Context: an optimization exercise on an open-source flow, tuned for small area. The choices shown serve that exercise and are no tape-out recipe. RTL that was checked went through simulation tests only; none was proved equivalent to the original. The series may have gaps, and a smaller design here may also do less where the tests do not look. Function not checked in runs 2 to 4: the RTL went through the layout flow alone.

### design/flow/design.v
`default_nettype none
`timescale 1ns/1ns
module alu (
    input wire clk,
    input wire rst,
    input wire enable,
    input wire [7:0] operation,
    input wire [7:0] op1,
    input wire [7:0] op2,
	input wire cpu_carry,
    output wire [7:0] result_l,
    output wire [7:0] result_h,
    output wire carry,
    output wire zero,
    output wire sign
);
	reg [7:0] res_h;
	reg [7:0] res_l;
	reg ca;
	reg ze;
	reg si;
	assign carry = ca;
	assign zero = ze;
	assign sign = si;
	assign result_l = res_l;
	assign result_h = res_h;
	always @(posedge clk or posedge rst) begin
	    if (rst) begin
			res_h <= 0;
	        res_l <= 0;
	        ca <= 0;
	        ze <= 0;
	        si <= 0;
	    end else begin
			if (enable) begin
				res_h <= 0;
				case (operation[7])
					1'b1: begin  
						case (operation[6:1])
							6'b00_0100: begin  
								if ((op1 + op2 + cpu_carry) > 255) ca <= 1;
                        		res_l <= (op1 + op2 + cpu_carry);
							end
							6'b00_0101: begin  
								if ((op1 + op2 + cpu_carry) > 255) ca <= 1;
                        		res_l <= (op1 + op2 + cpu_carry);
							end
							6'b00_0110: begin  
								if ((op1 - op2) == 0) ze <= 1;
								if (op1 < op2) begin
									si <= 1;
									res_l <= (op2 - op1);
								end else begin
									res_l <= (op1 - op2);
								end
							end
							6'b00_0111: begin  
								if ((op1 - op2) == 0) ze <= 1;
								if (op1 < op2) begin
									si <= 1;
									res_l <= (op2 - op1);
								end else begin
									res_l <= (op1 - op2);
								end
							end
							6'b00_1000: begin  
								if ((op1 == 0) | (op2 == 0)) ze <= 1;
								{ res_h, res_l } <= (op1 * op2);
							end
							6'b00_1001: begin  
								if ((op1 == 0) | (op2 == 0)) ze <= 1;
								{ res_h, res_l } <= (op1 * op2);
							end
							6'b00_1010: begin  
								if ((op1 & op2) == 0) ze <= 1;
                        		res_l <= (op1 & op2);
							end
							6'b00_1011: begin  
								if ((op1 & op2) == 0) ze <= 1;
                        		res_l <= (op1 & op2);
							end
							6'b00_1100: begin  
								if ((op1 | op2) == 0) ze <= 1;
                        		res_l <= (op1 | op2);
							end
							6'b00_1101: begin  
								if ((op1 | op2) == 0) ze <= 1;
                        		res_l <= (op1 | op2);
							end
							6'b00_1110: begin  
								if ((op1 ^ op2) == 0) ze <= 1;
                        		res_l <= (op1 ^ op2);
							end
							6'b00_1111: begin  
								if ((op1 ^ op2) == 0) ze <= 1;
                        		res_l <= (op1 ^ op2);
							end
						endcase
					end
					1'b0: begin  
						if (operation[6:3] == 4'b1100) begin  
							res_l <= op1 | (8'b00000001 << operation[2:0]);
						end else if (operation[6:3] == 4'b1101) begin   
							if ((op1 & ~(8'b00000001 << operation[2:0])) == 8'b0000_0000) ze <= 1;
							res_l <= op1 & ~(8'b00000001 << operation[2:0]);
						end else begin
							case (operation)
								8'b0000_0001: begin  
									if (op1 == 8'h01) ze <= 1;
									if (op1 < 8'h01) begin
										si <= 1;
										res_l <= 8'h01;
									end else begin
										res_l <= (op1 - 1'b1);
									end
								end
								8'b0000_0010: begin  
									if (op1 == 8'hFF) begin
										ca <= 1;
										ze <= 1;
									end
									res_l <= (op1 + 1'b1);
								end
								8'b0000_0011: begin  
									if ((~op1) == 8'h00) ze <= 1;
									res_l <= ~op1;
								end
								8'b0000_0100: begin  
									ca <= 1;
								end
								8'b0000_0101: begin  
									ca <= 0;
								end
								8'b0000_0110: begin  
									if (op1 == 0) ze <= 1;
									res_l <= { op1[6:0], op1[7] };
								end
								8'b0000_0111: begin  
									if (op1 == 0) ze <= 1;
									res_l <= { op1[0], op1[7:1] };
								end
								8'b0000_1000: begin  
									if ({ op1[6:0], cpu_carry } == 0) ze <= 1;
									res_l <= { op1[6:0], cpu_carry };
									ca <= op1[7];
								end
								8'b0000_1001: begin  
									if ({ cpu_carry, op1[7:1] } == 0) ze <= 1;
									res_l <= { cpu_carry, op1[7:1] };
									ca <= op1[0];
								end
								8'b0000_1010: begin  
									if (op1 == 0) ze <= 1;
									res_l <= { op1[3:0], op1[7:4] };
								end
							endcase
						end
					end
            	endcase
			end
	    end
	end
endmodule
### design/flow/run.sh
#!/bin/bash
# synth_recipe.tcl (not shown) runs the flow's synth.tcl, then flattens the netlist and writes it again
# the make line also repeats each setting of config.mk as NAME=value (left out here)
make -C /OpenROAD-flow-scripts/flow DESIGN_CONFIG=/design/flow/config.mk WORK_HOME=/design/flow/orfs CLKGATE_MAP_FILE= SYNTH_SCRIPT=/design/flow/synth_recipe.tcl finish
### design/flow/config.mk
export PLATFORM = sky130hd
export DESIGN_NAME = alu
export DESIGN_NICKNAME = alu
export VERILOG_FILES = /design/flow/design.v
export SDC_FILE = /design/flow/constraint.sdc
export NUM_CORES = 4
export LEC_CHECK = 0
export CAP_MARGIN = 20
export CORE_MARGIN = 2
export CORE_UTILIZATION = 40
export SLEW_MARGIN = 20
### design/flow/constraint.sdc
create_clock -name core_clock -period 7.0 [get_ports {clk}]
set_input_delay 1.4000 -clock core_clock [delete_from_list [all_inputs] [get_ports {clk}]]
set_output_delay 1.4000 -clock core_clock [all_outputs]
set_load 0.01 [all_outputs]
Fig. 1: run 1, routed metal, one colour a layer
Two of the layers only.
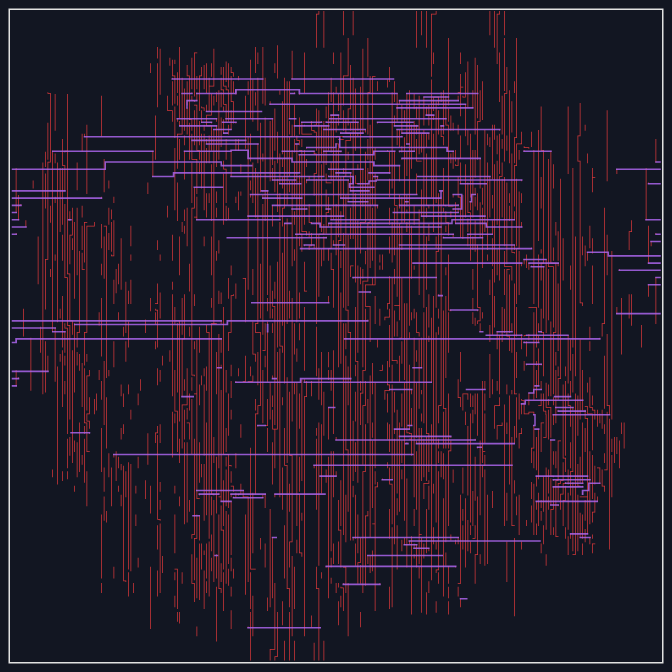
- purple: M3 (wire length 1,930 µm)
- red: M2 (wire length 9,390 µm)
Total GRT Usage: 28.67%
vias after detailed routing: 5,870
WL final: 20,710 µm
Wirelength per Cell: 21.86 µm

Fig. 2: run 1, cells coloured by class
Fill, decap, tap and diode cells in grey.
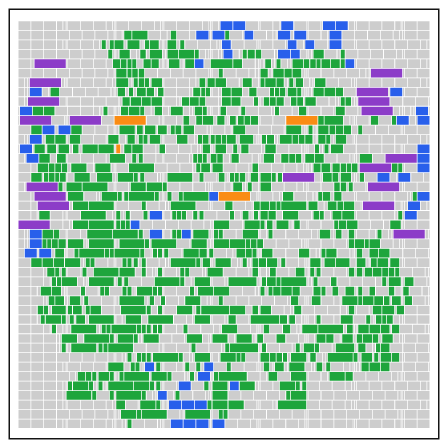
- green: remaining logic cells (cells 683)
- purple: registers (cells 19)
- orange: clock drivers and dummy loads (cells 4)
- blue: remaining buffers and delay cells (cells 61)
post-route cell area: 0.006375 mm²
cell row count: 43
sequential share of cell area: 7.458%

Fig. 3: run 1, cell sizes after repair
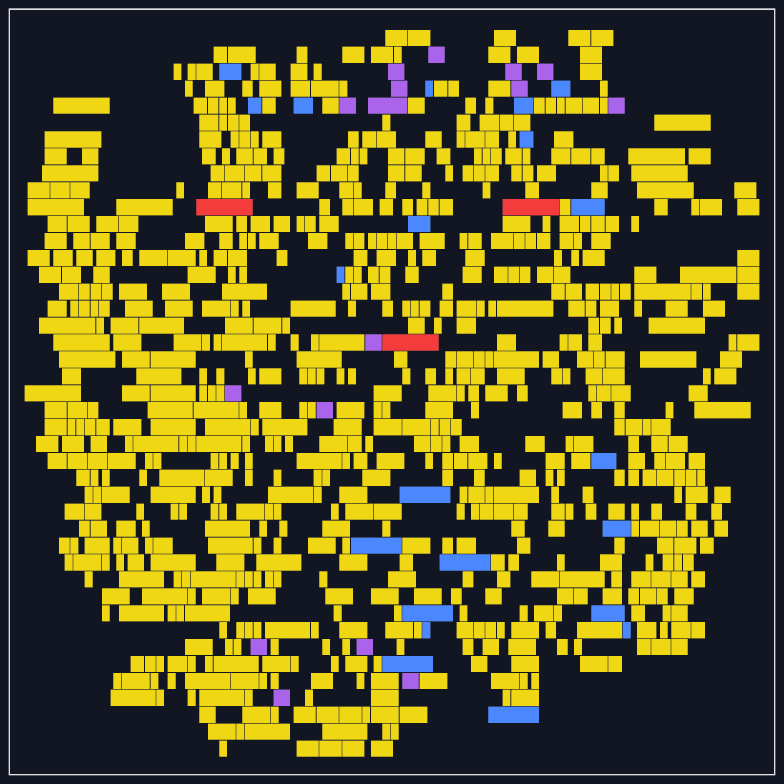
- blue: x2 (cells 21; most used mux4_2)
- yellow: x1 and smaller (cells 727; most used nor2_1)
- red: x6 and larger (cells 3; most used clkbuf_16)
- purple: x3 and x4 (cells 16; most used buf_4)
Final Worst Setup Slack: 794.5 ps
Area growth syn-to-layout: 12.90%
Non-clock buffers: 61

Fig. 4: run 1, congestion heat map
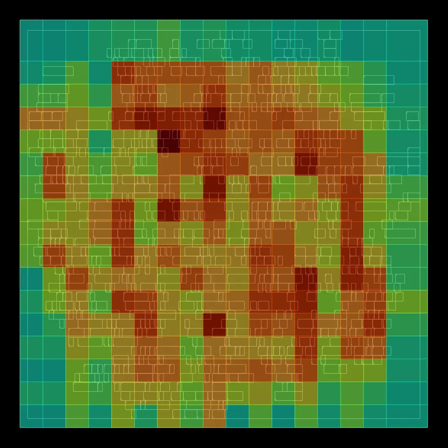
most crowded layer after global routing: met2
fin util: 46.10%

==> flow_metrics.env, run 1 <==
export IMPL_run_status="timing/DRC/antenna clean"
export IMPL_tns_ps=0
export IMPL_p_per_area_mw_per_mm2=160.7
export IMPL_p_int_mw=0.5130
export IMPL_cts_tree="built"
export IMPL_end_kind="flop"
export IMPL_drtPass1Iterations=8
export IMPL_placed_area_mm2=0.006296
export IMPL_hold_violations=0
export IMPL_crit_fanout=11
export IMPL_yosys_area_top_type_share_pct=15.73
export IMPL_rr_startpoint="ca"
export IMPL_clk_latency_ps=260
export IMPL_grt_overflow=0
export IMPL_synth_compound_area_share_pct=24.73
export IMPL_highest_layer="met4"
export IMPL_avgSynthCellArea_um2=7.683
export IMPL_start_util_pct=40.84
export IMPL_cap_violations=0
export IMPL_seqPwrFrac_pct=13.0
export IMPL_synthSimpleGateAreaFrac_pct=20.98
export IMPL_ys_seq_area_share_pct=8.420
export IMPL_p_sw_mw=0.5117
export IMPL_clk_pin_slew_worst_paths_ps=50
export IMPL_ys_types=77
export IMPL_pg_clk_mw=0.124
export IMPL_cts_resized=0
export IMPL_synth_async_sr_flop_share_pct=100.0
export IMPL_worst_pin_slew_ps=852.2
export IMPL_min_from="si"
export IMPL_crit_chain="clkdlybuf4s50_1 -> clkinv_1 -> nor2_1 -> fa_1 -> fa_1 -> fa_1 -> inv_1 -> fa_1 -> inv_1 -> ha_1 -> or3_1 -> a211oi_1 -> o31ai_1 -> xnor2_1 -> o2bb2ai_1"
export IMPL_grt_max_degree=43
export IMPL_cts_htree_levels=1
export IMPL_critPathKind="in2reg"
export IMPL_antenna_found_initial=1
export IMPL_drive_gt1_share_pct=5.215
export IMPL_syn_area_mm2=0.005647
export IMPL_taps=180
export IMPL_multi_input_cells=590
export IMPL_multi_input_area_mm2=0.004673
export IMPL_inverters=93
export IMPL_cts_setup_buffers=0
export IMPL_die_w_um=122.8
export IMPL_port_buffers=46
export IMPL_grt_util_met1_pct=38.56
export IMPL_yosysMostFrequentCell="nor2_1"
export IMPL_dominant_cells="multi-input gates"
export IMPL_first_global_vias=5948
export IMPL_diodes=0
export IMPL_worstSetupStartpoint="op1[2]"
export IMPL_clock_area_share_pct=1.237
export IMPL_maxPowerGroup="combinational cells"
export IMPL_yosys_top_cells_count="91 x nor2_1, 83 x inv_1, 71 x ha_1"
export IMPL_crit_arrival_ps=6330
export IMPL_stdcell_count=947
export IMPL_clock_path_buffers=2
export IMPL_slowest_stage="fa_1"
export IMPL_dieArea_mm2=0.01508
export IMPL_worstSetupStartpointType="input port"
export IMPL_mostFrequentLayoutCell="nor2_1"
export IMPL_combPwrFrac_pct=74.9
export IMPL_synth_top_family_by_area="adder cells"
export IMPL_p_sw_share_pct=49.94
export IMPL_min_path_cells=1
export IMPL_setup_viol=0
export IMPL_place_ws_ps=571.7
export IMPL_powerSeq_mw=0.133
export IMPL_use_met3_pct=6.924
export IMPL_max_stage_delay_ps=540
export IMPL_totalPowerFinal_mw=1.025
export IMPL_slew_viol_final=0
export IMPL_place_hpwl_um=16300
export IMPL_viasPerCell=6.199
export IMPL_synthAdderAreaFrac_pct=29.91
export IMPL_path_depth=15
export IMPL_cpLargestDelayFamily="adder cells"
export IMPL_path_buf_inv=4
export IMPL_yosys_warnings=1
export IMPL_period_needed_ps=6205
export IMPL_hold_end="si"
export IMPL_ys_top_cells_by_area="ha_1 16%, fa_1 14%, dfrtp_1 8.4%"
export IMPL_ios=47
export IMPL_skew_ps=0
Fig. 5: run 1, layout detail
Region (41, 66) to (81, 106) µm. Cells in grey, sequential cells in the stronger grey; small squares are vias.
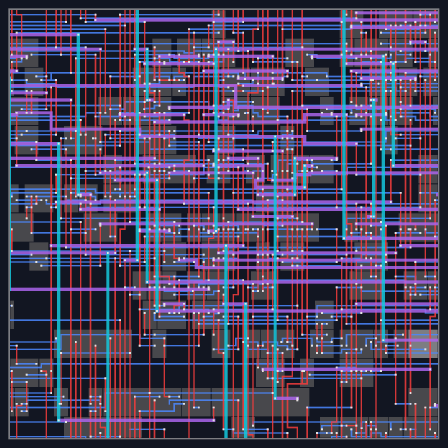

## Run 2: files that changed since run 1, shown whole
==> design/flow/design.v <==
`default_nettype none
`timescale 1ns/1ns
module alu (
    input wire clk,
    input wire rst,
    input wire enable,
    input wire [7:0] operation,
    input wire [7:0] op1,
    input wire [7:0] op2,
	input wire cpu_carry,
    output wire [7:0] result_l,
    output wire [7:0] result_h,
    output wire carry,
    output wire zero,
    output wire sign
);
	reg [7:0] res_h;
	reg [7:0] res_l;
	reg ca;
	reg ze;
	reg si;
	assign carry = ca;
	assign zero = ze;
	assign sign = si;
	assign result_l = res_l;
	assign result_h = res_h;
	wire [7:0] op = operation;
	wire [7:0] a = op1;
	wire [7:0] b = op2;
	wire c = cpu_carry;
    wire [7:0] pp [0:7];
    genvar gi;
    generate for (gi = 0; gi < 8; gi = gi + 1) begin : g_pp
        assign pp[gi] = op1 & {8{op2[gi]}};
    end endgenerate
    wire mhs0 = pp[0][6] ^ pp[1][5];
    wire mhc0 = pp[0][6] & pp[1][5];
    wire mfs0 = pp[0][7] ^ pp[1][6] ^ pp[2][5];
    wire mfc0 = (pp[0][7] & pp[1][6]) | (pp[0][7] & pp[2][5]) | (pp[1][6] & pp[2][5]);
    wire mhs1 = pp[3][4] ^ pp[4][3];
    wire mhc1 = pp[3][4] & pp[4][3];
    wire mfs1 = pp[1][7] ^ pp[2][6] ^ pp[3][5];
    wire mfc1 = (pp[1][7] & pp[2][6]) | (pp[1][7] & pp[3][5]) | (pp[2][6] & pp[3][5]);
    wire mhs2 = pp[4][4] ^ pp[5][3];
    wire mhc2 = pp[4][4] & pp[5][3];
    wire mfs2 = pp[2][7] ^ pp[3][6] ^ pp[4][5];
    wire mfc2 = (pp[2][7] & pp[3][6]) | (pp[2][7] & pp[4][5]) | (pp[3][6] & pp[4][5]);
    wire mhs3 = pp[0][4] ^ pp[1][3];
    wire mhc3 = pp[0][4] & pp[1][3];
    wire mfs3 = pp[0][5] ^ pp[1][4] ^ pp[2][3];
    wire mfc3 = (pp[0][5] & pp[1][4]) | (pp[0][5] & pp[2][3]) | (pp[1][4] & pp[2][3]);
    wire mhs4 = pp[3][2] ^ pp[4][1];
    wire mhc4 = pp[3][2] & pp[4][1];
    wire mfs4 = pp[2][4] ^ pp[3][3] ^ pp[4][2];
    wire mfc4 = (pp[2][4] & pp[3][3]) | (pp[2][4] & pp[4][2]) | (pp[3][3] & pp[4][2]);
    wire mfs5 = pp[5][1] ^ pp[6][0] ^ mhs0;
    wire mfc5 = (pp[5][1] & pp[6][0]) | (pp[5][1] & mhs0) | (pp[6][0] & mhs0);
    wire mfs6 = pp[5][2] ^ pp[6][1] ^ pp[7][0];
    wire mfc6 = (pp[5][2] & pp[6][1]) | (pp[5][2] & pp[7][0]) | (pp[6][1] & pp[7][0]);
    wire mfs7 = mhc0 ^ mfs0 ^ mhs1;
    wire mfc7 = (mhc0 & mfs0) | (mhc0 & mhs1) | (mfs0 & mhs1);
    wire mfs8 = pp[6][2] ^ pp[7][1] ^ mfc0;
    wire mfc8 = (pp[6][2] & pp[7][1]) | (pp[6][2] & mfc0) | (pp[7][1] & mfc0);
    wire mfs9 = mhc1 ^ mfs1 ^ mhs2;
    wire mfc9 = (mhc1 & mfs1) | (mhc1 & mhs2) | (mfs1 & mhs2);
    wire mfs10 = pp[5][4] ^ pp[6][3] ^ pp[7][2];
    wire mfc10 = (pp[5][4] & pp[6][3]) | (pp[5][4] & pp[7][2]) | (pp[6][3] & pp[7][2]);
    wire mfs11 = mfc1 ^ mhc2 ^ mfs2;
    wire mfc11 = (mfc1 & mhc2) | (mfc1 & mfs2) | (mhc2 & mfs2);
    wire mfs12 = pp[3][7] ^ pp[4][6] ^ pp[5][5];
    wire mfc12 = (pp[3][7] & pp[4][6]) | (pp[3][7] & pp[5][5]) | (pp[4][6] & pp[5][5]);
    wire mfs13 = pp[6][4] ^ pp[7][3] ^ mfc2;
    wire mfc13 = (pp[6][4] & pp[7][3]) | (pp[6][4] & mfc2) | (pp[7][3] & mfc2);
    wire mfs14 = pp[4][7] ^ pp[5][6] ^ pp[6][5];
    wire mfc14 = (pp[4][7] & pp[5][6]) | (pp[4][7] & pp[6][5]) | (pp[5][6] & pp[6][5]);
    wire mhs5 = pp[0][3] ^ pp[1][2];
    wire mhc5 = pp[0][3] & pp[1][2];
    wire mfs15 = pp[2][2] ^ pp[3][1] ^ pp[4][0];
    wire mfc15 = (pp[2][2] & pp[3][1]) | (pp[2][2] & pp[4][0]) | (pp[3][1] & pp[4][0]);
    wire mfs16 = pp[5][0] ^ mhc3 ^ mfs3;
    wire mfc16 = (pp[5][0] & mhc3) | (pp[5][0] & mfs3) | (mhc3 & mfs3);
    wire mfs17 = mfc3 ^ mhc4 ^ mfs4;
    wire mfc17 = (mfc3 & mhc4) | (mfc3 & mfs4) | (mhc4 & mfs4);
    wire mfs18 = mfc4 ^ mfc5 ^ mfs6;
    wire mfc18 = (mfc4 & mfc5) | (mfc4 & mfs6) | (mfc5 & mfs6);
    wire mfs19 = mfc6 ^ mfc7 ^ mfs8;
    wire mfc19 = (mfc6 & mfc7) | (mfc6 & mfs8) | (mfc7 & mfs8);
    wire mfs20 = mfc8 ^ mfc9 ^ mfs10;
    wire mfc20 = (mfc8 & mfc9) | (mfc8 & mfs10) | (mfc9 & mfs10);
    wire mfs21 = mfc10 ^ mfc11 ^ mfs12;
    wire mfc21 = (mfc10 & mfc11) | (mfc10 & mfs12) | (mfc11 & mfs12);
    wire mfs22 = pp[7][4] ^ mfc12 ^ mfc13;
    wire mfc22 = (pp[7][4] & mfc12) | (pp[7][4] & mfc13) | (mfc12 & mfc13);
    wire mfs23 = pp[5][7] ^ pp[6][6] ^ pp[7][5];
    wire mfc23 = (pp[5][7] & pp[6][6]) | (pp[5][7] & pp[7][5]) | (pp[6][6] & pp[7][5]);
    wire mhs6 = pp[0][2] ^ pp[1][1];
    wire mhc6 = pp[0][2] & pp[1][1];
    wire mfs24 = pp[2][1] ^ pp[3][0] ^ mhs5;
    wire mfc24 = (pp[2][1] & pp[3][0]) | (pp[2][1] & mhs5) | (pp[3][0] & mhs5);
    wire mfs25 = mhs3 ^ mhc5 ^ mfs15;
    wire mfc25 = (mhs3 & mhc5) | (mhs3 & mfs15) | (mhc5 & mfs15);
    wire mfs26 = mhs4 ^ mfc15 ^ mfs16;
    wire mfc26 = (mhs4 & mfc15) | (mhs4 & mfs16) | (mfc15 & mfs16);
    wire mfs27 = mfs5 ^ mfc16 ^ mfs17;
    wire mfc27 = (mfs5 & mfc16) | (mfs5 & mfs17) | (mfc16 & mfs17);
    wire mfs28 = mfs7 ^ mfc17 ^ mfs18;
    wire mfc28 = (mfs7 & mfc17) | (mfs7 & mfs18) | (mfc17 & mfs18);
    wire mfs29 = mfs9 ^ mfc18 ^ mfs19;
    wire mfc29 = (mfs9 & mfc18) | (mfs9 & mfs19) | (mfc18 & mfs19);
    wire mfs30 = mfs11 ^ mfc19 ^ mfs20;
    wire mfc30 = (mfs11 & mfc19) | (mfs11 & mfs20) | (mfc19 & mfs20);
    wire mfs31 = mfs13 ^ mfc20 ^ mfs21;
    wire mfc31 = (mfs13 & mfc20) | (mfs13 & mfs21) | (mfc20 & mfs21);
    wire mfs32 = mfs14 ^ mfc21 ^ mfs22;
    wire mfc32 = (mfs14 & mfc21) | (mfs14 & mfs22) | (mfc21 & mfs22);
    wire mfs33 = mfc14 ^ mfc22 ^ mfs23;
    wire mfc33 = (mfc14 & mfc22) | (mfc14 & mfs23) | (mfc22 & mfs23);
    wire mfs34 = pp[6][7] ^ pp[7][6] ^ mfc23;
    wire mfc34 = (pp[6][7] & pp[7][6]) | (pp[6][7] & mfc23) | (pp[7][6] & mfc23);
    wire mhs7 = pp[0][1] ^ pp[1][0];
    wire mhc7 = pp[0][1] & pp[1][0];
    wire mfs35 = pp[2][0] ^ mhs6 ^ mhc7;
    wire mfc35 = (pp[2][0] & mhs6) | (pp[2][0] & mhc7) | (mhs6 & mhc7);
    wire mfs36 = mhc6 ^ mfs24 ^ mfc35;
    wire mfc36 = (mhc6 & mfs24) | (mhc6 & mfc35) | (mfs24 & mfc35);
    wire mfs37 = mfc24 ^ mfs25 ^ mfc36;
    wire mfc37 = (mfc24 & mfs25) | (mfc24 & mfc36) | (mfs25 & mfc36);
    wire mfs38 = mfc25 ^ mfs26 ^ mfc37;
    wire mfc38 = (mfc25 & mfs26) | (mfc25 & mfc37) | (mfs26 & mfc37);
    wire mfs39 = mfc26 ^ mfs27 ^ mfc38;
    wire mfc39 = (mfc26 & mfs27) | (mfc26 & mfc38) | (mfs27 & mfc38);
    wire mfs40 = mfc27 ^ mfs28 ^ mfc39;
    wire mfc40 = (mfc27 & mfs28) | (mfc27 & mfc39) | (mfs28 & mfc39);
    wire mfs41 = mfc28 ^ mfs29 ^ mfc40;
    wire mfc41 = (mfc28 & mfs29) | (mfc28 & mfc40) | (mfs29 & mfc40);
    wire mfs42 = mfc29 ^ mfs30 ^ mfc41;
    wire mfc42 = (mfc29 & mfs30) | (mfc29 & mfc41) | (mfs30 & mfc41);
    wire mfs43 = mfc30 ^ mfs31 ^ mfc42;
    wire mfc43 = (mfc30 & mfs31) | (mfc30 & mfc42) | (mfs31 & mfc42);
    wire mfs44 = mfc31 ^ mfs32 ^ mfc43;
    wire mfc44 = (mfc31 & mfs32) | (mfc31 & mfc43) | (mfs32 & mfc43);
    wire mfs45 = mfc32 ^ mfs33 ^ mfc44;
    wire mfc45 = (mfc32 & mfs33) | (mfc32 & mfc44) | (mfs33 & mfc44);
    wire mfs46 = mfc33 ^ mfs34 ^ mfc45;
    wire mfc46 = (mfc33 & mfs34) | (mfc33 & mfc45) | (mfs34 & mfc45);
    wire mfs47 = pp[7][7] ^ mfc34 ^ mfc46;
    wire mfc47 = (pp[7][7] & mfc34) | (pp[7][7] & mfc46) | (mfc34 & mfc46);
    wire [15:0] prod = {mfc47, mfs47, mfs46, mfs45, mfs44, mfs43, mfs42, mfs41, mfs40, mfs39, mfs38, mfs37, mfs36, mfs35, mhs7, pp[0][0]};
	wire two    = op[7];
	wire is_add = two & (op[6:2] == 5'd2);
	wire is_sub = two & (op[6:2] == 5'd3);
	wire is_mul = two & (op[6:2] == 5'd4);
	wire is_and = two & (op[6:2] == 5'd5);
	wire is_or  = two & (op[6:2] == 5'd6);
	wire is_xor = two & (op[6:2] == 5'd7);
	wire is_setb = (op[7:3] == 5'b01100);
	wire is_clrb = (op[7:3] == 5'b01101);
	wire is_dec  = (op == 8'h01);
	wire is_inc  = (op == 8'h02);
	wire is_not  = (op == 8'h03);
	wire is_setc = (op == 8'h04);
	wire is_clrc = (op == 8'h05);
	wire is_rl   = (op == 8'h06);
	wire is_rr   = (op == 8'h07);
	wire is_rlc  = (op == 8'h08);
	wire is_rrc  = (op == 8'h09);
	wire is_swap = (op == 8'h0A);
	wire diff = is_sub | is_dec;
	wire [7:0] ycmp = is_dec ? 8'd1 : b;
	wire [8:0] bw;
	assign bw[0] = 1'b0;
	genvar k;
	generate for (k = 0; k < 8; k = k + 1) begin : g_cmp
		assign bw[k+1] = (~a[k] & ycmp[k]) | (~a[k] & bw[k]) | (ycmp[k] & bw[k]);
	end endgenerate
	wire lt = bw[8];
	wire [7:0] y = ({8{is_add}} & b) | ({8{diff}} & ~ycmp);
	wire [8:0] cc;
	assign cc[0] = (is_add & c) | (diff & ~lt) | is_inc;
	wire [7:0] s;
	generate for (k = 0; k < 8; k = k + 1) begin : g_add
		assign s[k] = a[k] ^ y[k] ^ cc[k];
		assign cc[k+1] = (a[k] & y[k]) | (a[k] & cc[k]) | (y[k] & cc[k]);
	end endgenerate
	wire inv = diff & lt;
	wire [7:0] mask = 8'd1 << op[2:0];
	wire [7:0] lg = ({8{is_and}} & a & b) | ({8{is_or}} & (a | b)) | ({8{is_xor}} & (a ^ b))
	              | ({8{is_not}} & ~a) | ({8{is_setb}} & (a | mask)) | ({8{is_clrb}} & a & ~mask);
	wire [7:0] rot = ({8{is_rl}} & {a[6:0], a[7]}) | ({8{is_rr}} & {a[0], a[7:1]})
	               | ({8{is_rlc}} & {a[6:0], c}) | ({8{is_rrc}} & {c, a[7:1]})
	               | ({8{is_swap}} & {a[3:0], a[7:4]});
	wire arith_op = is_add | diff | is_inc;
	wire [7:0] vnm = ({8{arith_op & ~inv}} & s) | ({8{inv}} & ~s) | lg | rot;
	wire [7:0] val = vnm | ({8{is_mul}} & prod[7:0]);
	wire wl = arith_op | is_mul | is_and | is_or | is_xor | is_not | is_setb | is_clrb
	        | is_rl | is_rr | is_rlc | is_rrc | is_swap;
	wire zop = wl & ~is_add & ~is_setb & ~is_mul;
	wire az = (a == 8'd0);
	wire bz = (b == 8'd0);
	wire zset = (zop & (vnm == 8'd0)) | (is_mul & (az | bz));
	wire ca_set = ((is_add | is_inc) & cc[8]) | is_setc;
	always @(posedge clk or posedge rst) begin
		if (rst) begin
			res_h <= 0;
			res_l <= 0;
			ca <= 0;
			ze <= 0;
			si <= 0;
		end else if (enable) begin
			res_h <= {8{is_mul}} & prod[15:8];
			if (wl) res_l <= val;
			if (zset) ze <= 1'b1;
			if (inv) si <= 1'b1;
			if (is_clrc) ca <= 1'b0;
			else if (is_rlc) ca <= a[7];
			else if (is_rrc) ca <= a[0];
			else if (ca_set) ca <= 1'b1;
		end
	end
endmodule
Fig. 6: run 2, layout detail
Region (34, 55) to (74, 95) µm. Cells in grey, sequential cells in the stronger grey; small squares are vias.
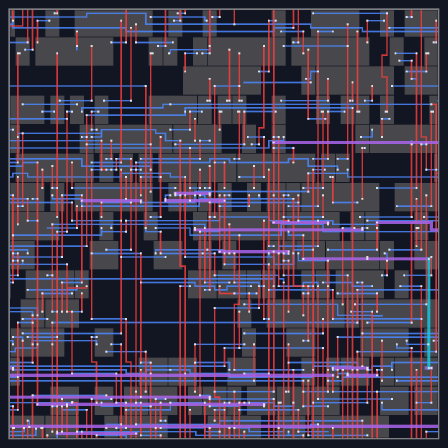
- blue: M1
- purple: M3
- red: M2
- cyan: M4
- cells with their middle in the window: 131
- most frequent: inv_1 (35), nor2_1 (25), fa_1 (19)
- sequential cells in the window: 0

==> flow_metrics.env, run 2 <==
export IMPL_run_status="timing/DRC/antenna clean"
export IMPL_grt_util_met1_pct=38.60
export IMPL_p_clk_share_pct=12.4
export IMPL_nFlopsAndLatches=19
export IMPL_seq_share_pct=8.461
export IMPL_cts_tree="built"
export IMPL_yosys_area_top_type_share_pct=26.08
export IMPL_finalWorstSetupSlack_ps=254.6
export IMPL_synth_compound_area_share_pct=22.24
export IMPL_taps=136
export IMPL_p_per_area_mw_per_mm2=127.1
export IMPL_multi_input_cells=415
export IMPL_period_needed_ps=6745
export IMPL_mostFrequentLayoutCell="buf_4"
export IMPL_drt_total_wl_um=15830
export IMPL_slowest_stage="fa_1"
export IMPL_dominant_cells="multi-input gates"
export IMPL_ys_seq_area_share_pct=11.06
export IMPL_skew_ps=0
export IMPL_min_from="si"
export IMPL_die_w_um=107.7
export IMPL_globalRoute_busiestLayer="met2"
export IMPL_synthAdderAreaFrac_pct=33.06
export IMPL_synth_top_family_by_area="adder cells"
export IMPL_grt_max_degree=41
export IMPL_worst_pin_slew_ps=898.7
export IMPL_cts_resized=21
export IMPL_seqCellArea_um2=475.5
export IMPL_buf_share_pct=21.31
export IMPL_area_delta_synth_final_pct=30.70
export IMPL_yosysMostFrequentCell="nor2_1"
export IMPL_yosys_warnings=1
export IMPL_rsz0062_at_grt="no"
export IMPL_hold_end="si"
export IMPL_stdcell_count=796
export IMPL_yosys_top_cells_count="73 x nor2_1, 72 x inv_1, 56 x fa_1"
export IMPL_antenna_found_initial=0
export IMPL_grtUsageTotal_pct=28.02
export IMPL_final_area_mm2=0.005619
export IMPL_rr_startpoint="ca"
export IMPL_pg_clk_mw=0.0886
export IMPL_drc=0
export IMPL_dieArea_mm2=0.01159
export IMPL_non_clock_buffer_count=142
export IMPL_start_util_pct=41.46
export IMPL_seqPwrFrac_pct=19.7
export IMPL_crit_fanout=4
export IMPL_worstSetupStartpoint="operation[0]"
export IMPL_multi_input_area_mm2=0.003421
export IMPL_synth_async_sr_flop_share_pct=100.0
export IMPL_hold_violations=0
export IMPL_critPathKind="in2reg"
export IMPL_drtPass1Iterations=6
export IMPL_end_kind="flop"
export IMPL_highest_layer="met4"
export IMPL_syn_area_mm2=0.004299
export IMPL_slew_viol_final=0
export IMPL_min_path_cells=1
export IMPL_fin_util_pct=54.19
export IMPL_cap_violations=0
export IMPL_crit_arrival_ps=6940
export IMPL_ys_top_cells_by_area="fa_1 26%, dfrtp_1 11%, ha_1 7.0%"
export IMPL_inverters=80
export IMPL_grt_overflow=0
export IMPL_p_sw_mw=0.3214
export IMPL_placed_area_mm2=0.005413
export IMPL_place_ws_ps=-690.2
export IMPL_vias=4544
export IMPL_synthSimpleGateAreaFrac_pct=20.95
export IMPL_p_sw_share_pct=45.00
export IMPL_clk_pin_slew_worst_paths_ps=80
export IMPL_first_global_vias=4523
export IMPL_viasPerCell=5.709
export IMPL_cts_setup_buffers=5
export IMPL_path_depth=21
export IMPL_avgSynthCellArea_um2=7.817
export IMPL_powerSeq_mw=0.141
export IMPL_max_stage_delay_ps=540
export IMPL_clock_area_share_pct=0.8239
export IMPL_combPwrFrac_pct=67.9
export IMPL_p_int_mw=0.3928
export IMPL_path_buf_inv=1
export IMPL_clock_path_buffers=2
export IMPL_cts_htree_levels=1
export IMPL_ys_types=62
export IMPL_maxPowerGroup="combinational cells"
export IMPL_place_hpwl_um=12480
export IMPL_wl_met2_um=7472
export IMPL_crit_chain="clkdlybuf4s50_1 -> or4b_4 -> o21ai_1 -> o22ai_2 -> a21oi_1 -> o211a_1 -> nor2_1 -> nor3_1 -> a211o_1 -> fa_2 -> fa_2 -> fa_2 -> fa_2 -> fa_2 -> fa_2 -> fa_2 -> fa_1 -> o21ai_0 -> o21ai_1 -> nand4_1 -> o21ai_1"
export IMPL_diodes=0
export IMPL_drive_gt1_share_pct=21.82
Fig. 7: run 2, congestion heat map
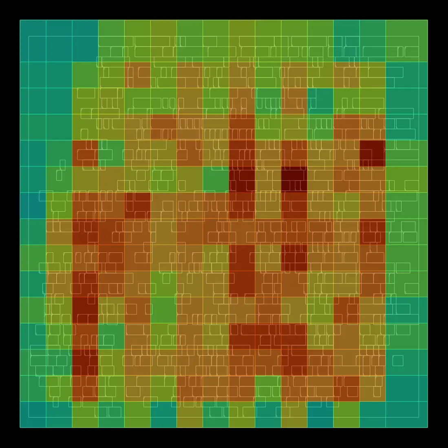
met3 Use GR: 3.087%
Wirelength per Cell: 19.88 µm
met2 GRT Util: 47.08%

Fig. 8: run 2, cells coloured by class
Fill, decap, tap and diode cells in grey.
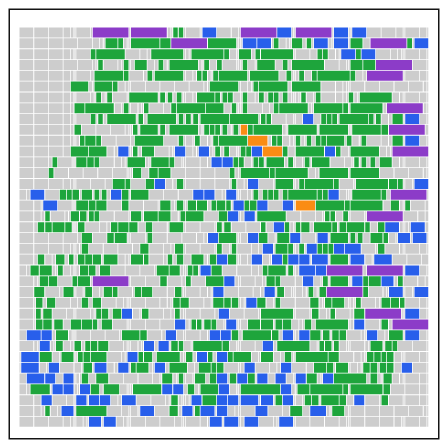

--- run 3 (diff from run 2) ---
--- a/design/flow/design.v
+++ b/design/flow/design.v
@@ -135,17 +135,23 @@
     wire mfc41 = (mfc28 & mfs29) | (mfc28 & mfc40) | (mfs29 & mfc40);
     wire mfs42 = mfc29 ^ mfs30 ^ mfc41;
     wire mfc42 = (mfc29 & mfs30) | (mfc29 & mfc41) | (mfs30 & mfc41);
-    wire mfs43 = mfc30 ^ mfs31 ^ mfc42;
-    wire mfc43 = (mfc30 & mfs31) | (mfc30 & mfc42) | (mfs31 & mfc42);
-    wire mfs44 = mfc31 ^ mfs32 ^ mfc43;
-    wire mfc44 = (mfc31 & mfs32) | (mfc31 & mfc43) | (mfs32 & mfc43);
-    wire mfs45 = mfc32 ^ mfs33 ^ mfc44;
-    wire mfc45 = (mfc32 & mfs33) | (mfc32 & mfc44) | (mfs33 & mfc44);
-    wire mfs46 = mfc33 ^ mfs34 ^ mfc45;
-    wire mfc46 = (mfc33 & mfs34) | (mfc33 & mfc45) | (mfs34 & mfc45);
-    wire mfs47 = pp[7][7] ^ mfc34 ^ mfc46;
-    wire mfc47 = (pp[7][7] & mfc34) | (pp[7][7] & mfc46) | (mfc34 & mfc46);
-    wire [15:0] prod = {mfc47, mfs47, mfs46, mfs45, mfs44, mfs43, mfs42, mfs41, mfs40, mfs39, mfs38, mfs37, mfs36, mfs35, mhs7, pp[0][0]};
+    wire mhs8 = mfc30 ^ mfs31;
+    wire mhc8 = mfc30 & mfs31;
+    wire mfs43 = mfc31 ^ mfs32 ^ mhc8;
+    wire mfc43 = (mfc31 & mfs32) | (mfc31 & mhc8) | (mfs32 & mhc8);
+    wire mfs44 = mfc32 ^ mfs33 ^ mfc43;
+    wire mfc44 = (mfc32 & mfs33) | (mfc32 & mfc43) | (mfs33 & mfc43);
+    wire mfs45 = mfc33 ^ mfs34 ^ mfc44;
+    wire mfc45 = (mfc33 & mfs34) | (mfc33 & mfc44) | (mfs34 & mfc44);
+    wire mfs46 = pp[7][7] ^ mfc34 ^ mfc45;
+    wire mfc46 = (pp[7][7] & mfc34) | (pp[7][7] & mfc45) | (mfc34 & mfc45);
+    wire inc0 = mfc42 & mhs8;
+    wire inc1 = inc0 & mfs43;
+    wire inc2 = inc1 & mfs44;
+    wire inc3 = inc2 & mfs45;
+    wire inc4 = inc3 & mfs46;
+    wire inc5 = inc4 & mfc46;
+    wire [15:0] prod = {(mfc46 ^ inc4), (mfs46 ^ inc3), (mfs45 ^ inc2), (mfs44 ^ inc1), (mfs43 ^ inc0), (mhs8 ^ mfc42), mfs42, mfs41, mfs40, mfs39, mfs38, mfs37, mfs36, mfs35, mhs7, pp[0][0]};
 	wire two    = op[7];
 	wire is_add = two & (op[6:2] == 5'd2);
 	wire is_sub = two & (op[6:2] == 5'd3);
@@ -166,23 +172,22 @@
 	wire is_rrc  = (op == 8'h09);
 	wire is_swap = (op == 8'h0A);
 	wire diff = is_sub | is_dec;
-	wire [7:0] ycmp = is_dec ? 8'd1 : b;
-	wire [8:0] bw;
-	assign bw[0] = 1'b0;
+	wire [7:0] y = two ? (b ^ {8{op[2]}}) : {{7{op[0]}}, 1'b0};
+	wire [8:0] cc;
+	assign cc[0] = ~two | op[2] | c;
+	wire [7:0] s;
 	genvar k;
-	generate for (k = 0; k < 8; k = k + 1) begin : g_cmp
-		assign bw[k+1] = (~a[k] & ycmp[k]) | (~a[k] & bw[k]) | (ycmp[k] & bw[k]);
-	end endgenerate
-	wire lt = bw[8];
-	wire [7:0] y = ({8{is_add}} & b) | ({8{diff}} & ~ycmp);
-	wire [8:0] cc;
-	assign cc[0] = (is_add & c) | (diff & ~lt) | is_inc;
-	wire [7:0] s;
 	generate for (k = 0; k < 8; k = k + 1) begin : g_add
 		assign s[k] = a[k] ^ y[k] ^ cc[k];
 		assign cc[k+1] = (a[k] & y[k]) | (a[k] & cc[k]) | (y[k] & cc[k]);
 	end endgenerate
-	wire inv = diff & lt;
+	wire [8:0] orp;
+	assign orp[0] = 1'b0;
+	generate for (k = 0; k < 8; k = k + 1) begin : g_orp
+		assign orp[k+1] = orp[k] | s[k];
+	end endgenerate
+	wire inv = diff & ~cc[8];
+	wire [7:0] arith = s ^ ({8{inv}} & orp[7:0]);
 	wire [7:0] mask = 8'd1 << op[2:0];
 	wire [7:0] lg = ({8{is_and}} & a & b) | ({8{is_or}} & (a | b)) | ({8{is_xor}} & (a ^ b))
 	              | ({8{is_not}} & ~a) | ({8{is_setb}} & (a | mask)) | ({8{is_clrb}} & a & ~mask);
@@ -190,14 +195,15 @@
 	               | ({8{is_rlc}} & {a[6:0], c}) | ({8{is_rrc}} & {c, a[7:1]})
 	               | ({8{is_swap}} & {a[3:0], a[7:4]});
 	wire arith_op = is_add | diff | is_inc;
-	wire [7:0] vnm = ({8{arith_op & ~inv}} & s) | ({8{inv}} & ~s) | lg | rot;
+	wire [7:0] lr = lg | rot;
+	wire [7:0] vnm = ({8{arith_op}} & arith) | lr;
 	wire [7:0] val = vnm | ({8{is_mul}} & prod[7:0]);
 	wire wl = arith_op | is_mul | is_and | is_or | is_xor | is_not | is_setb | is_clrb
 	        | is_rl | is_rr | is_rlc | is_rrc | is_swap;
 	wire zop = wl & ~is_add & ~is_setb & ~is_mul;
 	wire az = (a == 8'd0);
 	wire bz = (b == 8'd0);
-	wire zset = (zop & (vnm == 8'd0)) | (is_mul & (az | bz));
+	wire zset = (zop & ~arith_op & (lr == 8'd0)) | ((diff | is_inc) & ~orp[8]) | (is_mul & (az | bz));
 	wire ca_set = ((is_add | is_inc) & cc[8]) | is_setc;
 	always @(posedge clk or posedge rst) begin
 		if (rst) begin
--- a/design/flow/config.mk
+++ b/design/flow/config.mk
@@ -7,5 +7,6 @@
 export LEC_CHECK = 0
 export CAP_MARGIN = 20
 export CORE_MARGIN = 2
-export CORE_UTILIZATION = 40
+export CORE_UTILIZATION = 60
+export CTS_BUF_LIST = sky130_fd_sc_hd__clkbuf_4
 export SLEW_MARGIN = 20
Fig. 9: run 3, cells coloured by class
Fill, decap, tap and diode cells in grey.
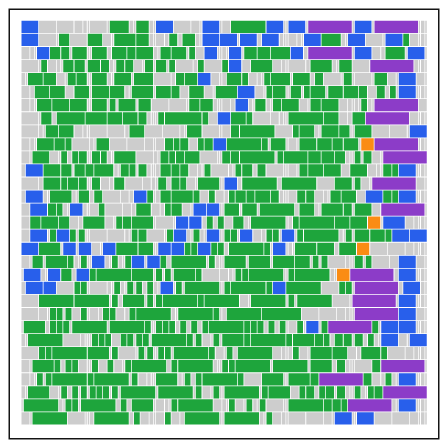
- purple: registers (cells 19)
- orange: clock drivers and dummy loads (cells 4)
- green: remaining logic cells (cells 474)
- blue: remaining buffers and delay cells (cells 83)
core area: 0.007137 mm²
post-route cell area: 0.005076 mm²
cell row count: 31
fin util: 71.13%

Fig. 10: run 3, congestion heat map
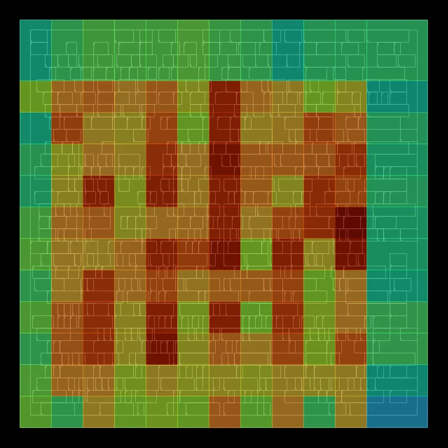
met2 GRT Util: 48.89%
met1 global-route usage: 45.77%

==> flow_metrics.env, run 3 <==
export IMPL_run_status="timing/DRC/antenna clean"
export IMPL_clockRootBuffer="clkbuf_4"
export IMPL_vdd_ir_drop_max_uv=69.28
export IMPL_cap_violations=0
export IMPL_combPwrFrac_pct=71.6
export IMPL_ys_seq_area_share_pct=10.91
export IMPL_ys_flop_type="dfrtp_1"
export IMPL_cp_endpoint="res_h[7]"
export IMPL_seqCellArea_um2=475.5
export IMPL_crit_chain="clkdlybuf4s50_1 -> inv_2 -> nor2_1 -> fa_1 -> inv_1 -> fa_1 -> fa_1 -> inv_1 -> fa_1 -> fa_2 -> fa_1 -> fa_1 -> inv_1 -> fa_1 -> inv_1 -> ha_1 -> ha_1 -> ha_1 -> ha_1 -> ha_1 -> xor2_1 -> nand3_1 -> o21ai_0"
export IMPL_totalPowerFinal_mw=0.6477
export IMPL_critPathRequiredTime_ps=7150
export IMPL_crit_fanout=4
export IMPL_grt_pass1_wl_um=19340
export IMPL_hold_class="reg2reg"
export IMPL_max_freq_mhz=147.9
export IMPL_crit_arrival_ps=6910
export IMPL_nClkBuffers=4
export IMPL_drtIter0Drc=306
export IMPL_cts_tree="built"
export IMPL_synth_async_sr_flop_share_pct=100.0
export IMPL_p_sw_share_pct=45.69
export IMPL_grt_overflow=0
export IMPL_port_buffers=46
export IMPL_postRouteAntennaNets=0
export IMPL_synthMuxAreaShare_pct=3.102
export IMPL_rsz0062_at_grt="no"
export IMPL_mostFrequentLayoutCell="inv_1"
export IMPL_use_met3_pct=5.817
export IMPL_yosys_top_cells_count="84 x inv_1, 58 x nor2_1, 55 x fa_1"
export IMPL_die_w_um=89.21
export IMPL_cts_setup_buffers=0
export IMPL_worstSetupStartpointType="input port"
export IMPL_synth_largest_area_cell="fa_1"
export IMPL_non_clock_buffer_count=83
export IMPL_netlist_instances=528
export IMPL_layout_common_cells="83 x inv_1, 58 x nor2_1, 54 x fa_1, 45 x clkdlybuf4s50_1, 41 x nand2_1"
export IMPL_synth_xor_area_share_pct=3.418
export IMPL_pg_clk_mw=0.0570
export IMPL_place_inst=673
export IMPL_globalRoute_busiestLayer="met2"
export IMPL_ctsHoldBuffers=0
export IMPL_cts_htree_levels=1
export IMPL_p_leak_nw=2.321
export IMPL_grt_max_degree=36
export IMPL_final_nets=694
export IMPL_end_kind="flop"
export IMPL_drt_total_wl_um=12230
export IMPL_hold_violations=0
export IMPL_slowest_stage="fa_1"
export IMPL_placed_area_mm2=0.005026
export IMPL_clk_latency_ps=280
export IMPL_synth_compound_area_share_pct=16.60
export IMPL_syn_area_mm2=0.004357
export IMPL_p_sw_mw=0.2959
export IMPL_min_path_cells=1
export IMPL_max_stage_delay_ps=540
export IMPL_inverters=90
export IMPL_stdcell_count=679
export IMPL_clock_area_share_pct=0.5916
export IMPL_place_congestion=0.9481
export IMPL_buf_share_pct=14.59
export IMPL_hold_end="si"
export IMPL_wl_met2_um=5383
export IMPL_p_int_mw=0.3518
export IMPL_multi_input_area_share_pct=66.35
export IMPL_drive_gt1_share_pct=12.93
export IMPL_p_clk_share_pct=8.8
export IMPL_min_from="si"
export IMPL_timing_final_crit_share_pct=96.56
export IMPL_ys_top_cells_by_area="fa_1 25%, dfrtp_1 11%, ha_1 8.6%"
export IMPL_clock_path_buffers=2
export IMPL_met1Wirelength_um=5343
export IMPL_path_buf_inv=6
export IMPL_skew_ps=0
export IMPL_powerSeq_mw=0.127
export IMPL_taps=99
export IMPL_antenna_found_initial=0
export IMPL_ys_types=74
export IMPL_maxPowerGroup="combinational cells"
export IMPL_nFlopsAndLatches=19
export IMPL_seq_share_pct=9.367
export IMPL_worstSetupStartpoint="op2[1]"
export IMPL_power_combinational_mw=0.464
export IMPL_whs_ps=461.9
export IMPL_nFillCells=636
export IMPL_worst_pin_slew_ps=968.4
export IMPL_p_per_area_mw_per_mm2=127.6
export IMPL_rr_startpoint="res_l[3]"
export IMPL_reg_top3="res_h (8), res_l (8)"
export IMPL_slew_viol_final=0
export IMPL_cts_num_sinks=19
export IMPL_vias=3974
export IMPL_start_util_pct=61.04
export IMPL_yosysMostFrequentCell="inv_1"
export IMPL_synthSimpleGateAreaFrac_pct=20.25
export IMPL_seqPwrFrac_pct=19.6
export IMPL_synth_edf_count=0
export IMPL_cts_resized=0
export IMPL_reg2reg_slack_ps=6220
export IMPL_first_global_vias=3803
export IMPL_yosys_warnings=1
export IMPL_wl_met3_um=1212
export IMPL_setup_viol=0
export IMPL_syn_nets=641
export IMPL_multi_input_area_mm2=0.003368
export IMPL_clk_pin_slew_worst_paths_ps=100
export IMPL_finalWorstSetupSlack_ps=240.9
export IMPL_fp_dieH_um=89.21
export IMPL_drc=0
export IMPL_numCtsBuffers=3
export IMPL_ys_seq_elements=19
export IMPL_area_delta_synth_final_pct=16.51
export IMPL_yosys_area_top_type_share_pct=25.27
export IMPL_diodes=0
export IMPL_tns_ps=0
export IMPL_place_hpwl_um=9835
export IMPL_synth_top_family_by_area="adder cells"
export IMPL_path_common_cell="fa_1"
export IMPL_rr_worst_depth=1
export IMPL_avgSynthCellArea_um2=8.251
export IMPL_drtPass1Iterations=5
export IMPL_grtUsageTotal_pct=31.98
export IMPL_rr_endpoint="res_l[3]"
export IMPL_cpLargestDelayFamily="adder cells"
export IMPL_highest_layer="met4"
export IMPL_relSlewSlack_pct=35.05
export IMPL_dieArea_mm2=0.007958
export IMPL_viasPerCell=5.853
export IMPL_synthAdderAreaFrac_pct=33.89
export IMPL_multi_input_cells=384
export IMPL_ios=47
export IMPL_critPathKind="in2reg"
export IMPL_routedWlPerCell_um=18.01
export IMPL_dominant_cells="multi-input gates"
export IMPL_path_depth=23
export IMPL_period_needed_ps=6759
export IMPL_place_ws_ps=-214.2
Fig. 11: run 3, routed metal, one colour a layer
Two of the layers only.
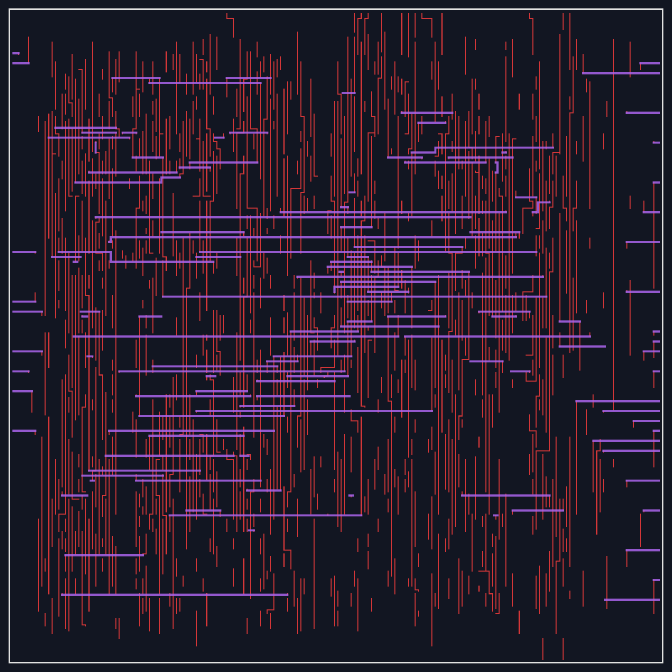

--- run 4 (diff from run 3) ---
--- a/design/flow/config.mk
+++ b/design/flow/config.mk
@@ -7,6 +7,5 @@
 export LEC_CHECK = 0
 export CAP_MARGIN = 20
 export CORE_MARGIN = 2
-export CORE_UTILIZATION = 60
-export CTS_BUF_LIST = sky130_fd_sc_hd__clkbuf_4
+export CORE_UTILIZATION = 40
 export SLEW_MARGIN = 20
Fig. 12: run 4, routed metal, one colour a layer
Two of the layers only.
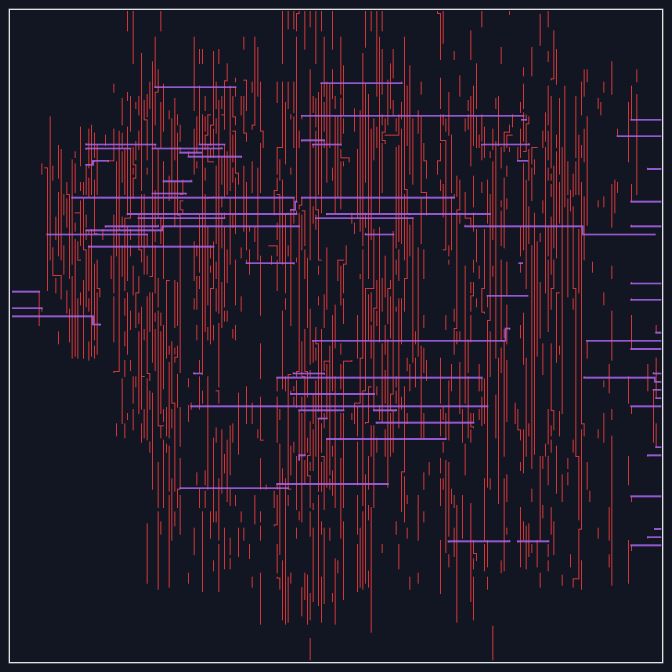
- purple: M3 (wire length 779 µm)
- red: M2 (wire length 6,110 µm)
Wirelength per Cell: 18.58 µm
Total GRT Usage: 23.81%

==> flow_metrics.env, run 4 <==
export IMPL_run_status="timing/DRC/antenna clean"
export IMPL_start_util_pct=40.54
export IMPL_vias=3882
export IMPL_powerSeq_mw=0.128
export IMPL_nClkBuffers=3
export IMPL_cts_resized=1
export IMPL_yosys_warnings=1
export IMPL_num_rows=38
export IMPL_worst_pin_slew_ps=938.1
export IMPL_wl_met3_um=779
export IMPL_syn_nets=641
export IMPL_hold_class="reg2reg"
export IMPL_slowest_stage="clkdlybuf4s50_1"
export IMPL_combPwrFrac_pct=69.1
export IMPL_p_per_area_mw_per_mm2=132.9
export IMPL_stdcell_count=717
export IMPL_rsz0062_at_grt="no"
export IMPL_cap_violations=0
export IMPL_p_leak_nw=2.312
export IMPL_cp_endpoint="res_h[7]"
export IMPL_yosys_area_top_type_share_pct=25.27
export IMPL_grt_pass1_wl_um=21490
export IMPL_synth_async_sr_flop_share_pct=100.0
export IMPL_die_w_um=108.4
export IMPL_drtIter0Drc=203
export IMPL_drt_total_wl_um=13320
export IMPL_crit_fanout=10
export IMPL_finalWorstSetupSlack_ps=295.3
export IMPL_avgSynthCellArea_um2=8.251
export IMPL_min_from="si"
export IMPL_max_stage_delay_ps=540
export IMPL_cpLargestDelayFamily="adder cells"
export IMPL_max_freq_mhz=149.2
export IMPL_crit_chain="clkdlybuf4s50_1 -> buf_4 -> ha_1 -> inv_1 -> fa_1 -> inv_1 -> fa_1 -> inv_1 -> fa_1 -> inv_1 -> fa_2 -> fa_2 -> fa_1 -> inv_1 -> fa_1 -> inv_1 -> ha_1 -> ha_1 -> ha_1 -> ha_1 -> ha_1 -> xor2_1 -> nand3_1 -> o21ai_0"
export IMPL_inverters=90
export IMPL_nFlopsAndLatches=19
export IMPL_clk_latency_ps=260
export IMPL_taps=140
export IMPL_port_buffers=46
export IMPL_p_clk_share_pct=12.2
export IMPL_p_sw_share_pct=46.20
export IMPL_timing_final_crit_share_pct=95.78
export IMPL_ios=47
export IMPL_synth_compound_area_share_pct=16.60
export IMPL_reg_top3="res_h (8), res_l (8)"
export IMPL_globalRoute_busiestLayer="met2"
export IMPL_yosys_top_cells_count="84 x inv_1, 58 x nor2_1, 55 x fa_1"
export IMPL_multi_input_cells=384
export IMPL_drtPass1Iterations=5
export IMPL_use_met3_pct=2.170
export IMPL_synth_largest_area_cell="fa_1"
export IMPL_core_mm2=0.01075
export IMPL_slew_viol_final=0
export IMPL_setup_viol=0
export IMPL_ys_top_cells_by_area="fa_1 25%, dfrtp_1 11%, ha_1 8.6%"
export IMPL_rr_startpoint="res_l[3]"
export IMPL_ys_types=74
export IMPL_cts_setup_buffers=0
export IMPL_antenna_found_initial=0
export IMPL_path_buf_inv=8
export IMPL_final_nets=691
export IMPL_clockRootBuffer="clkbuf_8"
export IMPL_totalPowerFinal_mw=0.6829
export IMPL_met1Wirelength_um=6295
export IMPL_grt_util_met1_pct=35.47
export IMPL_cts_num_sinks=19
export IMPL_synthMuxAreaShare_pct=3.102
export IMPL_wl_met2_um=6113
export IMPL_end_kind="flop"
export IMPL_critPathKind="in2reg"
export IMPL_ctsHoldBuffers=0
export IMPL_p_int_mw=0.3674
export IMPL_layout_common_cells="83 x inv_1, 56 x nor2_1, 52 x fa_1, 45 x clkdlybuf4s50_1, 41 x nand2_1"
export IMPL_worstSetupStartpoint="op1[3]"
export IMPL_dieArea_mm2=0.01174
export IMPL_whs_ps=461.6
export IMPL_fp_dieH_um=108.4
export IMPL_place_congestion=0.9343
export IMPL_mostFrequentLayoutCell="inv_1"
export IMPL_postRouteAntennaNets=0
export IMPL_synthAdderAreaFrac_pct=33.89
export IMPL_worstSetupStartpointType="input port"
export IMPL_hold_end="si"
export IMPL_synth_xor_area_share_pct=3.418
export IMPL_critPathRequiredTime_ps=7100
export IMPL_cts_tree="built"
export IMPL_place_hpwl_um=10820
export IMPL_multi_input_area_share_pct=65.90
export IMPL_cts_htree_levels=1
export IMPL_clock_path_buffers=2
export IMPL_grt_max_degree=42
export IMPL_final_area_mm2=0.005140
export IMPL_maxPowerGroup="combinational cells"
export IMPL_area_delta_synth_final_pct=17.98
export IMPL_netlist_instances=528
export IMPL_seqPwrFrac_pct=18.7
export IMPL_power_combinational_mw=0.472
export IMPL_p_sw_mw=0.3155
export IMPL_min_path_cells=1
export IMPL_rr_endpoint="res_l[3]"
export IMPL_numCtsBuffers=3
export IMPL_viasPerCell=5.414
export IMPL_placed_area_mm2=0.005070
export IMPL_fin_util_pct=47.83
export IMPL_grt_overflow=0
export IMPL_path_depth=24
export IMPL_tns_ps=0
export IMPL_place_ws_ps=-316.2
export IMPL_period_needed_ps=6705
export IMPL_nFillCells=1075
export IMPL_reg2reg_slack_ps=6210
export IMPL_buf_share_pct=13.97
export IMPL_synthSimpleGateAreaFrac_pct=20.25
export IMPL_syn_area_mm2=0.004357
export IMPL_seq_share_pct=9.250
export IMPL_place_inst=713
export IMPL_clock_area_share_pct=0.9007
export IMPL_first_global_vias=4025
export IMPL_clk_pin_slew_worst_paths_ps=90
export IMPL_synth_top_family_by_area="adder cells"
export IMPL_use_met2_pct=37.78
export IMPL_yosysMostFrequentCell="inv_1"
export IMPL_hold_violations=0
export IMPL_drc=0
export IMPL_crit_arrival_ps=6810
export IMPL_diodes=0
export IMPL_highest_layer="met4"
export IMPL_pg_clk_mw=0.0833
export IMPL_synth_edf_count=0
export IMPL_drive_gt1_share_pct=13.17
export IMPL_skew_ps=0
export IMPL_dominant_cells="multi-input gates"
export IMPL_ys_flop_type="dfrtp_1"
export IMPL_non_clock_buffer_count=80
export IMPL_rr_worst_depth=1
export IMPL_seqCellArea_um2=475.5
export IMPL_ys_seq_elements=19
export IMPL_ys_seq_area_share_pct=10.91
export IMPL_multi_input_area_mm2=0.003387
export IMPL_relSlewSlack_pct=37.26
export IMPL_vdd_ir_drop_max_uv=70.32
Fig. 13: run 4, layout detail
Region (34, 56) to (74, 96) µm. Cells in grey, sequential cells in the stronger grey; small squares are vias.
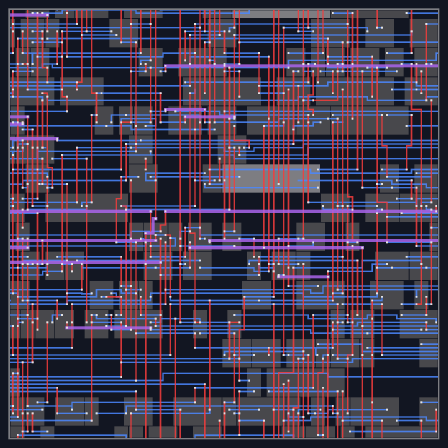

Fig. 14: run 4, cells coloured by class
Fill, decap, tap and diode cells in grey.
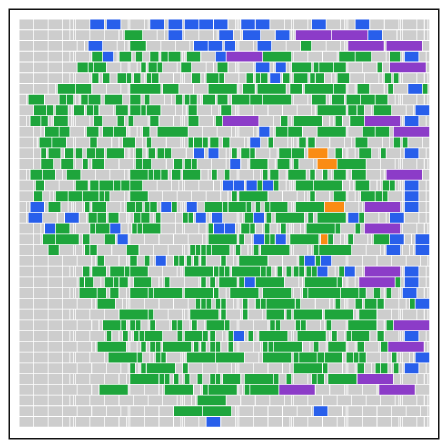

==> run 5: a larger rewrite; changed files in full <==
==> design/flow/design.v <==
`default_nettype none
`timescale 1ns/1ns
module alu (
    input wire clk,
    input wire rst,
    input wire enable,
    input wire [7:0] operation,
    input wire [7:0] op1,
    input wire [7:0] op2,
	input wire cpu_carry,
    output wire [7:0] result_l,
    output wire [7:0] result_h,
    output wire carry,
    output wire zero,
    output wire sign
);
	reg [7:0] res_h;
	reg [7:0] res_l;
	reg ca;
	reg ze;
	reg si;
	assign carry = ca;
	assign zero = ze;
	assign sign = si;
	assign result_l = res_l;
	assign result_h = res_h;
	wire [7:0] op = operation;
	wire [7:0] a = op1;
	wire [7:0] b = op2;
	wire c = cpu_carry;
    wire [7:0] npp [0:7];
    genvar gi;
    generate for (gi = 0; gi < 8; gi = gi + 1) begin : g_pp
        assign npp[gi] = ~(op1 & {8{op2[gi]}});
    end endgenerate
    wire mhs0, mhc0;
    alu_nha u_mha0 (.a(npp[0][6]), .b(npp[1][5]), .s(mhs0), .co(mhc0));
    wire mfs0, mfc0;
    alu_fa u_mfa0 (.a(npp[0][7]), .b(npp[1][6]), .c(npp[2][5]), .s(mfs0), .co(mfc0));
    wire mhs1, mhc1;
    alu_nha u_mha1 (.a(npp[3][4]), .b(npp[4][3]), .s(mhs1), .co(mhc1));
    wire mfs1, mfc1;
    alu_fa u_mfa1 (.a(npp[1][7]), .b(npp[2][6]), .c(npp[3][5]), .s(mfs1), .co(mfc1));
    wire mhs2, mhc2;
    alu_nha u_mha2 (.a(npp[4][4]), .b(npp[5][3]), .s(mhs2), .co(mhc2));
    wire mfs2, mfc2;
    alu_fa u_mfa2 (.a(npp[2][7]), .b(npp[3][6]), .c(npp[4][5]), .s(mfs2), .co(mfc2));
    wire mhs3, mhc3;
    alu_nha u_mha3 (.a(npp[0][4]), .b(npp[1][3]), .s(mhs3), .co(mhc3));
    wire mfs3, mfc3;
    alu_fa u_mfa3 (.a(npp[0][5]), .b(npp[1][4]), .c(npp[2][3]), .s(mfs3), .co(mfc3));
    wire mhs4, mhc4;
    alu_nha u_mha4 (.a(npp[3][2]), .b(npp[4][1]), .s(mhs4), .co(mhc4));
    wire mfs4, mfc4;
    alu_fa u_mfa4 (.a(npp[2][4]), .b(npp[3][3]), .c(npp[4][2]), .s(mfs4), .co(mfc4));
    wire mfs5, mfc5;
    alu_fa u_mfa5 (.a(npp[5][1]), .b(npp[6][0]), .c(mhs0), .s(mfs5), .co(mfc5));
    wire mfs6, mfc6;
    alu_fa u_mfa6 (.a(npp[5][2]), .b(npp[6][1]), .c(npp[7][0]), .s(mfs6), .co(mfc6));
    wire mfs7, mfc7;
    alu_fa u_mfa7 (.a(mhc0), .b(mfs0), .c(mhs1), .s(mfs7), .co(mfc7));
    wire mfs8, mfc8;
    alu_fa u_mfa8 (.a(npp[6][2]), .b(npp[7][1]), .c(mfc0), .s(mfs8), .co(mfc8));
    wire mfs9, mfc9;
    alu_fa u_mfa9 (.a(mhc1), .b(mfs1), .c(mhs2), .s(mfs9), .co(mfc9));
    wire mfs10, mfc10;
    alu_fa u_mfa10 (.a(npp[5][4]), .b(npp[6][3]), .c(npp[7][2]), .s(mfs10), .co(mfc10));
    wire mfs11, mfc11;
    alu_fa u_mfa11 (.a(mfc1), .b(mhc2), .c(mfs2), .s(mfs11), .co(mfc11));
    wire mfs12, mfc12;
    alu_fa u_mfa12 (.a(npp[3][7]), .b(npp[4][6]), .c(npp[5][5]), .s(mfs12), .co(mfc12));
    wire mfs13, mfc13;
    alu_fa u_mfa13 (.a(npp[6][4]), .b(npp[7][3]), .c(mfc2), .s(mfs13), .co(mfc13));
    wire mfs14, mfc14;
    alu_fa u_mfa14 (.a(npp[4][7]), .b(npp[5][6]), .c(npp[6][5]), .s(mfs14), .co(mfc14));
    wire mhs5, mhc5;
    alu_nha u_mha5 (.a(npp[0][3]), .b(npp[1][2]), .s(mhs5), .co(mhc5));
    wire mfs15, mfc15;
    alu_fa u_mfa15 (.a(npp[2][2]), .b(npp[3][1]), .c(npp[4][0]), .s(mfs15), .co(mfc15));
    wire mfs16, mfc16;
    alu_fa u_mfa16 (.a(npp[5][0]), .b(mhc3), .c(mfs3), .s(mfs16), .co(mfc16));
    wire mfs17, mfc17;
    alu_fa u_mfa17 (.a(mfc3), .b(mhc4), .c(mfs4), .s(mfs17), .co(mfc17));
    wire mfs18, mfc18;
    alu_fa u_mfa18 (.a(mfc4), .b(mfc5), .c(mfs6), .s(mfs18), .co(mfc18));
    wire mfs19, mfc19;
    alu_fa u_mfa19 (.a(mfc6), .b(mfc7), .c(mfs8), .s(mfs19), .co(mfc19));
    wire mfs20, mfc20;
    alu_fa u_mfa20 (.a(mfc8), .b(mfc9), .c(mfs10), .s(mfs20), .co(mfc20));
    wire mfs21, mfc21;
    alu_fa u_mfa21 (.a(mfc10), .b(mfc11), .c(mfs12), .s(mfs21), .co(mfc21));
    wire mfs22, mfc22;
    alu_fa u_mfa22 (.a(npp[7][4]), .b(mfc12), .c(mfc13), .s(mfs22), .co(mfc22));
    wire mfs23, mfc23;
    alu_fa u_mfa23 (.a(npp[5][7]), .b(npp[6][6]), .c(npp[7][5]), .s(mfs23), .co(mfc23));
    wire mhs6, mhc6;
    alu_nha u_mha6 (.a(npp[0][2]), .b(npp[1][1]), .s(mhs6), .co(mhc6));
    wire mfs24, mfc24;
    alu_fa u_mfa24 (.a(npp[2][1]), .b(npp[3][0]), .c(mhs5), .s(mfs24), .co(mfc24));
    wire mfs25, mfc25;
    alu_fa u_mfa25 (.a(mhs3), .b(mhc5), .c(mfs15), .s(mfs25), .co(mfc25));
    wire mfs26, mfc26;
    alu_fa u_mfa26 (.a(mhs4), .b(mfc15), .c(mfs16), .s(mfs26), .co(mfc26));
    wire mfs27, mfc27;
    alu_fa u_mfa27 (.a(mfs5), .b(mfc16), .c(mfs17), .s(mfs27), .co(mfc27));
    wire mfs28, mfc28;
    alu_fa u_mfa28 (.a(mfs7), .b(mfc17), .c(mfs18), .s(mfs28), .co(mfc28));
    wire mfs29, mfc29;
    alu_fa u_mfa29 (.a(mfs9), .b(mfc18), .c(mfs19), .s(mfs29), .co(mfc29));
    wire mfs30, mfc30;
    alu_fa u_mfa30 (.a(mfs11), .b(mfc19), .c(mfs20), .s(mfs30), .co(mfc30));
    wire mfs31, mfc31;
    alu_fa u_mfa31 (.a(mfs13), .b(mfc20), .c(mfs21), .s(mfs31), .co(mfc31));
    wire mfs32, mfc32;
    alu_fa u_mfa32 (.a(mfs14), .b(mfc21), .c(mfs22), .s(mfs32), .co(mfc32));
    wire mfs33, mfc33;
    alu_fa u_mfa33 (.a(mfc14), .b(mfc22), .c(mfs23), .s(mfs33), .co(mfc33));
    wire mfs34, mfc34;
    alu_fa u_mfa34 (.a(npp[6][7]), .b(npp[7][6]), .c(mfc23), .s(mfs34), .co(mfc34));
    wire mhs7, mhc7;
    alu_nha u_mha7 (.a(npp[0][1]), .b(npp[1][0]), .s(mhs7), .co(mhc7));
    wire mfs35, mfc35;
    alu_fa u_mfa35 (.a(npp[2][0]), .b(mhs6), .c(mhc7), .s(mfs35), .co(mfc35));
    wire mfs36, mfc36;
    alu_fa u_mfa36 (.a(mhc6), .b(mfs24), .c(mfc35), .s(mfs36), .co(mfc36));
    wire mfs37, mfc37;
    alu_fa u_mfa37 (.a(mfc24), .b(mfs25), .c(mfc36), .s(mfs37), .co(mfc37));
    wire mfs38, mfc38;
    alu_fa u_mfa38 (.a(mfc25), .b(mfs26), .c(mfc37), .s(mfs38), .co(mfc38));
    wire mfs39, mfc39;
    alu_fa u_mfa39 (.a(mfc26), .b(mfs27), .c(mfc38), .s(mfs39), .co(mfc39));
    wire mfs40, mfc40;
    alu_fa u_mfa40 (.a(mfc27), .b(mfs28), .c(mfc39), .s(mfs40), .co(mfc40));
    wire mfs41, mfc41;
    alu_fa u_mfa41 (.a(mfc28), .b(mfs29), .c(mfc40), .s(mfs41), .co(mfc41));
    wire mfs42, mfc42;
    alu_fa u_mfa42 (.a(mfc29), .b(mfs30), .c(mfc41), .s(mfs42), .co(mfc42));
    wire mhs8, mhc8;
    alu_nha u_mha8 (.a(mfc30), .b(mfs31), .s(mhs8), .co(mhc8));
    wire mfs43, mfc43;
    alu_fa u_mfa43 (.a(mfc31), .b(mfs32), .c(mhc8), .s(mfs43), .co(mfc43));
    wire mfs44, mfc44;
    alu_fa u_mfa44 (.a(mfc32), .b(mfs33), .c(mfc43), .s(mfs44), .co(mfc44));
    wire mfs45, mfc45;
    alu_fa u_mfa45 (.a(mfc33), .b(mfs34), .c(mfc44), .s(mfs45), .co(mfc45));
    wire mfs46, mfc46;
    alu_fa u_mfa46 (.a(npp[7][7]), .b(mfc34), .c(mfc45), .s(mfs46), .co(mfc46));
    wire inc0 = ~mfc42 & ~mhs8;
    wire inc1 = inc0 & ~mfs43;
    wire inc2 = inc1 & ~mfs44;
    wire inc3 = inc2 & ~mfs45;
    wire inc4 = inc3 & ~mfs46;
    wire inc5 = inc4 & ~mfc46;
    wire [15:0] prod = {(~mfc46 ^ inc4), (~mfs46 ^ inc3), (~mfs45 ^ inc2), (~mfs44 ^ inc1), (~mfs43 ^ inc0), (~mhs8 ^ ~mfc42), ~mfs42, ~mfs41, ~mfs40, ~mfs39, ~mfs38, ~mfs37, ~mfs36, ~mfs35, ~mhs7, ~npp[0][0]};
	wire two    = op[7];
	wire is_add = two & (op[6:2] == 5'd2);
	wire is_sub = two & (op[6:2] == 5'd3);
	wire is_mul = two & (op[6:2] == 5'd4);
	wire is_and = two & (op[6:2] == 5'd5);
	wire is_or  = two & (op[6:2] == 5'd6);
	wire is_xor = two & (op[6:2] == 5'd7);
	wire is_setb = (op[7:3] == 5'b01100);
	wire is_clrb = (op[7:3] == 5'b01101);
	wire is_dec  = (op == 8'h01);
	wire is_inc  = (op == 8'h02);
	wire is_not  = (op == 8'h03);
	wire is_setc = (op == 8'h04);
	wire is_clrc = (op == 8'h05);
	wire is_rl   = (op == 8'h06);
	wire is_rr   = (op == 8'h07);
	wire is_rlc  = (op == 8'h08);
	wire is_rrc  = (op == 8'h09);
	wire is_swap = (op == 8'h0A);
	wire diff = is_sub | is_dec;
	wire [7:0] y = two ? (b ^ {8{op[2]}}) : {{7{op[0]}}, 1'b0};
	wire [8:0] cc;
	assign cc[0] = ~two | op[2] | c;
	wire [7:0] s;
	genvar k;
	generate for (k = 0; k < 8; k = k + 1) begin : g_add
		alu_fa u_fa (.a(a[k]), .b(y[k]), .c(cc[k]), .s(s[k]), .co(cc[k+1]));
	end endgenerate
	wire [8:0] orp;
	assign orp[0] = 1'b0;
	generate for (k = 0; k < 8; k = k + 1) begin : g_orp
		assign orp[k+1] = orp[k] | s[k];
	end endgenerate
	wire inv = diff & ~cc[8];
	wire [7:0] arith = s ^ ({8{inv}} & orp[7:0]);
	wire [7:0] mask = 8'd1 << op[2:0];
	wire [7:0] lg = ({8{is_and}} & a & b) | ({8{is_or}} & (a | b)) | ({8{is_xor}} & (a ^ b))
	              | ({8{is_not}} & ~a) | ({8{is_setb}} & (a | mask)) | ({8{is_clrb}} & a & ~mask);
	wire [7:0] rot = ({8{is_rl}} & {a[6:0], a[7]}) | ({8{is_rr}} & {a[0], a[7:1]})
	               | ({8{is_rlc}} & {a[6:0], c}) | ({8{is_rrc}} & {c, a[7:1]})
	               | ({8{is_swap}} & {a[3:0], a[7:4]});
	wire arith_op = is_add | diff | is_inc;
	wire [7:0] lr = lg | rot;
	wire [7:0] vnm = ({8{arith_op}} & arith) | lr;
	wire [7:0] val = vnm | ({8{is_mul}} & prod[7:0]);
	wire wl = arith_op | is_mul | is_and | is_or | is_xor | is_not | is_setb | is_clrb
	        | is_rl | is_rr | is_rlc | is_rrc | is_swap;
	wire zop = wl & ~is_add & ~is_setb & ~is_mul;
	wire az = (a == 8'd0);
	wire bz = (b == 8'd0);
	wire zset = (zop & ~arith_op & (lr == 8'd0)) | ((diff | is_inc) & ~orp[8]) | (is_mul & (az | bz));
	wire ca_set = ((is_add | is_inc) & cc[8]) | is_setc;
	always @(posedge clk or posedge rst) begin
		if (rst) begin
			res_h <= 0;
			res_l <= 0;
			ca <= 0;
			ze <= 0;
			si <= 0;
		end else if (enable) begin
			res_h <= {8{is_mul}} & prod[15:8];
			if (wl) res_l <= val;
			if (zset) ze <= 1'b1;
			if (inv) si <= 1'b1;
			if (is_clrc) ca <= 1'b0;
			else if (is_rlc) ca <= a[7];
			else if (is_rrc) ca <= a[0];
			else if (ca_set) ca <= 1'b1;
		end
	end
endmodule
module alu_fa (
	input wire a,
	input wire b,
	input wire c,
	output wire s,
	output wire co
);
	assign s = a ^ b ^ c;
	assign co = (a & b) | (a & c) | (b & c);
endmodule
module alu_nha (
	input wire a,
	input wire b,
	output wire s,
	output wire co
);
	assign s = ~(a ^ b);
	assign co = a | b;
endmodule
Fig. 15: run 5, cells coloured by class
Fill, decap, tap and diode cells in grey.
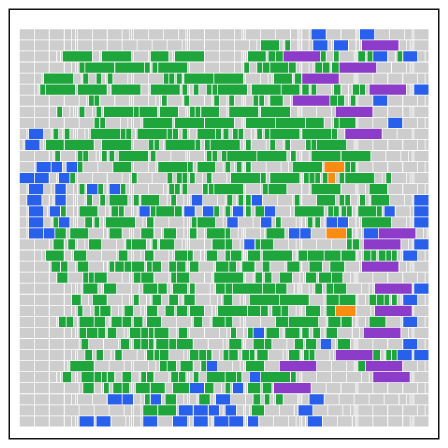
- green: remaining logic cells (cells 454)
- purple: registers (cells 19)
- orange: clock drivers and dummy loads (cells 4)
- blue: remaining buffers and delay cells (cells 81)
cell row count: 36
sequential share of cell area: 9.686%
post-route cell area: 0.004908 mm²

Fig. 16: run 5, congestion heat map
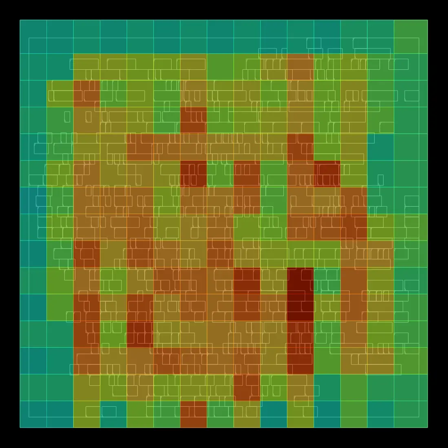
met3 Use GR: 1.608%
met2 GRT Util: 33.64%
Total GRT Usage: 22.46%
met1 global-route usage: 34.48%

==> flow_metrics.env, run 5 <==
export IMPL_whs_ps=481.5
export IMPL_clk_pin_slew_worst_paths_ps=70
export IMPL_clock_area_share_pct=0.9432
export IMPL_final_nets=672
export IMPL_slowest_stage="fa_1"
export IMPL_non_clock_buffer_count=81
export IMPL_p_sw_mw=0.2886
export IMPL_multi_input_area_mm2=0.003201
export IMPL_port_buffers=46
export IMPL_tns_ps=0
export IMPL_hold_class="reg2reg"
export IMPL_maxPowerGroup="combinational cells"
export IMPL_totalPowerFinal_mw=0.6462
export IMPL_p_leak_nw=2.129
export IMPL_path_buf_inv=4
export IMPL_rr_worst_depth=3
export IMPL_relSlewSlack_pct=28.16
export IMPL_taps=133
export IMPL_netlist_instances=503
export IMPL_grt_pass1_wl_um=19790
export IMPL_cap_violations=0
export IMPL_dominant_cells="multi-input gates"
export IMPL_rr_endpoint="ze"
export IMPL_drt_total_wl_um=11750
export IMPL_ys_top_cells_by_area="fa_1 27%, dfrtp_1 12%, ha_1 9.1%"
export IMPL_yosys_top_cells_count="70 x inv_1, 70 x nor2_1, 55 x fa_1"
export IMPL_drtIter0Drc=321
export IMPL_cts_tree="built"
export IMPL_ys_types=64
export IMPL_grt_max_degree=46
export IMPL_globalRoute_busiestLayer="met1"
export IMPL_synth_edf_count=0
export IMPL_routedWlPerCell_um=17.00
export IMPL_synthSimpleGateAreaFrac_pct=19.82
export IMPL_powerSeq_mw=0.126
export IMPL_seqCellArea_um2=475.5
export IMPL_worstSetupStartpoint="op1[4]"
export IMPL_area_delta_synth_final_pct=19.64
export IMPL_place_inst=687
export IMPL_numCtsBuffers=3
export IMPL_synthAdderAreaFrac_pct=35.99
export IMPL_synth_async_sr_flop_share_pct=100.0
export IMPL_syn_area_mm2=0.004103
export IMPL_crit_arrival_ps=6770
export IMPL_drive_gt1_share_pct=9.857
export IMPL_ctsHoldBuffers=0
export IMPL_end_kind="flop"
export IMPL_synthMuxAreaShare_pct=2.257
export IMPL_clk_latency_ps=260
export IMPL_min_from="res_l[3]"
export IMPL_reg2reg_slack_ps=5870
export IMPL_critPathRequiredTime_ps=7170
export IMPL_synth_xor_area_share_pct=3.416
export IMPL_clockRootBuffer="clkbuf_8"
export IMPL_dieArea_mm2=0.01108
export IMPL_antenna_found_initial=0
export IMPL_crit_chain="clkdlybuf4s50_1 -> inv_1 -> nor2_2 -> fa_1 -> fa_1 -> inv_1 -> fa_1 -> fa_1 -> fa_1 -> fa_1 -> fa_1 -> inv_1 -> fa_1 -> ha_1 -> ha_1 -> ha_1 -> ha_1 -> ha_1 -> xor2_1 -> nand3_1 -> o21ai_0"
export IMPL_synth_largest_area_cell="fa_1"
export IMPL_timing_final_crit_share_pct=94.19
export IMPL_rr_startpoint="ze"
export IMPL_ys_seq_area_share_pct=11.59
export IMPL_wl_met2_um=5263
export IMPL_ys_flop_type="dfrtp_1"
export IMPL_cts_setup_buffers=0
export IMPL_cts_num_sinks=19
export IMPL_run_status="timing/DRC/antenna clean"
export IMPL_crit_fanout=2
export IMPL_reg_top3="res_h (8), res_l (8)"
export IMPL_cts_htree_levels=1
export IMPL_seqPwrFrac_pct=19.5
export IMPL_vdd_ir_drop_max_uv=61.54
export IMPL_stdcell_count=691
export IMPL_wl_met3_um=598
export IMPL_synth_compound_area_share_pct=16.47
export IMPL_start_util_pct=41.59
export IMPL_period_needed_ps=6594
export IMPL_hold_violations=0
export IMPL_cpLargestDelayFamily="adder cells"
export IMPL_path_depth=21
export IMPL_buf_share_pct=14.73
export IMPL_p_clk_share_pct=11.9
export IMPL_core_mm2=0.009864
export IMPL_cp_endpoint="res_h[7]"
export IMPL_yosys_warnings=1
export IMPL_pg_clk_mw=0.0770
export IMPL_slew_viol_final=0
export IMPL_combPwrFrac_pct=68.6
export IMPL_place_congestion=0.9612
export IMPL_diodes=0
Fig. 17: run 5, cell sizes after repair
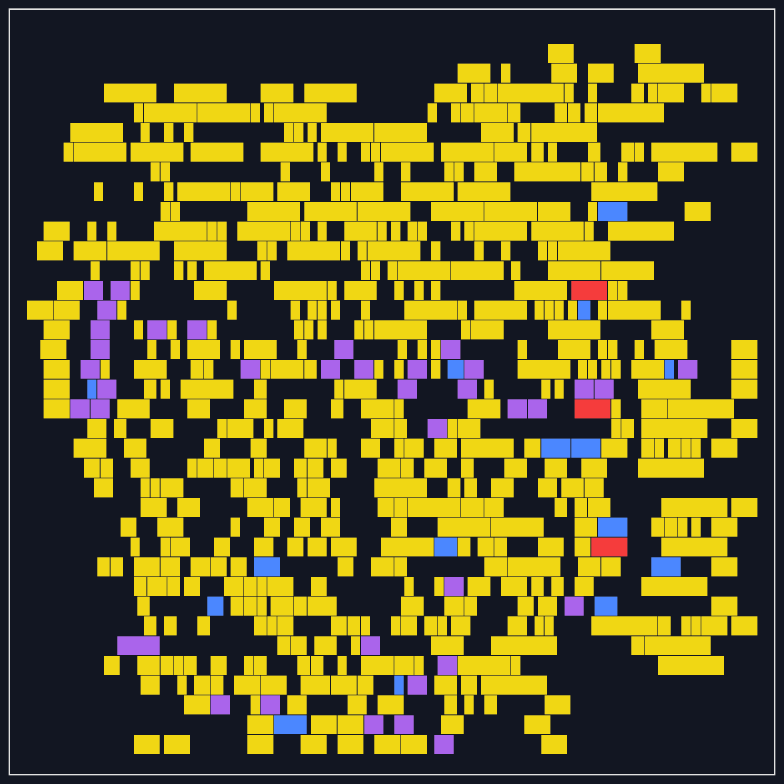

--- run 6 (diff from run 5) ---
--- a/design/flow/config.mk
+++ b/design/flow/config.mk
@@ -8,4 +8,5 @@
 export CAP_MARGIN = 20
 export CORE_MARGIN = 2
 export CORE_UTILIZATION = 40
+export GPL_TIMING_DRIVEN = 0
 export SLEW_MARGIN = 20
Fig. 18: run 6, cell sizes after repair
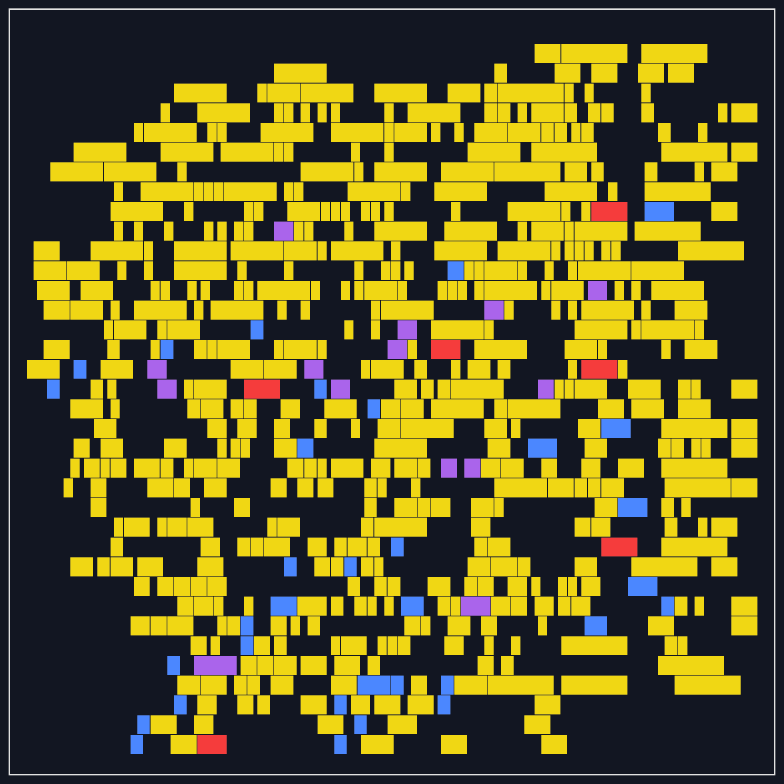
- yellow: x1 and smaller (cells 499; most used inv_1)
- blue: x2 (cells 33; most used buf_2)
- purple: x3 and x4 (cells 14; most used buf_4)
- red: x6 and larger (cells 6; most used clkbuf_8)
Final Worst Setup Slack: 261.7 ps
Area growth syn-to-layout: 18.02%
Non-clock buffers: 75

Fig. 19: run 6, congestion heat map
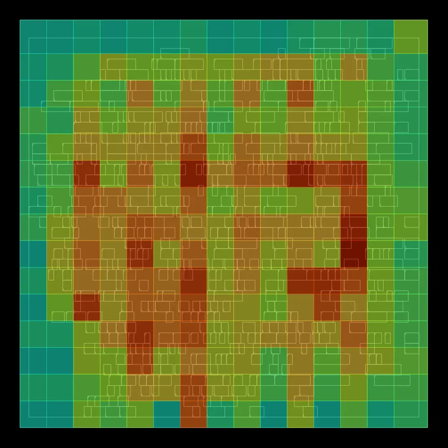
met3 Use GR: 1.670%
Total GRT Usage: 23.39%
met2 GRT Util: 36.08%

==> flow_metrics.env, run 6 <==
export IMPL_drtIter0Drc=267
export IMPL_cts_htree_levels=1
export IMPL_clk_latency_ps=260
export IMPL_drtPass1Iterations=6
export IMPL_slowest_stage="fa_1"
export IMPL_place_congestion=0.9156
export IMPL_p_per_area_mw_per_mm2=133.7
export IMPL_setup_viol=0
export IMPL_ctsHoldBuffers=0
export IMPL_globalRoute_busiestLayer="met2"
export IMPL_clock_area_share_pct=0.9302
export IMPL_p_int_mw=0.3510
export IMPL_rsz0062_at_grt="no"
export IMPL_powerSeq_mw=0.126
export IMPL_synth_async_sr_flop_share_pct=100.0
export IMPL_diodes=0
export IMPL_synth_xor_area_share_pct=3.416
export IMPL_worstSetupStartpoint="operation[2]"
export IMPL_ys_types=64
export IMPL_critPathRequiredTime_ps=7150
export IMPL_clk_pin_slew_worst_paths_ps=60
export IMPL_grt_util_met1_pct=35.85
export IMPL_routedWlPerCell_um=18.11
export IMPL_dieArea_mm2=0.01108
export IMPL_place_inst=680
export IMPL_run_status="timing/DRC/antenna clean"
export IMPL_drc=0
export IMPL_vias=3820
export IMPL_min_path_cells=2
export IMPL_path_buf_inv=4
export IMPL_cts_tree="built"
export IMPL_synth_top_family_by_area="adder cells"
export IMPL_cpLargestDelayFamily="adder cells"
export IMPL_p_clk_share_pct=12.1
export IMPL_wl_met2_um=5654
export IMPL_synth_largest_area_cell="fa_1"
export IMPL_fin_util_pct=49.09
export IMPL_end_kind="flop"
export IMPL_rr_worst_depth=3
export IMPL_path_common_cell="fa_1"
export IMPL_synth_edf_count=0
export IMPL_reg2reg_slack_ps=5890
export IMPL_grt_overflow=0
export IMPL_grt_max_degree=20
export IMPL_worst_pin_slew_ps=1135
export IMPL_synth_compound_area_share_pct=16.47
export IMPL_mostFrequentLayoutCell="inv_1"
export IMPL_avgSynthCellArea_um2=8.156
export IMPL_power_combinational_mw=0.443
export IMPL_worstSetupStartpointType="input port"
export IMPL_dominant_cells="multi-input gates"
export IMPL_cap_violations=0
export IMPL_seqCellArea_um2=475.5
export IMPL_drt_total_wl_um=12410
export IMPL_yosys_area_top_type_share_pct=26.84
export IMPL_crit_chain="clkdlybuf4s50_1 -> buf_6 -> clkbuf_2 -> nor3b_1 -> fa_1 -> inv_1 -> fa_1 -> fa_1 -> fa_1 -> fa_1 -> fa_1 -> fa_1 -> fa_1 -> nor2_4 -> nand3b_1 -> xor2_1 -> o211ai_1 -> mux2_2"
export IMPL_taps=133
export IMPL_seqPwrFrac_pct=19.5
export IMPL_netlist_instances=503
export IMPL_p_sw_mw=0.2965
export IMPL_synthAdderAreaFrac_pct=35.99
export IMPL_p_leak_nw=2.152
export IMPL_start_util_pct=41.59
export IMPL_rr_endpoint="ze"
export IMPL_ys_flop_type="dfrtp_1"
export IMPL_yosys_warnings=1
export IMPL_whs_ps=476.4
export IMPL_totalPowerFinal_mw=0.6475
export IMPL_highest_layer="met4"
export IMPL_reg_top3="res_h (8), res_l (8)"
export IMPL_max_freq_mhz=148.4
export IMPL_wl_met3_um=781
export IMPL_hold_end="res_l[4]"
export IMPL_port_buffers=44
export IMPL_nFlopsAndLatches=19
export IMPL_place_hpwl_um=9932
export IMPL_syn_area_mm2=0.004103
export IMPL_place_ws_ps=-776.5
export IMPL_yosys_top_cells_count="70 x inv_1, 70 x nor2_1, 55 x fa_1"
export IMPL_layout_common_cells="69 x inv_1, 68 x nor2_1, 55 x fa_1, 32 x clkdlybuf4s50_1"
export IMPL_relSlewSlack_pct=22.36
export IMPL_combPwrFrac_pct=68.4
export IMPL_period_needed_ps=6738
export IMPL_tns_ps=0
export IMPL_ys_seq_elements=19
export IMPL_ios=47
Fig. 20: run 6, cells coloured by class
Fill, decap, tap and diode cells in grey.
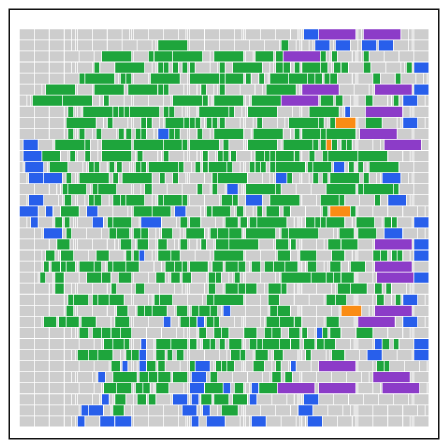

--- run 7 (diff from run 6) ---
==> design/flow/flow/run.sh (new file) <==
#!/bin/bash
# Own layout flow: the standard ORFS flow (standard.sh) with two changes.
#  1. Synthesis is synth_recipe.tcl on a copy of ORFS's synth.tcl that maps the
#     design's alu_fa full adders straight to the fa_1 cell, skips extract_fa,
#     and maps the rest with an area-oriented ABC script (area.abc).
#     Registers, flattening and renaming are as in the standard synthesis.
#  2. Ports are buffered with buf_1 (BUFFER_PORTS_ARGS) instead of the
#     default pick; every input and output port still gets its buffer.
# Each tool's output goes to a log in this folder (ORFS keeps per-step logs
# under orfs/logs).
set -euo pipefail
W=$(pwd)
F=$W/flow
python3 "$F/patch_synth.py" "$FLOW_HOME/scripts/synth.tcl" "$W/cust_core.tcl" \
    "$F/cellmap.v" "$F/area.abc" > "$W/patch_synth.log" 2>&1
sed "s#source \$::env(SCRIPTS_DIR)/synth.tcl#source {$W/cust_core.tcl}#" \
    "$W/synth_recipe.tcl" > "$W/cust_synth.tcl"
grep -q cust_core "$W/cust_synth.tcl"
bash "$W/standard.sh" "SYNTH_SCRIPT=$W/cust_synth.tcl" \
    "BUFFER_PORTS_ARGS=-buffer_cell sky130_fd_sc_hd__buf_1" finish \
    > "$W/standard.log" 2>&1
==> design/flow/flow/area.abc (new file) <==
strash
dc2
dch -f
map -a
strash
dch -f
map -a
topo
==> design/flow/flow/cellmap.v (new file) <==
(* techmap_celltype = "alu_fa" *)
module _map_alu_fa (input a, input b, input c, output s, output co);
  sky130_fd_sc_hd__fa_1 _TECHMAP_REPLACE_ (.A(a), .B(b), .CIN(c), .SUM(s), .COUT(co));
endmodule
==> design/flow/flow/patch_synth.py (new file) <==
#!/usr/bin/env python3
"""Write a copy of ORFS's synth.tcl with three changes:
 - instances of the design's alu_fa module become the library's fa_1 cell
   (techmap with cellmap.v) before the design is flattened;
 - extract_fa is skipped (the adders are already cells);
 - the final ABC mapping uses the area-oriented script area.abc.
usage: patch_synth.py synth.tcl out.tcl cellmap.v area.abc"""
import sys
src_path, out_path, cellmap, abc = sys.argv[1:5]
src = open(src_path).read()

def sub(old, new):
    global src
    if src.count(old) != 1:
        sys.exit(f"patch_synth: expected one {old!r} in {src_path}")
    src = src.replace(old, new)

a = 'hierarchy -check -top $::env(DESIGN_NAME)\n'
sub(a, a + f'techmap -map {{{cellmap}}}\n')
sub('  extract_fa {*}[dont_use_extract_fa_args]\n', '')
b = '  log_cmd abc {*}$abc_args\n'
sub(b, f'  set abc_args [lreplace $abc_args 1 1 {{{abc}}}]\n' + b)
open(out_path, 'w').write(src)
print("patched", src_path, "->", out_path)
==> design/flow/standard.sh (new file) <==
#!/bin/bash
# synth_recipe.tcl (not shown) runs the flow's synth.tcl, then flattens the netlist and writes it again
# the make line also repeats each setting of config.mk as NAME=value (left out here)
make -C /OpenROAD-flow-scripts/flow DESIGN_CONFIG=/design/flow/config.mk WORK_HOME=/design/flow/orfs CLKGATE_MAP_FILE= SYNTH_SCRIPT=/design/flow/synth_recipe.tcl "${@:-finish}"
--- a/design/flow/config.mk
+++ b/design/flow/config.mk
@@ -8,5 +8,4 @@
 export CAP_MARGIN = 20
 export CORE_MARGIN = 2
 export CORE_UTILIZATION = 40
-export GPL_TIMING_DRIVEN = 0
 export SLEW_MARGIN = 20
removed: design/flow/run.sh
Fig. 21: run 7, cells coloured by class
Fill, decap, tap and diode cells in grey.
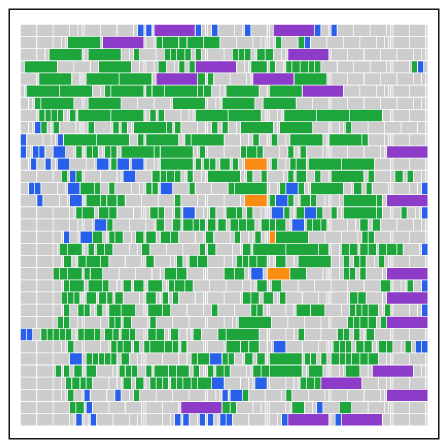
- green: remaining logic cells (cells 435)
- orange: clock drivers and dummy loads (cells 4)
- blue: remaining buffers and delay cells (cells 70)
- purple: registers (cells 19)
fin util: 47.58%
sequential share of cell area: 12.22%

==> flow_metrics.env, run 7 <==
export IMPL_run_status="timing/DRC/antenna clean"
export IMPL_yosys_area_top_type_share_pct=32.76
export IMPL_yosys_top_cells_count="84 x nand2_1, 71 x nor2_1, 65 x clkinv_1"
export IMPL_die_w_um=95.66
export IMPL_max_stage_delay_ps=460
export IMPL_final_area_mm2=0.003890
export IMPL_grt_pass1_wl_um=18950
export IMPL_crit_chain="buf_1 -> clkinv_1 -> o22ai_1 -> nand2_1 -> fa_1 -> fa_1 -> fa_1 -> fa_1 -> fa_1 -> fa_1 -> fa_1 -> fa_1 -> nor3_1 -> clkinv_1 -> nor2_1 -> clkinv_1 -> nor2_1 -> nand2_1 -> nor2_1 -> clkinv_1 -> o21ai_0 -> nand2_1"
export IMPL_relSlewSlack_pct=24.92
export IMPL_fp_dieH_um=95.66
export IMPL_drtPass1Iterations=5
export IMPL_diodes=0
export IMPL_end_kind="flop"
export IMPL_skew_ps=0
export IMPL_mostFrequentLayoutCell="nand2_1"
export IMPL_power_combinational_mw=0.366
export IMPL_crit_fanout=9
export IMPL_drive_gt1_share_pct=5.871
export IMPL_num_rows=33
export IMPL_hold_class="reg2reg"
export IMPL_port_buffers=46
export IMPL_ios=47
export IMPL_clk_pin_slew_worst_paths_ps=80
export IMPL_wl_met3_um=1176
export IMPL_postRouteAntennaNets=0
export IMPL_numCtsBuffers=3
export IMPL_place_congestion=1.018
export IMPL_reg_top3="res_h (8), res_l (8)"
export IMPL_start_util_pct=41.11
export IMPL_drtIter0Drc=353
export IMPL_use_met2_pct=40.73
export IMPL_core_mm2=0.008175
export IMPL_multi_input_cells=370
export IMPL_rsz0062_at_grt="no"
export IMPL_antenna_found_initial=0
export IMPL_timing_final_crit_share_pct=95.06
export IMPL_synthSimpleGateAreaFrac_pct=23.90
export IMPL_p_sw_share_pct=46.35
export IMPL_critPathKind="in2reg"
export IMPL_taps=105
export IMPL_globalRoute_busiestLayer="met1"
export IMPL_ys_types=31
export IMPL_clockRootBuffer="clkbuf_8"
export IMPL_avgSynthCellArea_um2=7.402
export IMPL_inverters=65
export IMPL_ys_flop_type="dfrtp_1"
export IMPL_worst_pin_slew_ps=1098
export IMPL_p_leak_nw=1.371
export IMPL_yosys_warnings=1
export IMPL_cts_resized=0
export IMPL_highest_layer="met4"
export IMPL_seqPwrFrac_pct=23.2
export IMPL_rr_endpoint="res_h[3]"
export IMPL_yosysMostFrequentCell="nand2_1"
export IMPL_non_clock_buffer_count=70
export IMPL_wl_met2_um=5149
export IMPL_drc=0
export IMPL_cap_violations=0
export IMPL_clk_latency_ps=260
export IMPL_setup_viol=0
export IMPL_layout_common_cells="84 x nand2_1, 71 x nor2_1, 65 x clkinv_1, 55 x fa_1, 46 x buf_1"
export IMPL_ctsHoldBuffers=0
export IMPL_synth_top_family_by_area="adder cells"
export IMPL_path_depth=22
export IMPL_netlist_instances=454
export IMPL_synth_edf_count=0
export IMPL_first_global_vias=3519
export IMPL_syn_area_mm2=0.003361
export IMPL_p_int_mw=0.3136
export IMPL_crit_arrival_ps=6810
export IMPL_synth_largest_area_cell="fa_1"
export IMPL_final_nets=612
export IMPL_path_common_cell="fa_1"
export IMPL_grt_util_met1_pct=42.56
export IMPL_synth_xor_area_share_pct=0.2606
export IMPL_slowest_stage="fa_1"
export IMPL_synthMuxAreaShare_pct=0
export IMPL_synth_compound_area_share_pct=21.67
export IMPL_ys_seq_area_share_pct=14.15
export IMPL_dominant_cells="multi-input gates"
export IMPL_worstSetupStartpointType="input port"
export IMPL_min_path_cells=2
export IMPL_p_per_area_mw_per_mm2=150.3
export IMPL_combPwrFrac_pct=62.5
export IMPL_tns_ps=0
export IMPL_totalPowerFinal_mw=0.5845
export IMPL_dieArea_mm2=0.009151
export IMPL_ys_seq_elements=19
export IMPL_vdd_ir_drop_max_uv=76.34
export IMPL_rr_worst_depth=1
export IMPL_place_hpwl_um=9810
export IMPL_slew_viol_final=0
export IMPL_clock_path_buffers=2
Fig. 22: run 7, routed metal, one colour a layer
Two of the layers only.
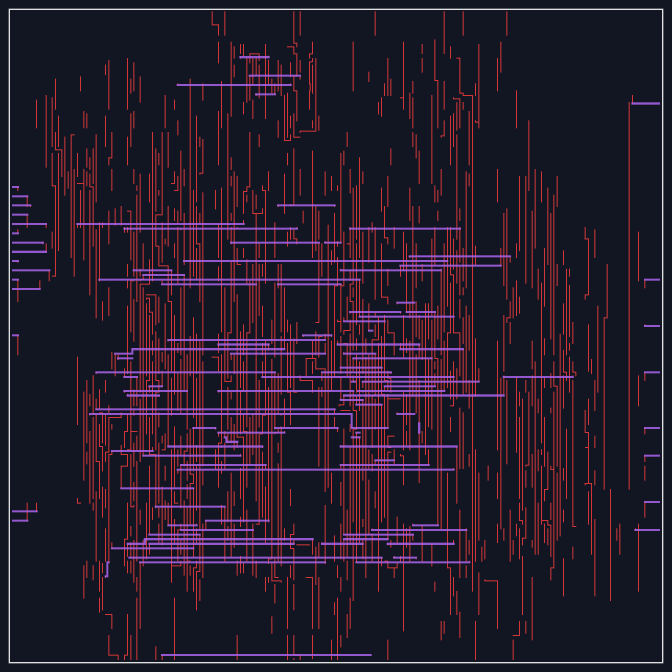
- red: M2 (wire length 5,150 µm)
- purple: M3 (wire length 1,180 µm)
WL final: 11,810 µm
Total GRT Usage: 27.50%
vias after detailed routing: 3,669
Wirelength per Cell: 18.65 µm

Fig. 23: run 7, congestion heat map
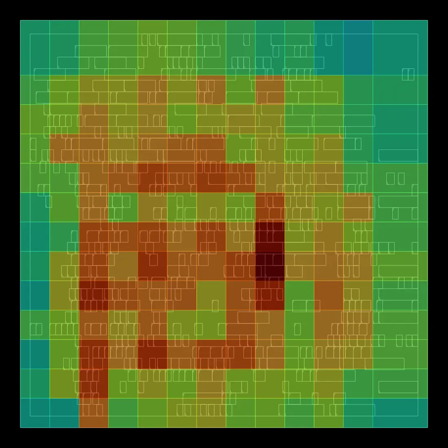

--- run 8 (diff from run 7) ---
--- a/design/flow/config.mk
+++ b/design/flow/config.mk
@@ -8,4 +8,5 @@
 export CAP_MARGIN = 20
 export CORE_MARGIN = 2
 export CORE_UTILIZATION = 40
+export GPL_TIMING_DRIVEN = 0
 export SLEW_MARGIN = 20
Fig. 24: run 8, congestion heat map
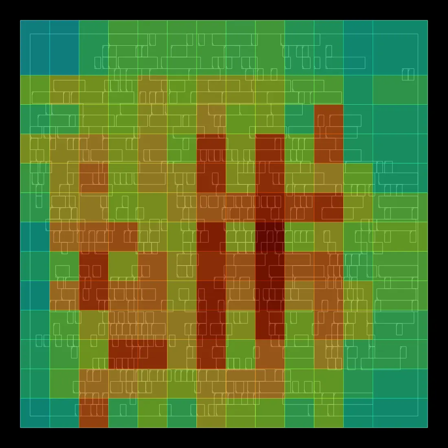
met1 global-route usage: 38.17%
met3 Use GR: 2.925%
met2 GRT Util: 40.21%
fin util: 46.19%

==> flow_metrics.env, run 8 <==
export IMPL_fp_dieH_um=95.66
export IMPL_totalPowerFinal_mw=0.5620
export IMPL_non_clock_buffer_count=48
export IMPL_rr_startpoint="res_h[2]"
export IMPL_place_ws_ps=-546.6
export IMPL_synth_largest_area_cell="fa_1"
export IMPL_worst_pin_slew_ps=1084
export IMPL_cap_violations=0
export IMPL_nClkBuffers=4
export IMPL_reg2reg_slack_ps=6300
export IMPL_start_util_pct=41.11
export IMPL_drc=0
export IMPL_powerSeq_mw=0.135
export IMPL_hold_class="reg2reg"
export IMPL_rr_worst_depth=1
export IMPL_period_needed_ps=6664
export IMPL_buf_share_pct=5.633
export IMPL_dieArea_mm2=0.009151
export IMPL_met1Wirelength_um=5184
export IMPL_die_w_um=95.66
export IMPL_first_global_vias=3426
export IMPL_ys_seq_elements=19
export IMPL_place_hpwl_um=8790
export IMPL_antenna_found_initial=0
export IMPL_layout_common_cells="84 x nand2_1, 69 x nor2_1, 60 x clkinv_1, 55 x fa_1, 40 x o21ai_0"
export IMPL_p_sw_mw=0.2590
export IMPL_drive_gt1_share_pct=4.941
export IMPL_finalWorstSetupSlack_ps=336.5
export IMPL_slowest_stage="fa_1"
export IMPL_run_status="timing/DRC/antenna clean"
export IMPL_mostFrequentLayoutCell="nand2_1"
export IMPL_final_nets=590
export IMPL_clockRootBuffer="clkbuf_8"
export IMPL_core_mm2=0.008175
export IMPL_area_delta_synth_final_pct=12.36
export IMPL_ctsHoldBuffers=0
export IMPL_wl_met2_um=5024
export IMPL_cts_resized=5
export IMPL_whs_ps=479.3
export IMPL_numCtsBuffers=3
export IMPL_max_freq_mhz=150.1
export IMPL_yosys_area_top_type_share_pct=32.76
export IMPL_cts_num_sinks=19
export IMPL_pg_clk_mw=0.0841
export IMPL_max_stage_delay_ps=420
export IMPL_syn_nets=537
export IMPL_cts_htree_levels=1
export IMPL_relSlewSlack_pct=26.99
export IMPL_end_kind="flop"
export IMPL_grt_overflow=0
export IMPL_reg_top3="res_h (8), res_l (8)"
export IMPL_path_common_cell="fa_1"
export IMPL_yosys_top_cells_count="84 x nand2_1, 71 x nor2_1, 65 x clkinv_1"
export IMPL_drtPass1Iterations=5
export IMPL_ys_seq_area_share_pct=14.15
export IMPL_crit_fanout=9
export IMPL_crit_chain="buf_2 -> clkinv_1 -> nor2_2 -> nand2_1 -> fa_1 -> fa_1 -> fa_1 -> fa_1 -> fa_1 -> fa_1 -> fa_1 -> fa_1 -> nor3_1 -> clkinv_1 -> nor2_1 -> clkinv_1 -> nor2_1 -> nand2_1 -> nor2_1 -> clkinv_1 -> o21ai_0 -> nand2_1"
export IMPL_num_rows=33
export IMPL_nFillCells=869
export IMPL_cpLargestDelayFamily="adder cells"
export IMPL_timing_final_crit_share_pct=95.19
export IMPL_cp_endpoint="res_h[7]"
export IMPL_min_path_cells=1
export IMPL_synth_edf_count=0
export IMPL_nFlopsAndLatches=19
export IMPL_rr_endpoint="res_h[2]"
export IMPL_seqPwrFrac_pct=24.1
export IMPL_setup_viol=0
export IMPL_stdcell_count=611
export IMPL_synthAdderAreaFrac_pct=32.76
export IMPL_p_sw_share_pct=46.08
export IMPL_wl_met3_um=729
export IMPL_hold_violations=0
export IMPL_synth_top_family_by_area="adder cells"
export IMPL_viasPerCell=5.792
export IMPL_port_buffers=46
export IMPL_clock_path_buffers=2
export IMPL_critPathRequiredTime_ps=7160
export IMPL_ys_types=31
export IMPL_grt_pass1_wl_um=17930
export IMPL_p_int_mw=0.3030
export IMPL_synth_compound_area_share_pct=21.67
export IMPL_netlist_instances=454
export IMPL_vias=3539
export IMPL_inverters=65
export IMPL_cts_tree="built"
export IMPL_maxPowerGroup="combinational cells"
export IMPL_cts_setup_buffers=0
export IMPL_final_area_mm2=0.003776
export IMPL_ios=47
export IMPL_slew_viol_final=0
Fig. 25: run 8, routed metal, one colour a layer
Two of the layers only.
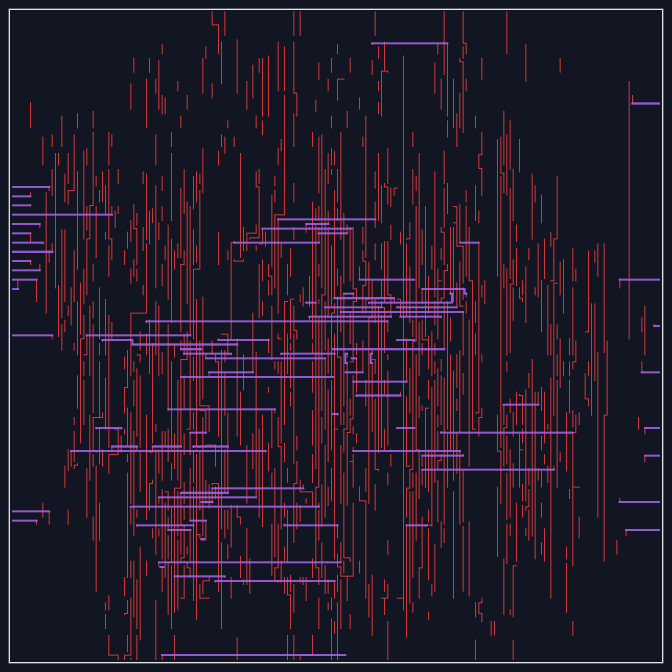
Wirelength per Cell: 18.20 µm
Total GRT Usage: 25.72%
WL final: 11,120 µm

Fig. 26: run 8, cells coloured by class
Fill, decap, tap and diode cells in grey.
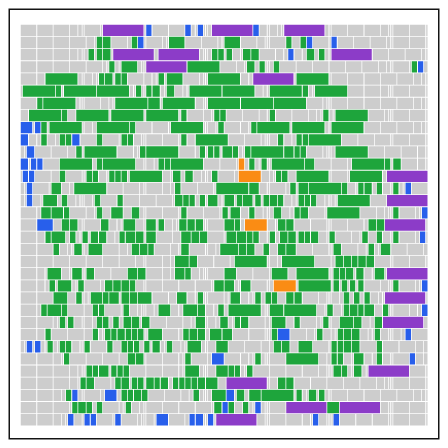

--- run 9 (diff from run 8) ---
--- a/design/flow/design.v
+++ b/design/flow/design.v
@@ -171,10 +171,10 @@
 	wire is_rlc  = (op == 8'h08);
 	wire is_rrc  = (op == 8'h09);
 	wire is_swap = (op == 8'h0A);
-	wire diff = is_sub | is_dec;
-	wire [7:0] y = two ? (b ^ {8{op[2]}}) : {{7{op[0]}}, 1'b0};
+	wire is_rot_l = is_rl | is_rlc;
+	wire [7:0] y = two ? (b ^ {8{op[2]}}) : (is_rot_l ? a : {{7{is_dec}}, 1'b0});
 	wire [8:0] cc;
-	assign cc[0] = ~two | op[2] | c;
+	assign cc[0] = two ? (op[2] | c) : (is_rl ? a[7] : (is_rlc ? c : 1'b1));
 	wire [7:0] s;
 	genvar k;
 	generate for (k = 0; k < 8; k = k + 1) begin : g_add
@@ -185,24 +185,24 @@
 	generate for (k = 0; k < 8; k = k + 1) begin : g_orp
 		assign orp[k+1] = orp[k] | s[k];
 	end endgenerate
-	wire inv = diff & ~cc[8];
-	wire [7:0] arith = s ^ ({8{inv}} & orp[7:0]);
+	wire diff = is_sub | is_dec;
+	wire neg = (diff | is_not) & ~cc[8];
+	wire [7:0] arith = s ^ ({8{neg}} & orp[7:0]);
 	wire [7:0] mask = 8'd1 << op[2:0];
 	wire [7:0] lg = ({8{is_and}} & a & b) | ({8{is_or}} & (a | b)) | ({8{is_xor}} & (a ^ b))
-	              | ({8{is_not}} & ~a) | ({8{is_setb}} & (a | mask)) | ({8{is_clrb}} & a & ~mask);
-	wire [7:0] rot = ({8{is_rl}} & {a[6:0], a[7]}) | ({8{is_rr}} & {a[0], a[7:1]})
-	               | ({8{is_rlc}} & {a[6:0], c}) | ({8{is_rrc}} & {c, a[7:1]})
+	              | ({8{is_setb}} & (a | mask)) | ({8{is_clrb}} & a & ~mask);
+	wire [7:0] rot = ({8{is_rr}} & {a[0], a[7:1]}) | ({8{is_rrc}} & {c, a[7:1]})
 	               | ({8{is_swap}} & {a[3:0], a[7:4]});
-	wire arith_op = is_add | diff | is_inc;
+	wire arith_op = is_add | diff | is_inc | is_not | is_rot_l;
 	wire [7:0] lr = lg | rot;
 	wire [7:0] vnm = ({8{arith_op}} & arith) | lr;
 	wire [7:0] val = vnm | ({8{is_mul}} & prod[7:0]);
-	wire wl = arith_op | is_mul | is_and | is_or | is_xor | is_not | is_setb | is_clrb
-	        | is_rl | is_rr | is_rlc | is_rrc | is_swap;
-	wire zop = wl & ~is_add & ~is_setb & ~is_mul;
+	wire wl = arith_op | is_mul | is_and | is_or | is_xor | is_setb | is_clrb
+	        | is_rr | is_rrc | is_swap;
 	wire az = (a == 8'd0);
 	wire bz = (b == 8'd0);
-	wire zset = (zop & ~arith_op & (lr == 8'd0)) | ((diff | is_inc) & ~orp[8]) | (is_mul & (az | bz));
+	wire lr_z = is_and | is_or | is_xor | is_clrb | is_rr | is_rrc | is_swap;
+	wire zset = (lr_z & (lr == 8'd0)) | ((arith_op & ~is_add) & ~orp[8]) | (is_mul & (az | bz));
 	wire ca_set = ((is_add | is_inc) & cc[8]) | is_setc;
 	always @(posedge clk or posedge rst) begin
 		if (rst) begin
@@ -215,9 +215,9 @@
 			res_h <= {8{is_mul}} & prod[15:8];
 			if (wl) res_l <= val;
 			if (zset) ze <= 1'b1;
-			if (inv) si <= 1'b1;
+			if (diff & ~cc[8]) si <= 1'b1;
 			if (is_clrc) ca <= 1'b0;
-			else if (is_rlc) ca <= a[7];
+			else if (is_rlc) ca <= cc[8];
 			else if (is_rrc) ca <= a[0];
 			else if (ca_set) ca <= 1'b1;
 		end
--- a/design/flow/config.mk
+++ b/design/flow/config.mk
@@ -8,5 +8,6 @@
 export CAP_MARGIN = 20
 export CORE_MARGIN = 2
 export CORE_UTILIZATION = 40
+export CTS_BUF_LIST = sky130_fd_sc_hd__clkbuf_4 sky130_fd_sc_hd__clkbuf_8
 export GPL_TIMING_DRIVEN = 0
 export SLEW_MARGIN = 20
Fig. 27: run 9, cells coloured by class
Fill, decap, tap and diode cells in grey.
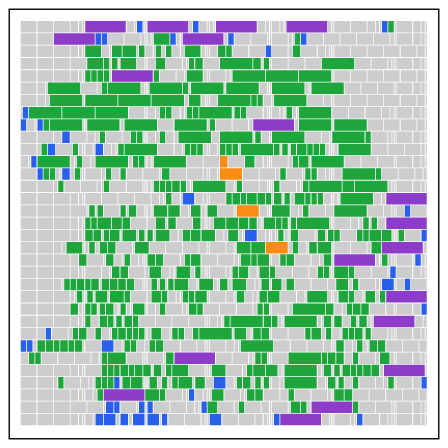
- blue: remaining buffers and delay cells (cells 49)
- purple: registers (cells 19)
- orange: clock drivers and dummy loads (cells 4)
- green: remaining logic cells (cells 417)
core area: 0.008093 mm²
fin util: 46.52%

==> flow_metrics.env, run 9 <==
export IMPL_run_status="timing/DRC/antenna clean"
export IMPL_met1Wirelength_um=4922
export IMPL_final_area_mm2=0.003765
export IMPL_mostFrequentLayoutCell="nand2_1"
export IMPL_ys_seq_elements=19
export IMPL_vias=3514
export IMPL_yosysMostFrequentCell="nand2_1"
export IMPL_avgSynthCellArea_um2=7.570
export IMPL_vdd_ir_drop_max_uv=72.20
export IMPL_slew_viol_final=0
export IMPL_antenna_found_initial=0
export IMPL_synth_async_sr_flop_share_pct=100.0
export IMPL_reg2reg_slack_ps=6260
export IMPL_stdcell_count=594
export IMPL_die_w_um=94.84
export IMPL_globalRoute_busiestLayer="met2"
export IMPL_clock_area_share_pct=1.230
export IMPL_path_common_cell="fa_1"
export IMPL_non_clock_buffer_count=49
export IMPL_place_congestion=0.9642
export IMPL_combPwrFrac_pct=61.3
export IMPL_drtPass1Iterations=5
export IMPL_drt_total_wl_um=10870
export IMPL_taps=105
export IMPL_cap_violations=0
export IMPL_synthMuxAreaShare_pct=0
export IMPL_rr_worst_depth=1
export IMPL_crit_fanout=14
export IMPL_yosys_warnings=1
export IMPL_finalWorstSetupSlack_ps=340.8
export IMPL_dieArea_mm2=0.008995
export IMPL_multi_input_area_mm2=0.002656
export IMPL_diodes=0
export IMPL_layout_common_cells="94 x nand2_1, 55 x fa_1, 54 x nor2_1, 48 x clkinv_1, 34 x a21oi_1"
export IMPL_highest_layer="met4"
export IMPL_synth_xor_area_share_pct=0.7961
export IMPL_netlist_instances=436
export IMPL_cts_resized=9
export IMPL_cp_endpoint="res_h[7]"
export IMPL_postRouteAntennaNets=0
export IMPL_crit_arrival_ps=6810
export IMPL_maxPowerGroup="combinational cells"
export IMPL_rr_startpoint="res_h[6]"
export IMPL_first_global_vias=3353
export IMPL_period_needed_ps=6659
export IMPL_cts_setup_buffers=0
export IMPL_worst_pin_slew_ps=1044
export IMPL_p_sw_mw=0.2684
export IMPL_synth_largest_area_cell="fa_1"
export IMPL_cpLargestDelayFamily="adder cells"
export IMPL_grt_util_met1_pct=37.82
export IMPL_p_per_area_mw_per_mm2=154.7
export IMPL_clockRootBuffer="clkbuf_8"
export IMPL_syn_area_mm2=0.003301
export IMPL_timing_final_crit_share_pct=95.13
export IMPL_numCtsBuffers=3
export IMPL_seqPwrFrac_pct=24.3
export IMPL_p_int_mw=0.3139
export IMPL_max_freq_mhz=150.2
export IMPL_placed_area_mm2=0.003612
export IMPL_critPathKind="in2reg"
export IMPL_hold_violations=0
export IMPL_use_met3_pct=3.432
export IMPL_nClkBuffers=3
export IMPL_min_path_cells=1
export IMPL_nFlopsAndLatches=19
export IMPL_area_delta_synth_final_pct=14.06
export IMPL_yosys_area_top_type_share_pct=33.36
export IMPL_grt_pass1_wl_um=17840
export IMPL_p_sw_share_pct=46.09
export IMPL_synthSimpleGateAreaFrac_pct=22.82
export IMPL_yosys_top_cells_count="96 x nand2_1, 58 x nor2_1, 55 x clkinv_1, 55 x fa_1, 34 x a21oi_1"
export IMPL_setup_viol=0
export IMPL_fp_dieH_um=94.84
export IMPL_clk_pin_slew_worst_paths_ps=80
export IMPL_wl_met3_um=821
export IMPL_inverters=55
export IMPL_worstSetupStartpointType="input port"
export IMPL_skew_ps=0
export IMPL_hold_class="reg2reg"
export IMPL_power_combinational_mw=0.357
export IMPL_place_ws_ps=-790.9
export IMPL_synth_compound_area_share_pct=22.37
export IMPL_viasPerCell=5.916
export IMPL_ios=47
export IMPL_p_clk_share_pct=14.4
export IMPL_ctsHoldBuffers=0
export IMPL_tns_ps=0
export IMPL_use_met2_pct=40.13
export IMPL_hold_end="res_h[3]"
export IMPL_nFillCells=847
export IMPL_synth_top_family_by_area="adder cells"
export IMPL_place_inst=587
export IMPL_start_util_pct=40.79
export IMPL_ys_seq_area_share_pct=14.40
export IMPL_final_nets=573
export IMPL_multi_input_area_share_pct=70.56
export IMPL_grt_overflow=0
export IMPL_cts_num_sinks=19
export IMPL_critPathRequiredTime_ps=7150
export IMPL_relSlewSlack_pct=30.25
export IMPL_ys_types=34
export IMPL_synth_edf_count=0
export IMPL_dominant_cells="multi-input gates"
export IMPL_clock_path_buffers=2
export IMPL_whs_ps=492.5
export IMPL_synthAdderAreaFrac_pct=33.36
export IMPL_place_hpwl_um=8460
export IMPL_ys_flop_type="dfrtp_1"
export IMPL_rr_endpoint="res_h[6]"
export IMPL_drtIter0Drc=331
export IMPL_min_from="res_h[3]"
export IMPL_grt_max_degree=20
export IMPL_clk_latency_ps=270
export IMPL_path_buf_inv=5
export IMPL_seqCellArea_um2=475.5
export IMPL_multi_input_cells=362
export IMPL_cts_tree="built"
Fig. 28: run 9, layout detail
Region (27, 46) to (67, 86) µm. Cells in grey, sequential cells in the stronger grey; small squares are vias.
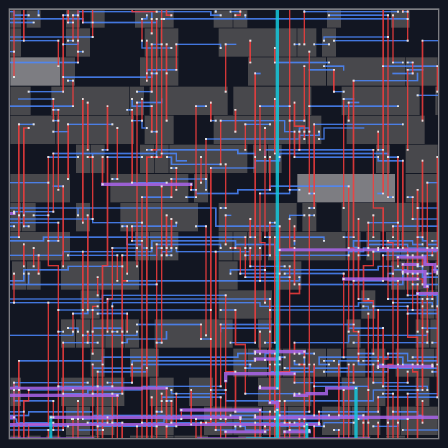
- red: M2
- cyan: M4
- blue: M1
- purple: M3
- sequential cells in the window: 2
- most frequent: nand2_1 (45), fa_1 (21), o21ai_0 (6)
- cells with their middle in the window: 114
- netlist names of flops here include: res_h (2)

--- run 10 (diff from run 9) ---
--- a/design/flow/config.mk
+++ b/design/flow/config.mk
@@ -8,6 +8,8 @@
 export CAP_MARGIN = 20
 export CORE_MARGIN = 2
 export CORE_UTILIZATION = 40
-export CTS_BUF_LIST = sky130_fd_sc_hd__clkbuf_4 sky130_fd_sc_hd__clkbuf_8
+export CTS_BUF_LIST = sky130_fd_sc_hd__clkbuf_8
+export CTS_CLUSTER_DIAMETER = 500
+export CTS_CLUSTER_SIZE = 30
 export GPL_TIMING_DRIVEN = 0
 export SLEW_MARGIN = 20
Fig. 29: run 10, congestion heat map
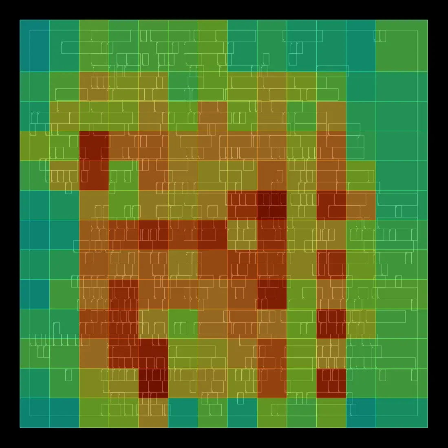
met3 Use GR: 3.432%
met2 GRT Util: 40.13%

==> flow_metrics.env, run 10 <==
export IMPL_critPathKind="in2reg"
export IMPL_ios=47
export IMPL_skew_ps=0
export IMPL_viasPerCell=5.916
export IMPL_grt_overflow=0
export IMPL_relSlewSlack_pct=30.25
export IMPL_whs_ps=492.5
export IMPL_pg_clk_mw=0.0840
export IMPL_cts_tree="built"
export IMPL_max_freq_mhz=150.2
export IMPL_rr_startpoint="res_h[6]"
export IMPL_clk_latency_ps=270
export IMPL_highest_layer="met4"
export IMPL_mostFrequentLayoutCell="nand2_1"
export IMPL_vdd_ir_drop_max_uv=72.20
export IMPL_die_w_um=94.84
export IMPL_inverters=55
export IMPL_synth_largest_area_cell="fa_1"
export IMPL_ys_types=34
export IMPL_synthSimpleGateAreaFrac_pct=22.82
export IMPL_clk_pin_slew_worst_paths_ps=80
export IMPL_dieArea_mm2=0.008995
export IMPL_ctsHoldBuffers=0
export IMPL_synthMuxAreaShare_pct=0
export IMPL_path_common_cell="fa_1"
export IMPL_path_depth=22
export IMPL_powerSeq_mw=0.142
export IMPL_drt_total_wl_um=10870
export IMPL_run_status="timing/DRC/antenna clean"
export IMPL_fin_util_pct=46.52
export IMPL_worst_pin_slew_ps=1044
export IMPL_seq_share_pct=12.63
export IMPL_timing_final_crit_share_pct=95.13
export IMPL_cts_htree_levels=1
export IMPL_drtIter0Drc=331
export IMPL_synth_top_family_by_area="adder cells"
export IMPL_diodes=0
export IMPL_min_path_cells=1
export IMPL_p_sw_mw=0.2684
export IMPL_numCtsBuffers=3
export IMPL_core_mm2=0.008093
export IMPL_seqPwrFrac_pct=24.3
export IMPL_drive_gt1_share_pct=8.180
export IMPL_antenna_found_initial=0
export IMPL_vias=3514
export IMPL_synth_xor_area_share_pct=0.7961
export IMPL_combPwrFrac_pct=61.3
export IMPL_p_per_area_mw_per_mm2=154.7
export IMPL_buf_share_pct=6.015
export IMPL_clock_path_buffers=2
export IMPL_grt_pass1_wl_um=17840
export IMPL_grt_max_degree=20
export IMPL_worstSetupStartpointType="input port"
export IMPL_crit_arrival_ps=6810
export IMPL_power_combinational_mw=0.357
export IMPL_p_sw_share_pct=46.09
export IMPL_synthAdderAreaFrac_pct=33.36
export IMPL_taps=105
export IMPL_drtPass1Iterations=5
export IMPL_clock_area_share_pct=1.230
export IMPL_start_util_pct=40.79
export IMPL_worstSetupStartpoint="op1[3]"
export IMPL_netlist_instances=436
export IMPL_placed_area_mm2=0.003612
export IMPL_p_leak_nw=1.306
export IMPL_ys_seq_elements=19
export IMPL_setup_viol=0
export IMPL_routedWlPerCell_um=18.29
export IMPL_place_ws_ps=-790.9
export IMPL_wl_met3_um=821
export IMPL_cp_endpoint="res_h[7]"
export IMPL_multi_input_cells=362
export IMPL_grtUsageTotal_pct=25.71
export IMPL_synth_compound_area_share_pct=22.37
export IMPL_rr_endpoint="res_h[6]"
export IMPL_avgSynthCellArea_um2=7.570
export IMPL_wl_met2_um=4855
export IMPL_end_kind="flop"
export IMPL_drc=0
export IMPL_clockRootBuffer="clkbuf_8"
export IMPL_maxPowerGroup="combinational cells"
export IMPL_nClkBuffers=3
export IMPL_grt_util_met1_pct=37.82
export IMPL_hold_class="reg2reg"
export IMPL_cts_num_sinks=19
export IMPL_tns_ps=0
export IMPL_cts_resized=9
export IMPL_port_buffers=46
export IMPL_multi_input_area_share_pct=70.56
export IMPL_multi_input_area_mm2=0.002656
export IMPL_stdcell_count=594
export IMPL_final_nets=573
export IMPL_slowest_stage="fa_1"
export IMPL_met1Wirelength_um=4922
export IMPL_yosys_warnings=1
export IMPL_ys_flop_type="dfrtp_1"
export IMPL_hold_violations=0
export IMPL_crit_fanout=14
export IMPL_place_inst=587
export IMPL_max_stage_delay_ps=460
export IMPL_postRouteAntennaNets=0
export IMPL_min_from="res_h[3]"
export IMPL_cts_setup_buffers=0
export IMPL_period_needed_ps=6659
export IMPL_place_congestion=0.9642
export IMPL_seqCellArea_um2=475.5
export IMPL_first_global_vias=3353
export IMPL_layout_common_cells="94 x nand2_1, 55 x fa_1, 54 x nor2_1, 48 x clkinv_1, 34 x a21oi_1"
export IMPL_hold_end="res_h[3]"
export IMPL_synth_edf_count=0
export IMPL_dominant_cells="multi-input gates"
export IMPL_globalRoute_busiestLayer="met2"
export IMPL_p_clk_share_pct=14.4
export IMPL_syn_area_mm2=0.003301
export IMPL_p_int_mw=0.3139
export IMPL_crit_chain="clkbuf_4 -> clkinvlp_4 -> o21ai_1 -> nand2_1 -> fa_1 -> fa_1 -> fa_1 -> fa_1 -> fa_1 -> fa_1 -> fa_1 -> fa_1 -> nor3_2 -> clkinv_1 -> or2_2 -> nor2_1 -> clkinv_1 -> nor2_1 -> clkinv_1 -> nor2_2 -> xor2_1 -> o21ai_0"
export IMPL_critPathRequiredTime_ps=7150
export IMPL_syn_nets=519
export IMPL_yosys_top_cells_count="96 x nand2_1, 58 x nor2_1, 55 x clkinv_1, 55 x fa_1, 34 x a21oi_1"
export IMPL_rr_worst_depth=1
export IMPL_ys_top_cells_by_area="fa_1 33%, dfrtp_1 14%, nand2_1 11%"
export IMPL_yosys_area_top_type_share_pct=33.36
export IMPL_cap_violations=0
export IMPL_ys_seq_area_share_pct=14.40
export IMPL_synth_async_sr_flop_share_pct=100.0
export IMPL_nFlopsAndLatches=19
export IMPL_num_rows=33
export IMPL_fp_dieH_um=94.84
export IMPL_path_buf_inv=5
export IMPL_slew_viol_final=0
export IMPL_reg_top3="res_h (8), res_l (8)"
export IMPL_cpLargestDelayFamily="adder cells"
export IMPL_reg2reg_slack_ps=6260
export IMPL_totalPowerFinal_mw=0.5823
export IMPL_yosysMostFrequentCell="nand2_1"
export IMPL_place_hpwl_um=8460
export IMPL_nFillCells=847
Fig. 30: run 10, cell sizes after repair
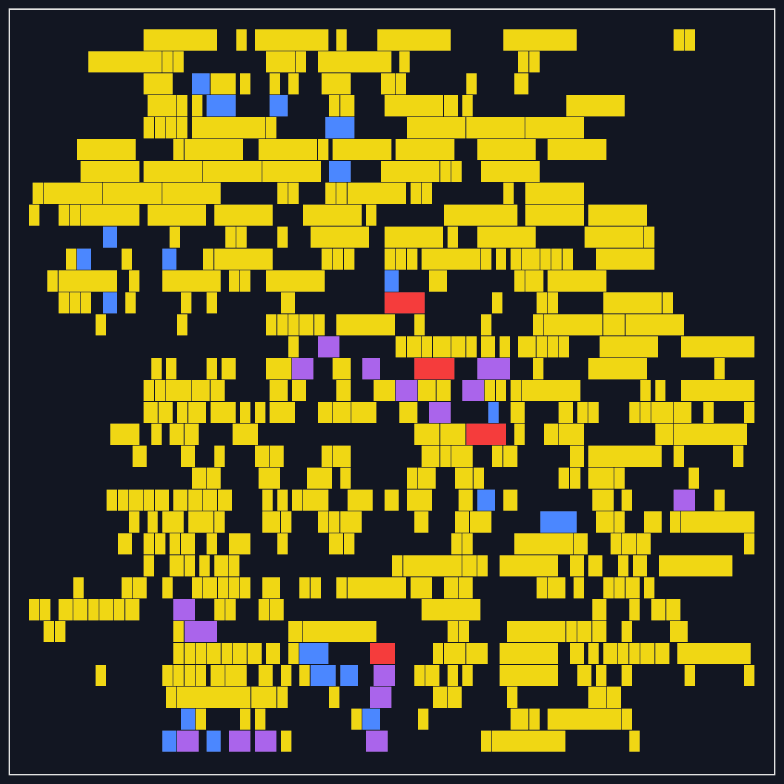
Area growth syn-to-layout: 14.06%
Final Worst Setup Slack: 340.8 ps
post-route cell area: 0.003765 mm²
Non-clock buffers: 49

Fig. 31: run 10, routed metal, one colour a layer
Two of the layers only.
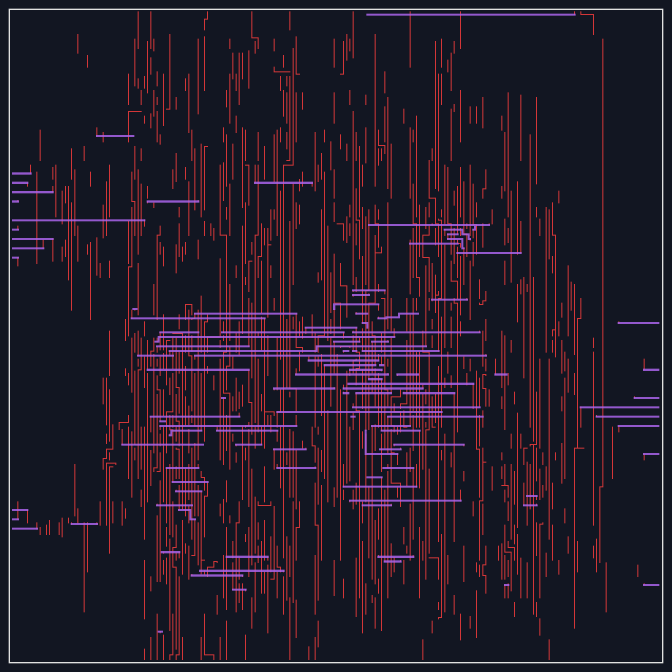

--- run 11 (diff from run 10) ---
==> design/flow/config.mk (replaced) <==
export PLATFORM = sky130hd
export DESIGN_NAME = alu
export DESIGN_NICKNAME = alu
export VERILOG_FILES = /design/flow/design.v
export SDC_FILE = /design/flow/constraint.sdc
export NUM_CORES = 4
export LEC_CHECK = 0
export CAP_MARGIN = 0
export CORE_MARGIN = 2
export CORE_UTILIZATION = 40
export CTS_BUF_LIST = sky130_fd_sc_hd__clkbuf_8
export GPL_TIMING_DRIVEN = 0
export SLEW_MARGIN = 0
Fig. 32: run 11, routed metal, one colour a layer
Two of the layers only.
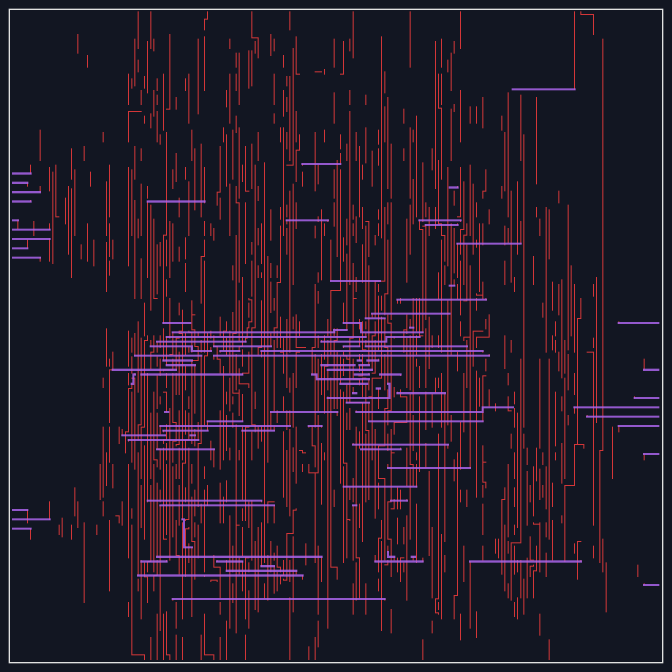
- red: M2 (wire length 4,960 µm)
- purple: M3 (wire length 791 µm)
WL final: 10,830 µm
Total GRT Usage: 26.06%
vias after detailed routing: 3,470
Wirelength per Cell: 18.23 µm

Fig. 33: run 11, congestion heat map
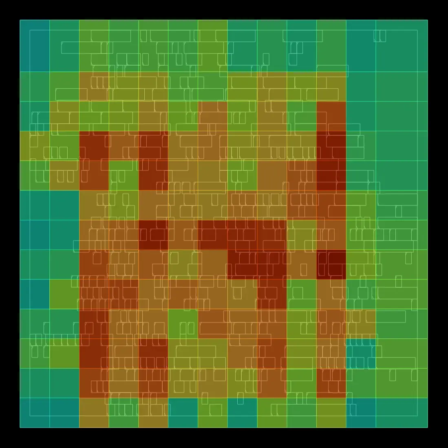
fin util: 46.41%
met1 global-route usage: 38.13%
met2 GRT Util: 40.78%

==> flow_metrics.env, run 11 <==
export IMPL_run_status="timing/DRC/antenna clean"
export IMPL_synth_compound_area_share_pct=22.37
export IMPL_ys_types=34
export IMPL_ios=47
export IMPL_reg2reg_slack_ps=6250
export IMPL_min_from="res_h[7]"
export IMPL_max_stage_delay_ps=600
export IMPL_crit_fanout=19
export IMPL_reg_top3="res_h (8), res_l (8)"
export IMPL_finalWorstSetupSlack_ps=374.5
export IMPL_grt_pass1_wl_um=17930
export IMPL_place_ws_ps=-785.8
export IMPL_yosysMostFrequentCell="nand2_1"
export IMPL_syn_area_mm2=0.003301
export IMPL_numCtsBuffers=3
export IMPL_first_global_vias=3341
export IMPL_rr_worst_depth=2
export IMPL_place_congestion=0.9642
export IMPL_final_area_mm2=0.003756
export IMPL_place_hpwl_um=8453
export IMPL_critPathRequiredTime_ps=7150
export IMPL_powerSeq_mw=0.141
export IMPL_highest_layer="met4"
export IMPL_seqCellArea_um2=475.5
export IMPL_clock_area_share_pct=1.233
export IMPL_multi_input_area_mm2=0.002650
export IMPL_cts_resized=9
export IMPL_dominant_cells="multi-input gates"
export IMPL_slowest_stage="fa_1"
export IMPL_placed_area_mm2=0.003605
export IMPL_period_needed_ps=6626
export IMPL_hold_violations=0
export IMPL_max_freq_mhz=150.9
export IMPL_wl_met3_um=791
export IMPL_ys_seq_area_share_pct=14.40
export IMPL_min_path_cells=2
export IMPL_cpLargestDelayFamily="adder cells"
export IMPL_clock_path_buffers=2
export IMPL_drtIter0Drc=300
export IMPL_tns_ps=0
export IMPL_timing_final_crit_share_pct=94.65
export IMPL_p_int_mw=0.3138
export IMPL_final_nets=573
export IMPL_clk_pin_slew_worst_paths_ps=70
export IMPL_taps=105
export IMPL_cp_endpoint="res_h[7]"
export IMPL_p_per_area_mw_per_mm2=154.8
export IMPL_nFillCells=867
export IMPL_ctsHoldBuffers=0
export IMPL_drive_gt1_share_pct=8.180
export IMPL_hold_end="res_h[7]"
export IMPL_netlist_instances=436
export IMPL_p_sw_share_pct=46.04
export IMPL_path_buf_inv=4
export IMPL_stdcell_count=594
export IMPL_drtPass1Iterations=6
export IMPL_antenna_found_initial=0
export IMPL_synthSimpleGateAreaFrac_pct=22.82
export IMPL_wl_met2_um=4957
export IMPL_drc=0
export IMPL_maxPowerGroup="combinational cells"
export IMPL_layout_common_cells="94 x nand2_1, 55 x fa_1, 54 x nor2_1, 47 x clkinv_1, 34 x a21oi_1"
export IMPL_met1Wirelength_um=4901
export IMPL_seqPwrFrac_pct=24.3
export IMPL_synth_xor_area_share_pct=0.7961
export IMPL_place_inst=587
export IMPL_end_kind="flop"
export IMPL_non_clock_buffer_count=49
export IMPL_nFlopsAndLatches=19
export IMPL_relSlewSlack_pct=18.75
export IMPL_area_delta_synth_final_pct=13.80
export IMPL_synth_top_family_by_area="adder cells"
export IMPL_skew_ps=0
export IMPL_ys_flop_type="dfrtp_1"
export IMPL_core_mm2=0.008093
export IMPL_diodes=0
export IMPL_clockRootBuffer="clkbuf_8"
export IMPL_combPwrFrac_pct=61.3
export IMPL_grt_overflow=0
export IMPL_worst_pin_slew_ps=1213
export IMPL_port_buffers=46
export IMPL_yosys_warnings=1
export IMPL_rr_startpoint="res_l[7]"
export IMPL_viasPerCell=5.842
export IMPL_synth_async_sr_flop_share_pct=100.0
export IMPL_power_combinational_mw=0.356
export IMPL_buf_share_pct=6.029
export IMPL_inverters=55
export IMPL_use_met3_pct=4.150
export IMPL_num_rows=33
export IMPL_cts_htree_levels=1
export IMPL_yosys_area_top_type_share_pct=33.36
export IMPL_rr_endpoint="res_l[7]"
export IMPL_cap_violations=0
export IMPL_start_util_pct=40.79
export IMPL_synthAdderAreaFrac_pct=33.36
export IMPL_p_leak_nw=1.308
export IMPL_slew_viol_final=0
export IMPL_synth_largest_area_cell="fa_1"
export IMPL_p_clk_share_pct=14.5
export IMPL_path_common_cell="fa_1"
export IMPL_cts_setup_buffers=0
export IMPL_seq_share_pct=12.66
export IMPL_whs_ps=491.3
export IMPL_p_sw_mw=0.2677
export IMPL_critPathKind="in2reg"
export IMPL_clk_latency_ps=280
export IMPL_postRouteAntennaNets=0
export IMPL_avgSynthCellArea_um2=7.570
export IMPL_hold_class="reg2reg"
export IMPL_dieArea_mm2=0.008995
export IMPL_path_depth=20
export IMPL_grt_max_degree=20
export IMPL_totalPowerFinal_mw=0.5815
export IMPL_globalRoute_busiestLayer="met2"
export IMPL_worstSetupStartpoint="op1[2]"
export IMPL_cts_num_sinks=19
export IMPL_ys_seq_elements=19
export IMPL_multi_input_cells=362
export IMPL_yosys_top_cells_count="96 x nand2_1, 58 x nor2_1, 55 x clkinv_1, 55 x fa_1, 34 x a21oi_1"
export IMPL_ys_top_cells_by_area="fa_1 33%, dfrtp_1 14%, nand2_1 11%"
export IMPL_synth_edf_count=0
export IMPL_cts_tree="built"
export IMPL_setup_viol=0
export IMPL_vdd_ir_drop_max_uv=72.50
export IMPL_pg_clk_mw=0.0841
export IMPL_mostFrequentLayoutCell="nand2_1"
export IMPL_fp_dieH_um=94.84
export IMPL_multi_input_area_share_pct=70.55
export IMPL_synthMuxAreaShare_pct=0
export IMPL_nClkBuffers=3
export IMPL_die_w_um=94.84
export IMPL_crit_arrival_ps=6770
export IMPL_worstSetupStartpointType="input port"
export IMPL_syn_nets=519
export IMPL_crit_chain="clkbuf_4 -> nand2_1 -> fa_1 -> fa_1 -> fa_1 -> fa_1 -> fa_1 -> fa_1 -> fa_1 -> fa_1 -> nor3_2 -> clkinv_1 -> or2_2 -> nor2_1 -> clkinv_1 -> nor2_1 -> clkinv_1 -> nor2_2 -> xor2_1 -> o21ai_0"

-- port drivers added, routing unchanged --
In the flow no input, the clock included, has a driving cell. The finished layouts below were timed again as built, in two steps. Step 1, drivers: a clkbuf_16 drives clk and a buf_2 each remaining input, both assumed. Step 2 times the ports against the registers' clock, not the clock port: input delays grow and output delays shrink by t, the midpoint of the rising clock arrivals with the driver on. a / b / c = ideal ports / drivers / drivers and shift; a / b = the first two.
run	t, ns	slack for setup (ns)
run 1	0.301	0.795 / 0.810 / 0.509
run 2	0.299	0.255 / 0.256 / -0.043
run 3	0.309	0.241 / 0.238 / -0.072
run 4	0.290	0.295 / 0.300 / 0.010
run 5	0.285	0.406 / 0.403 / 0.118
run 6	0.289	0.262 / 0.269 / -0.020
run 7	0.295	0.346 / 0.350 / 0.054
run 8	0.296	0.336 / 0.346 / 0.050
run 9	0.294	0.341 / 0.347 / 0.053
run 10	0.294	0.341 / 0.347 / 0.053
run 11	0.300	0.374 / 0.371 / 0.071
Met with ideal ports but missed after step 2: setup timing in run 2, run 3 and run 6.
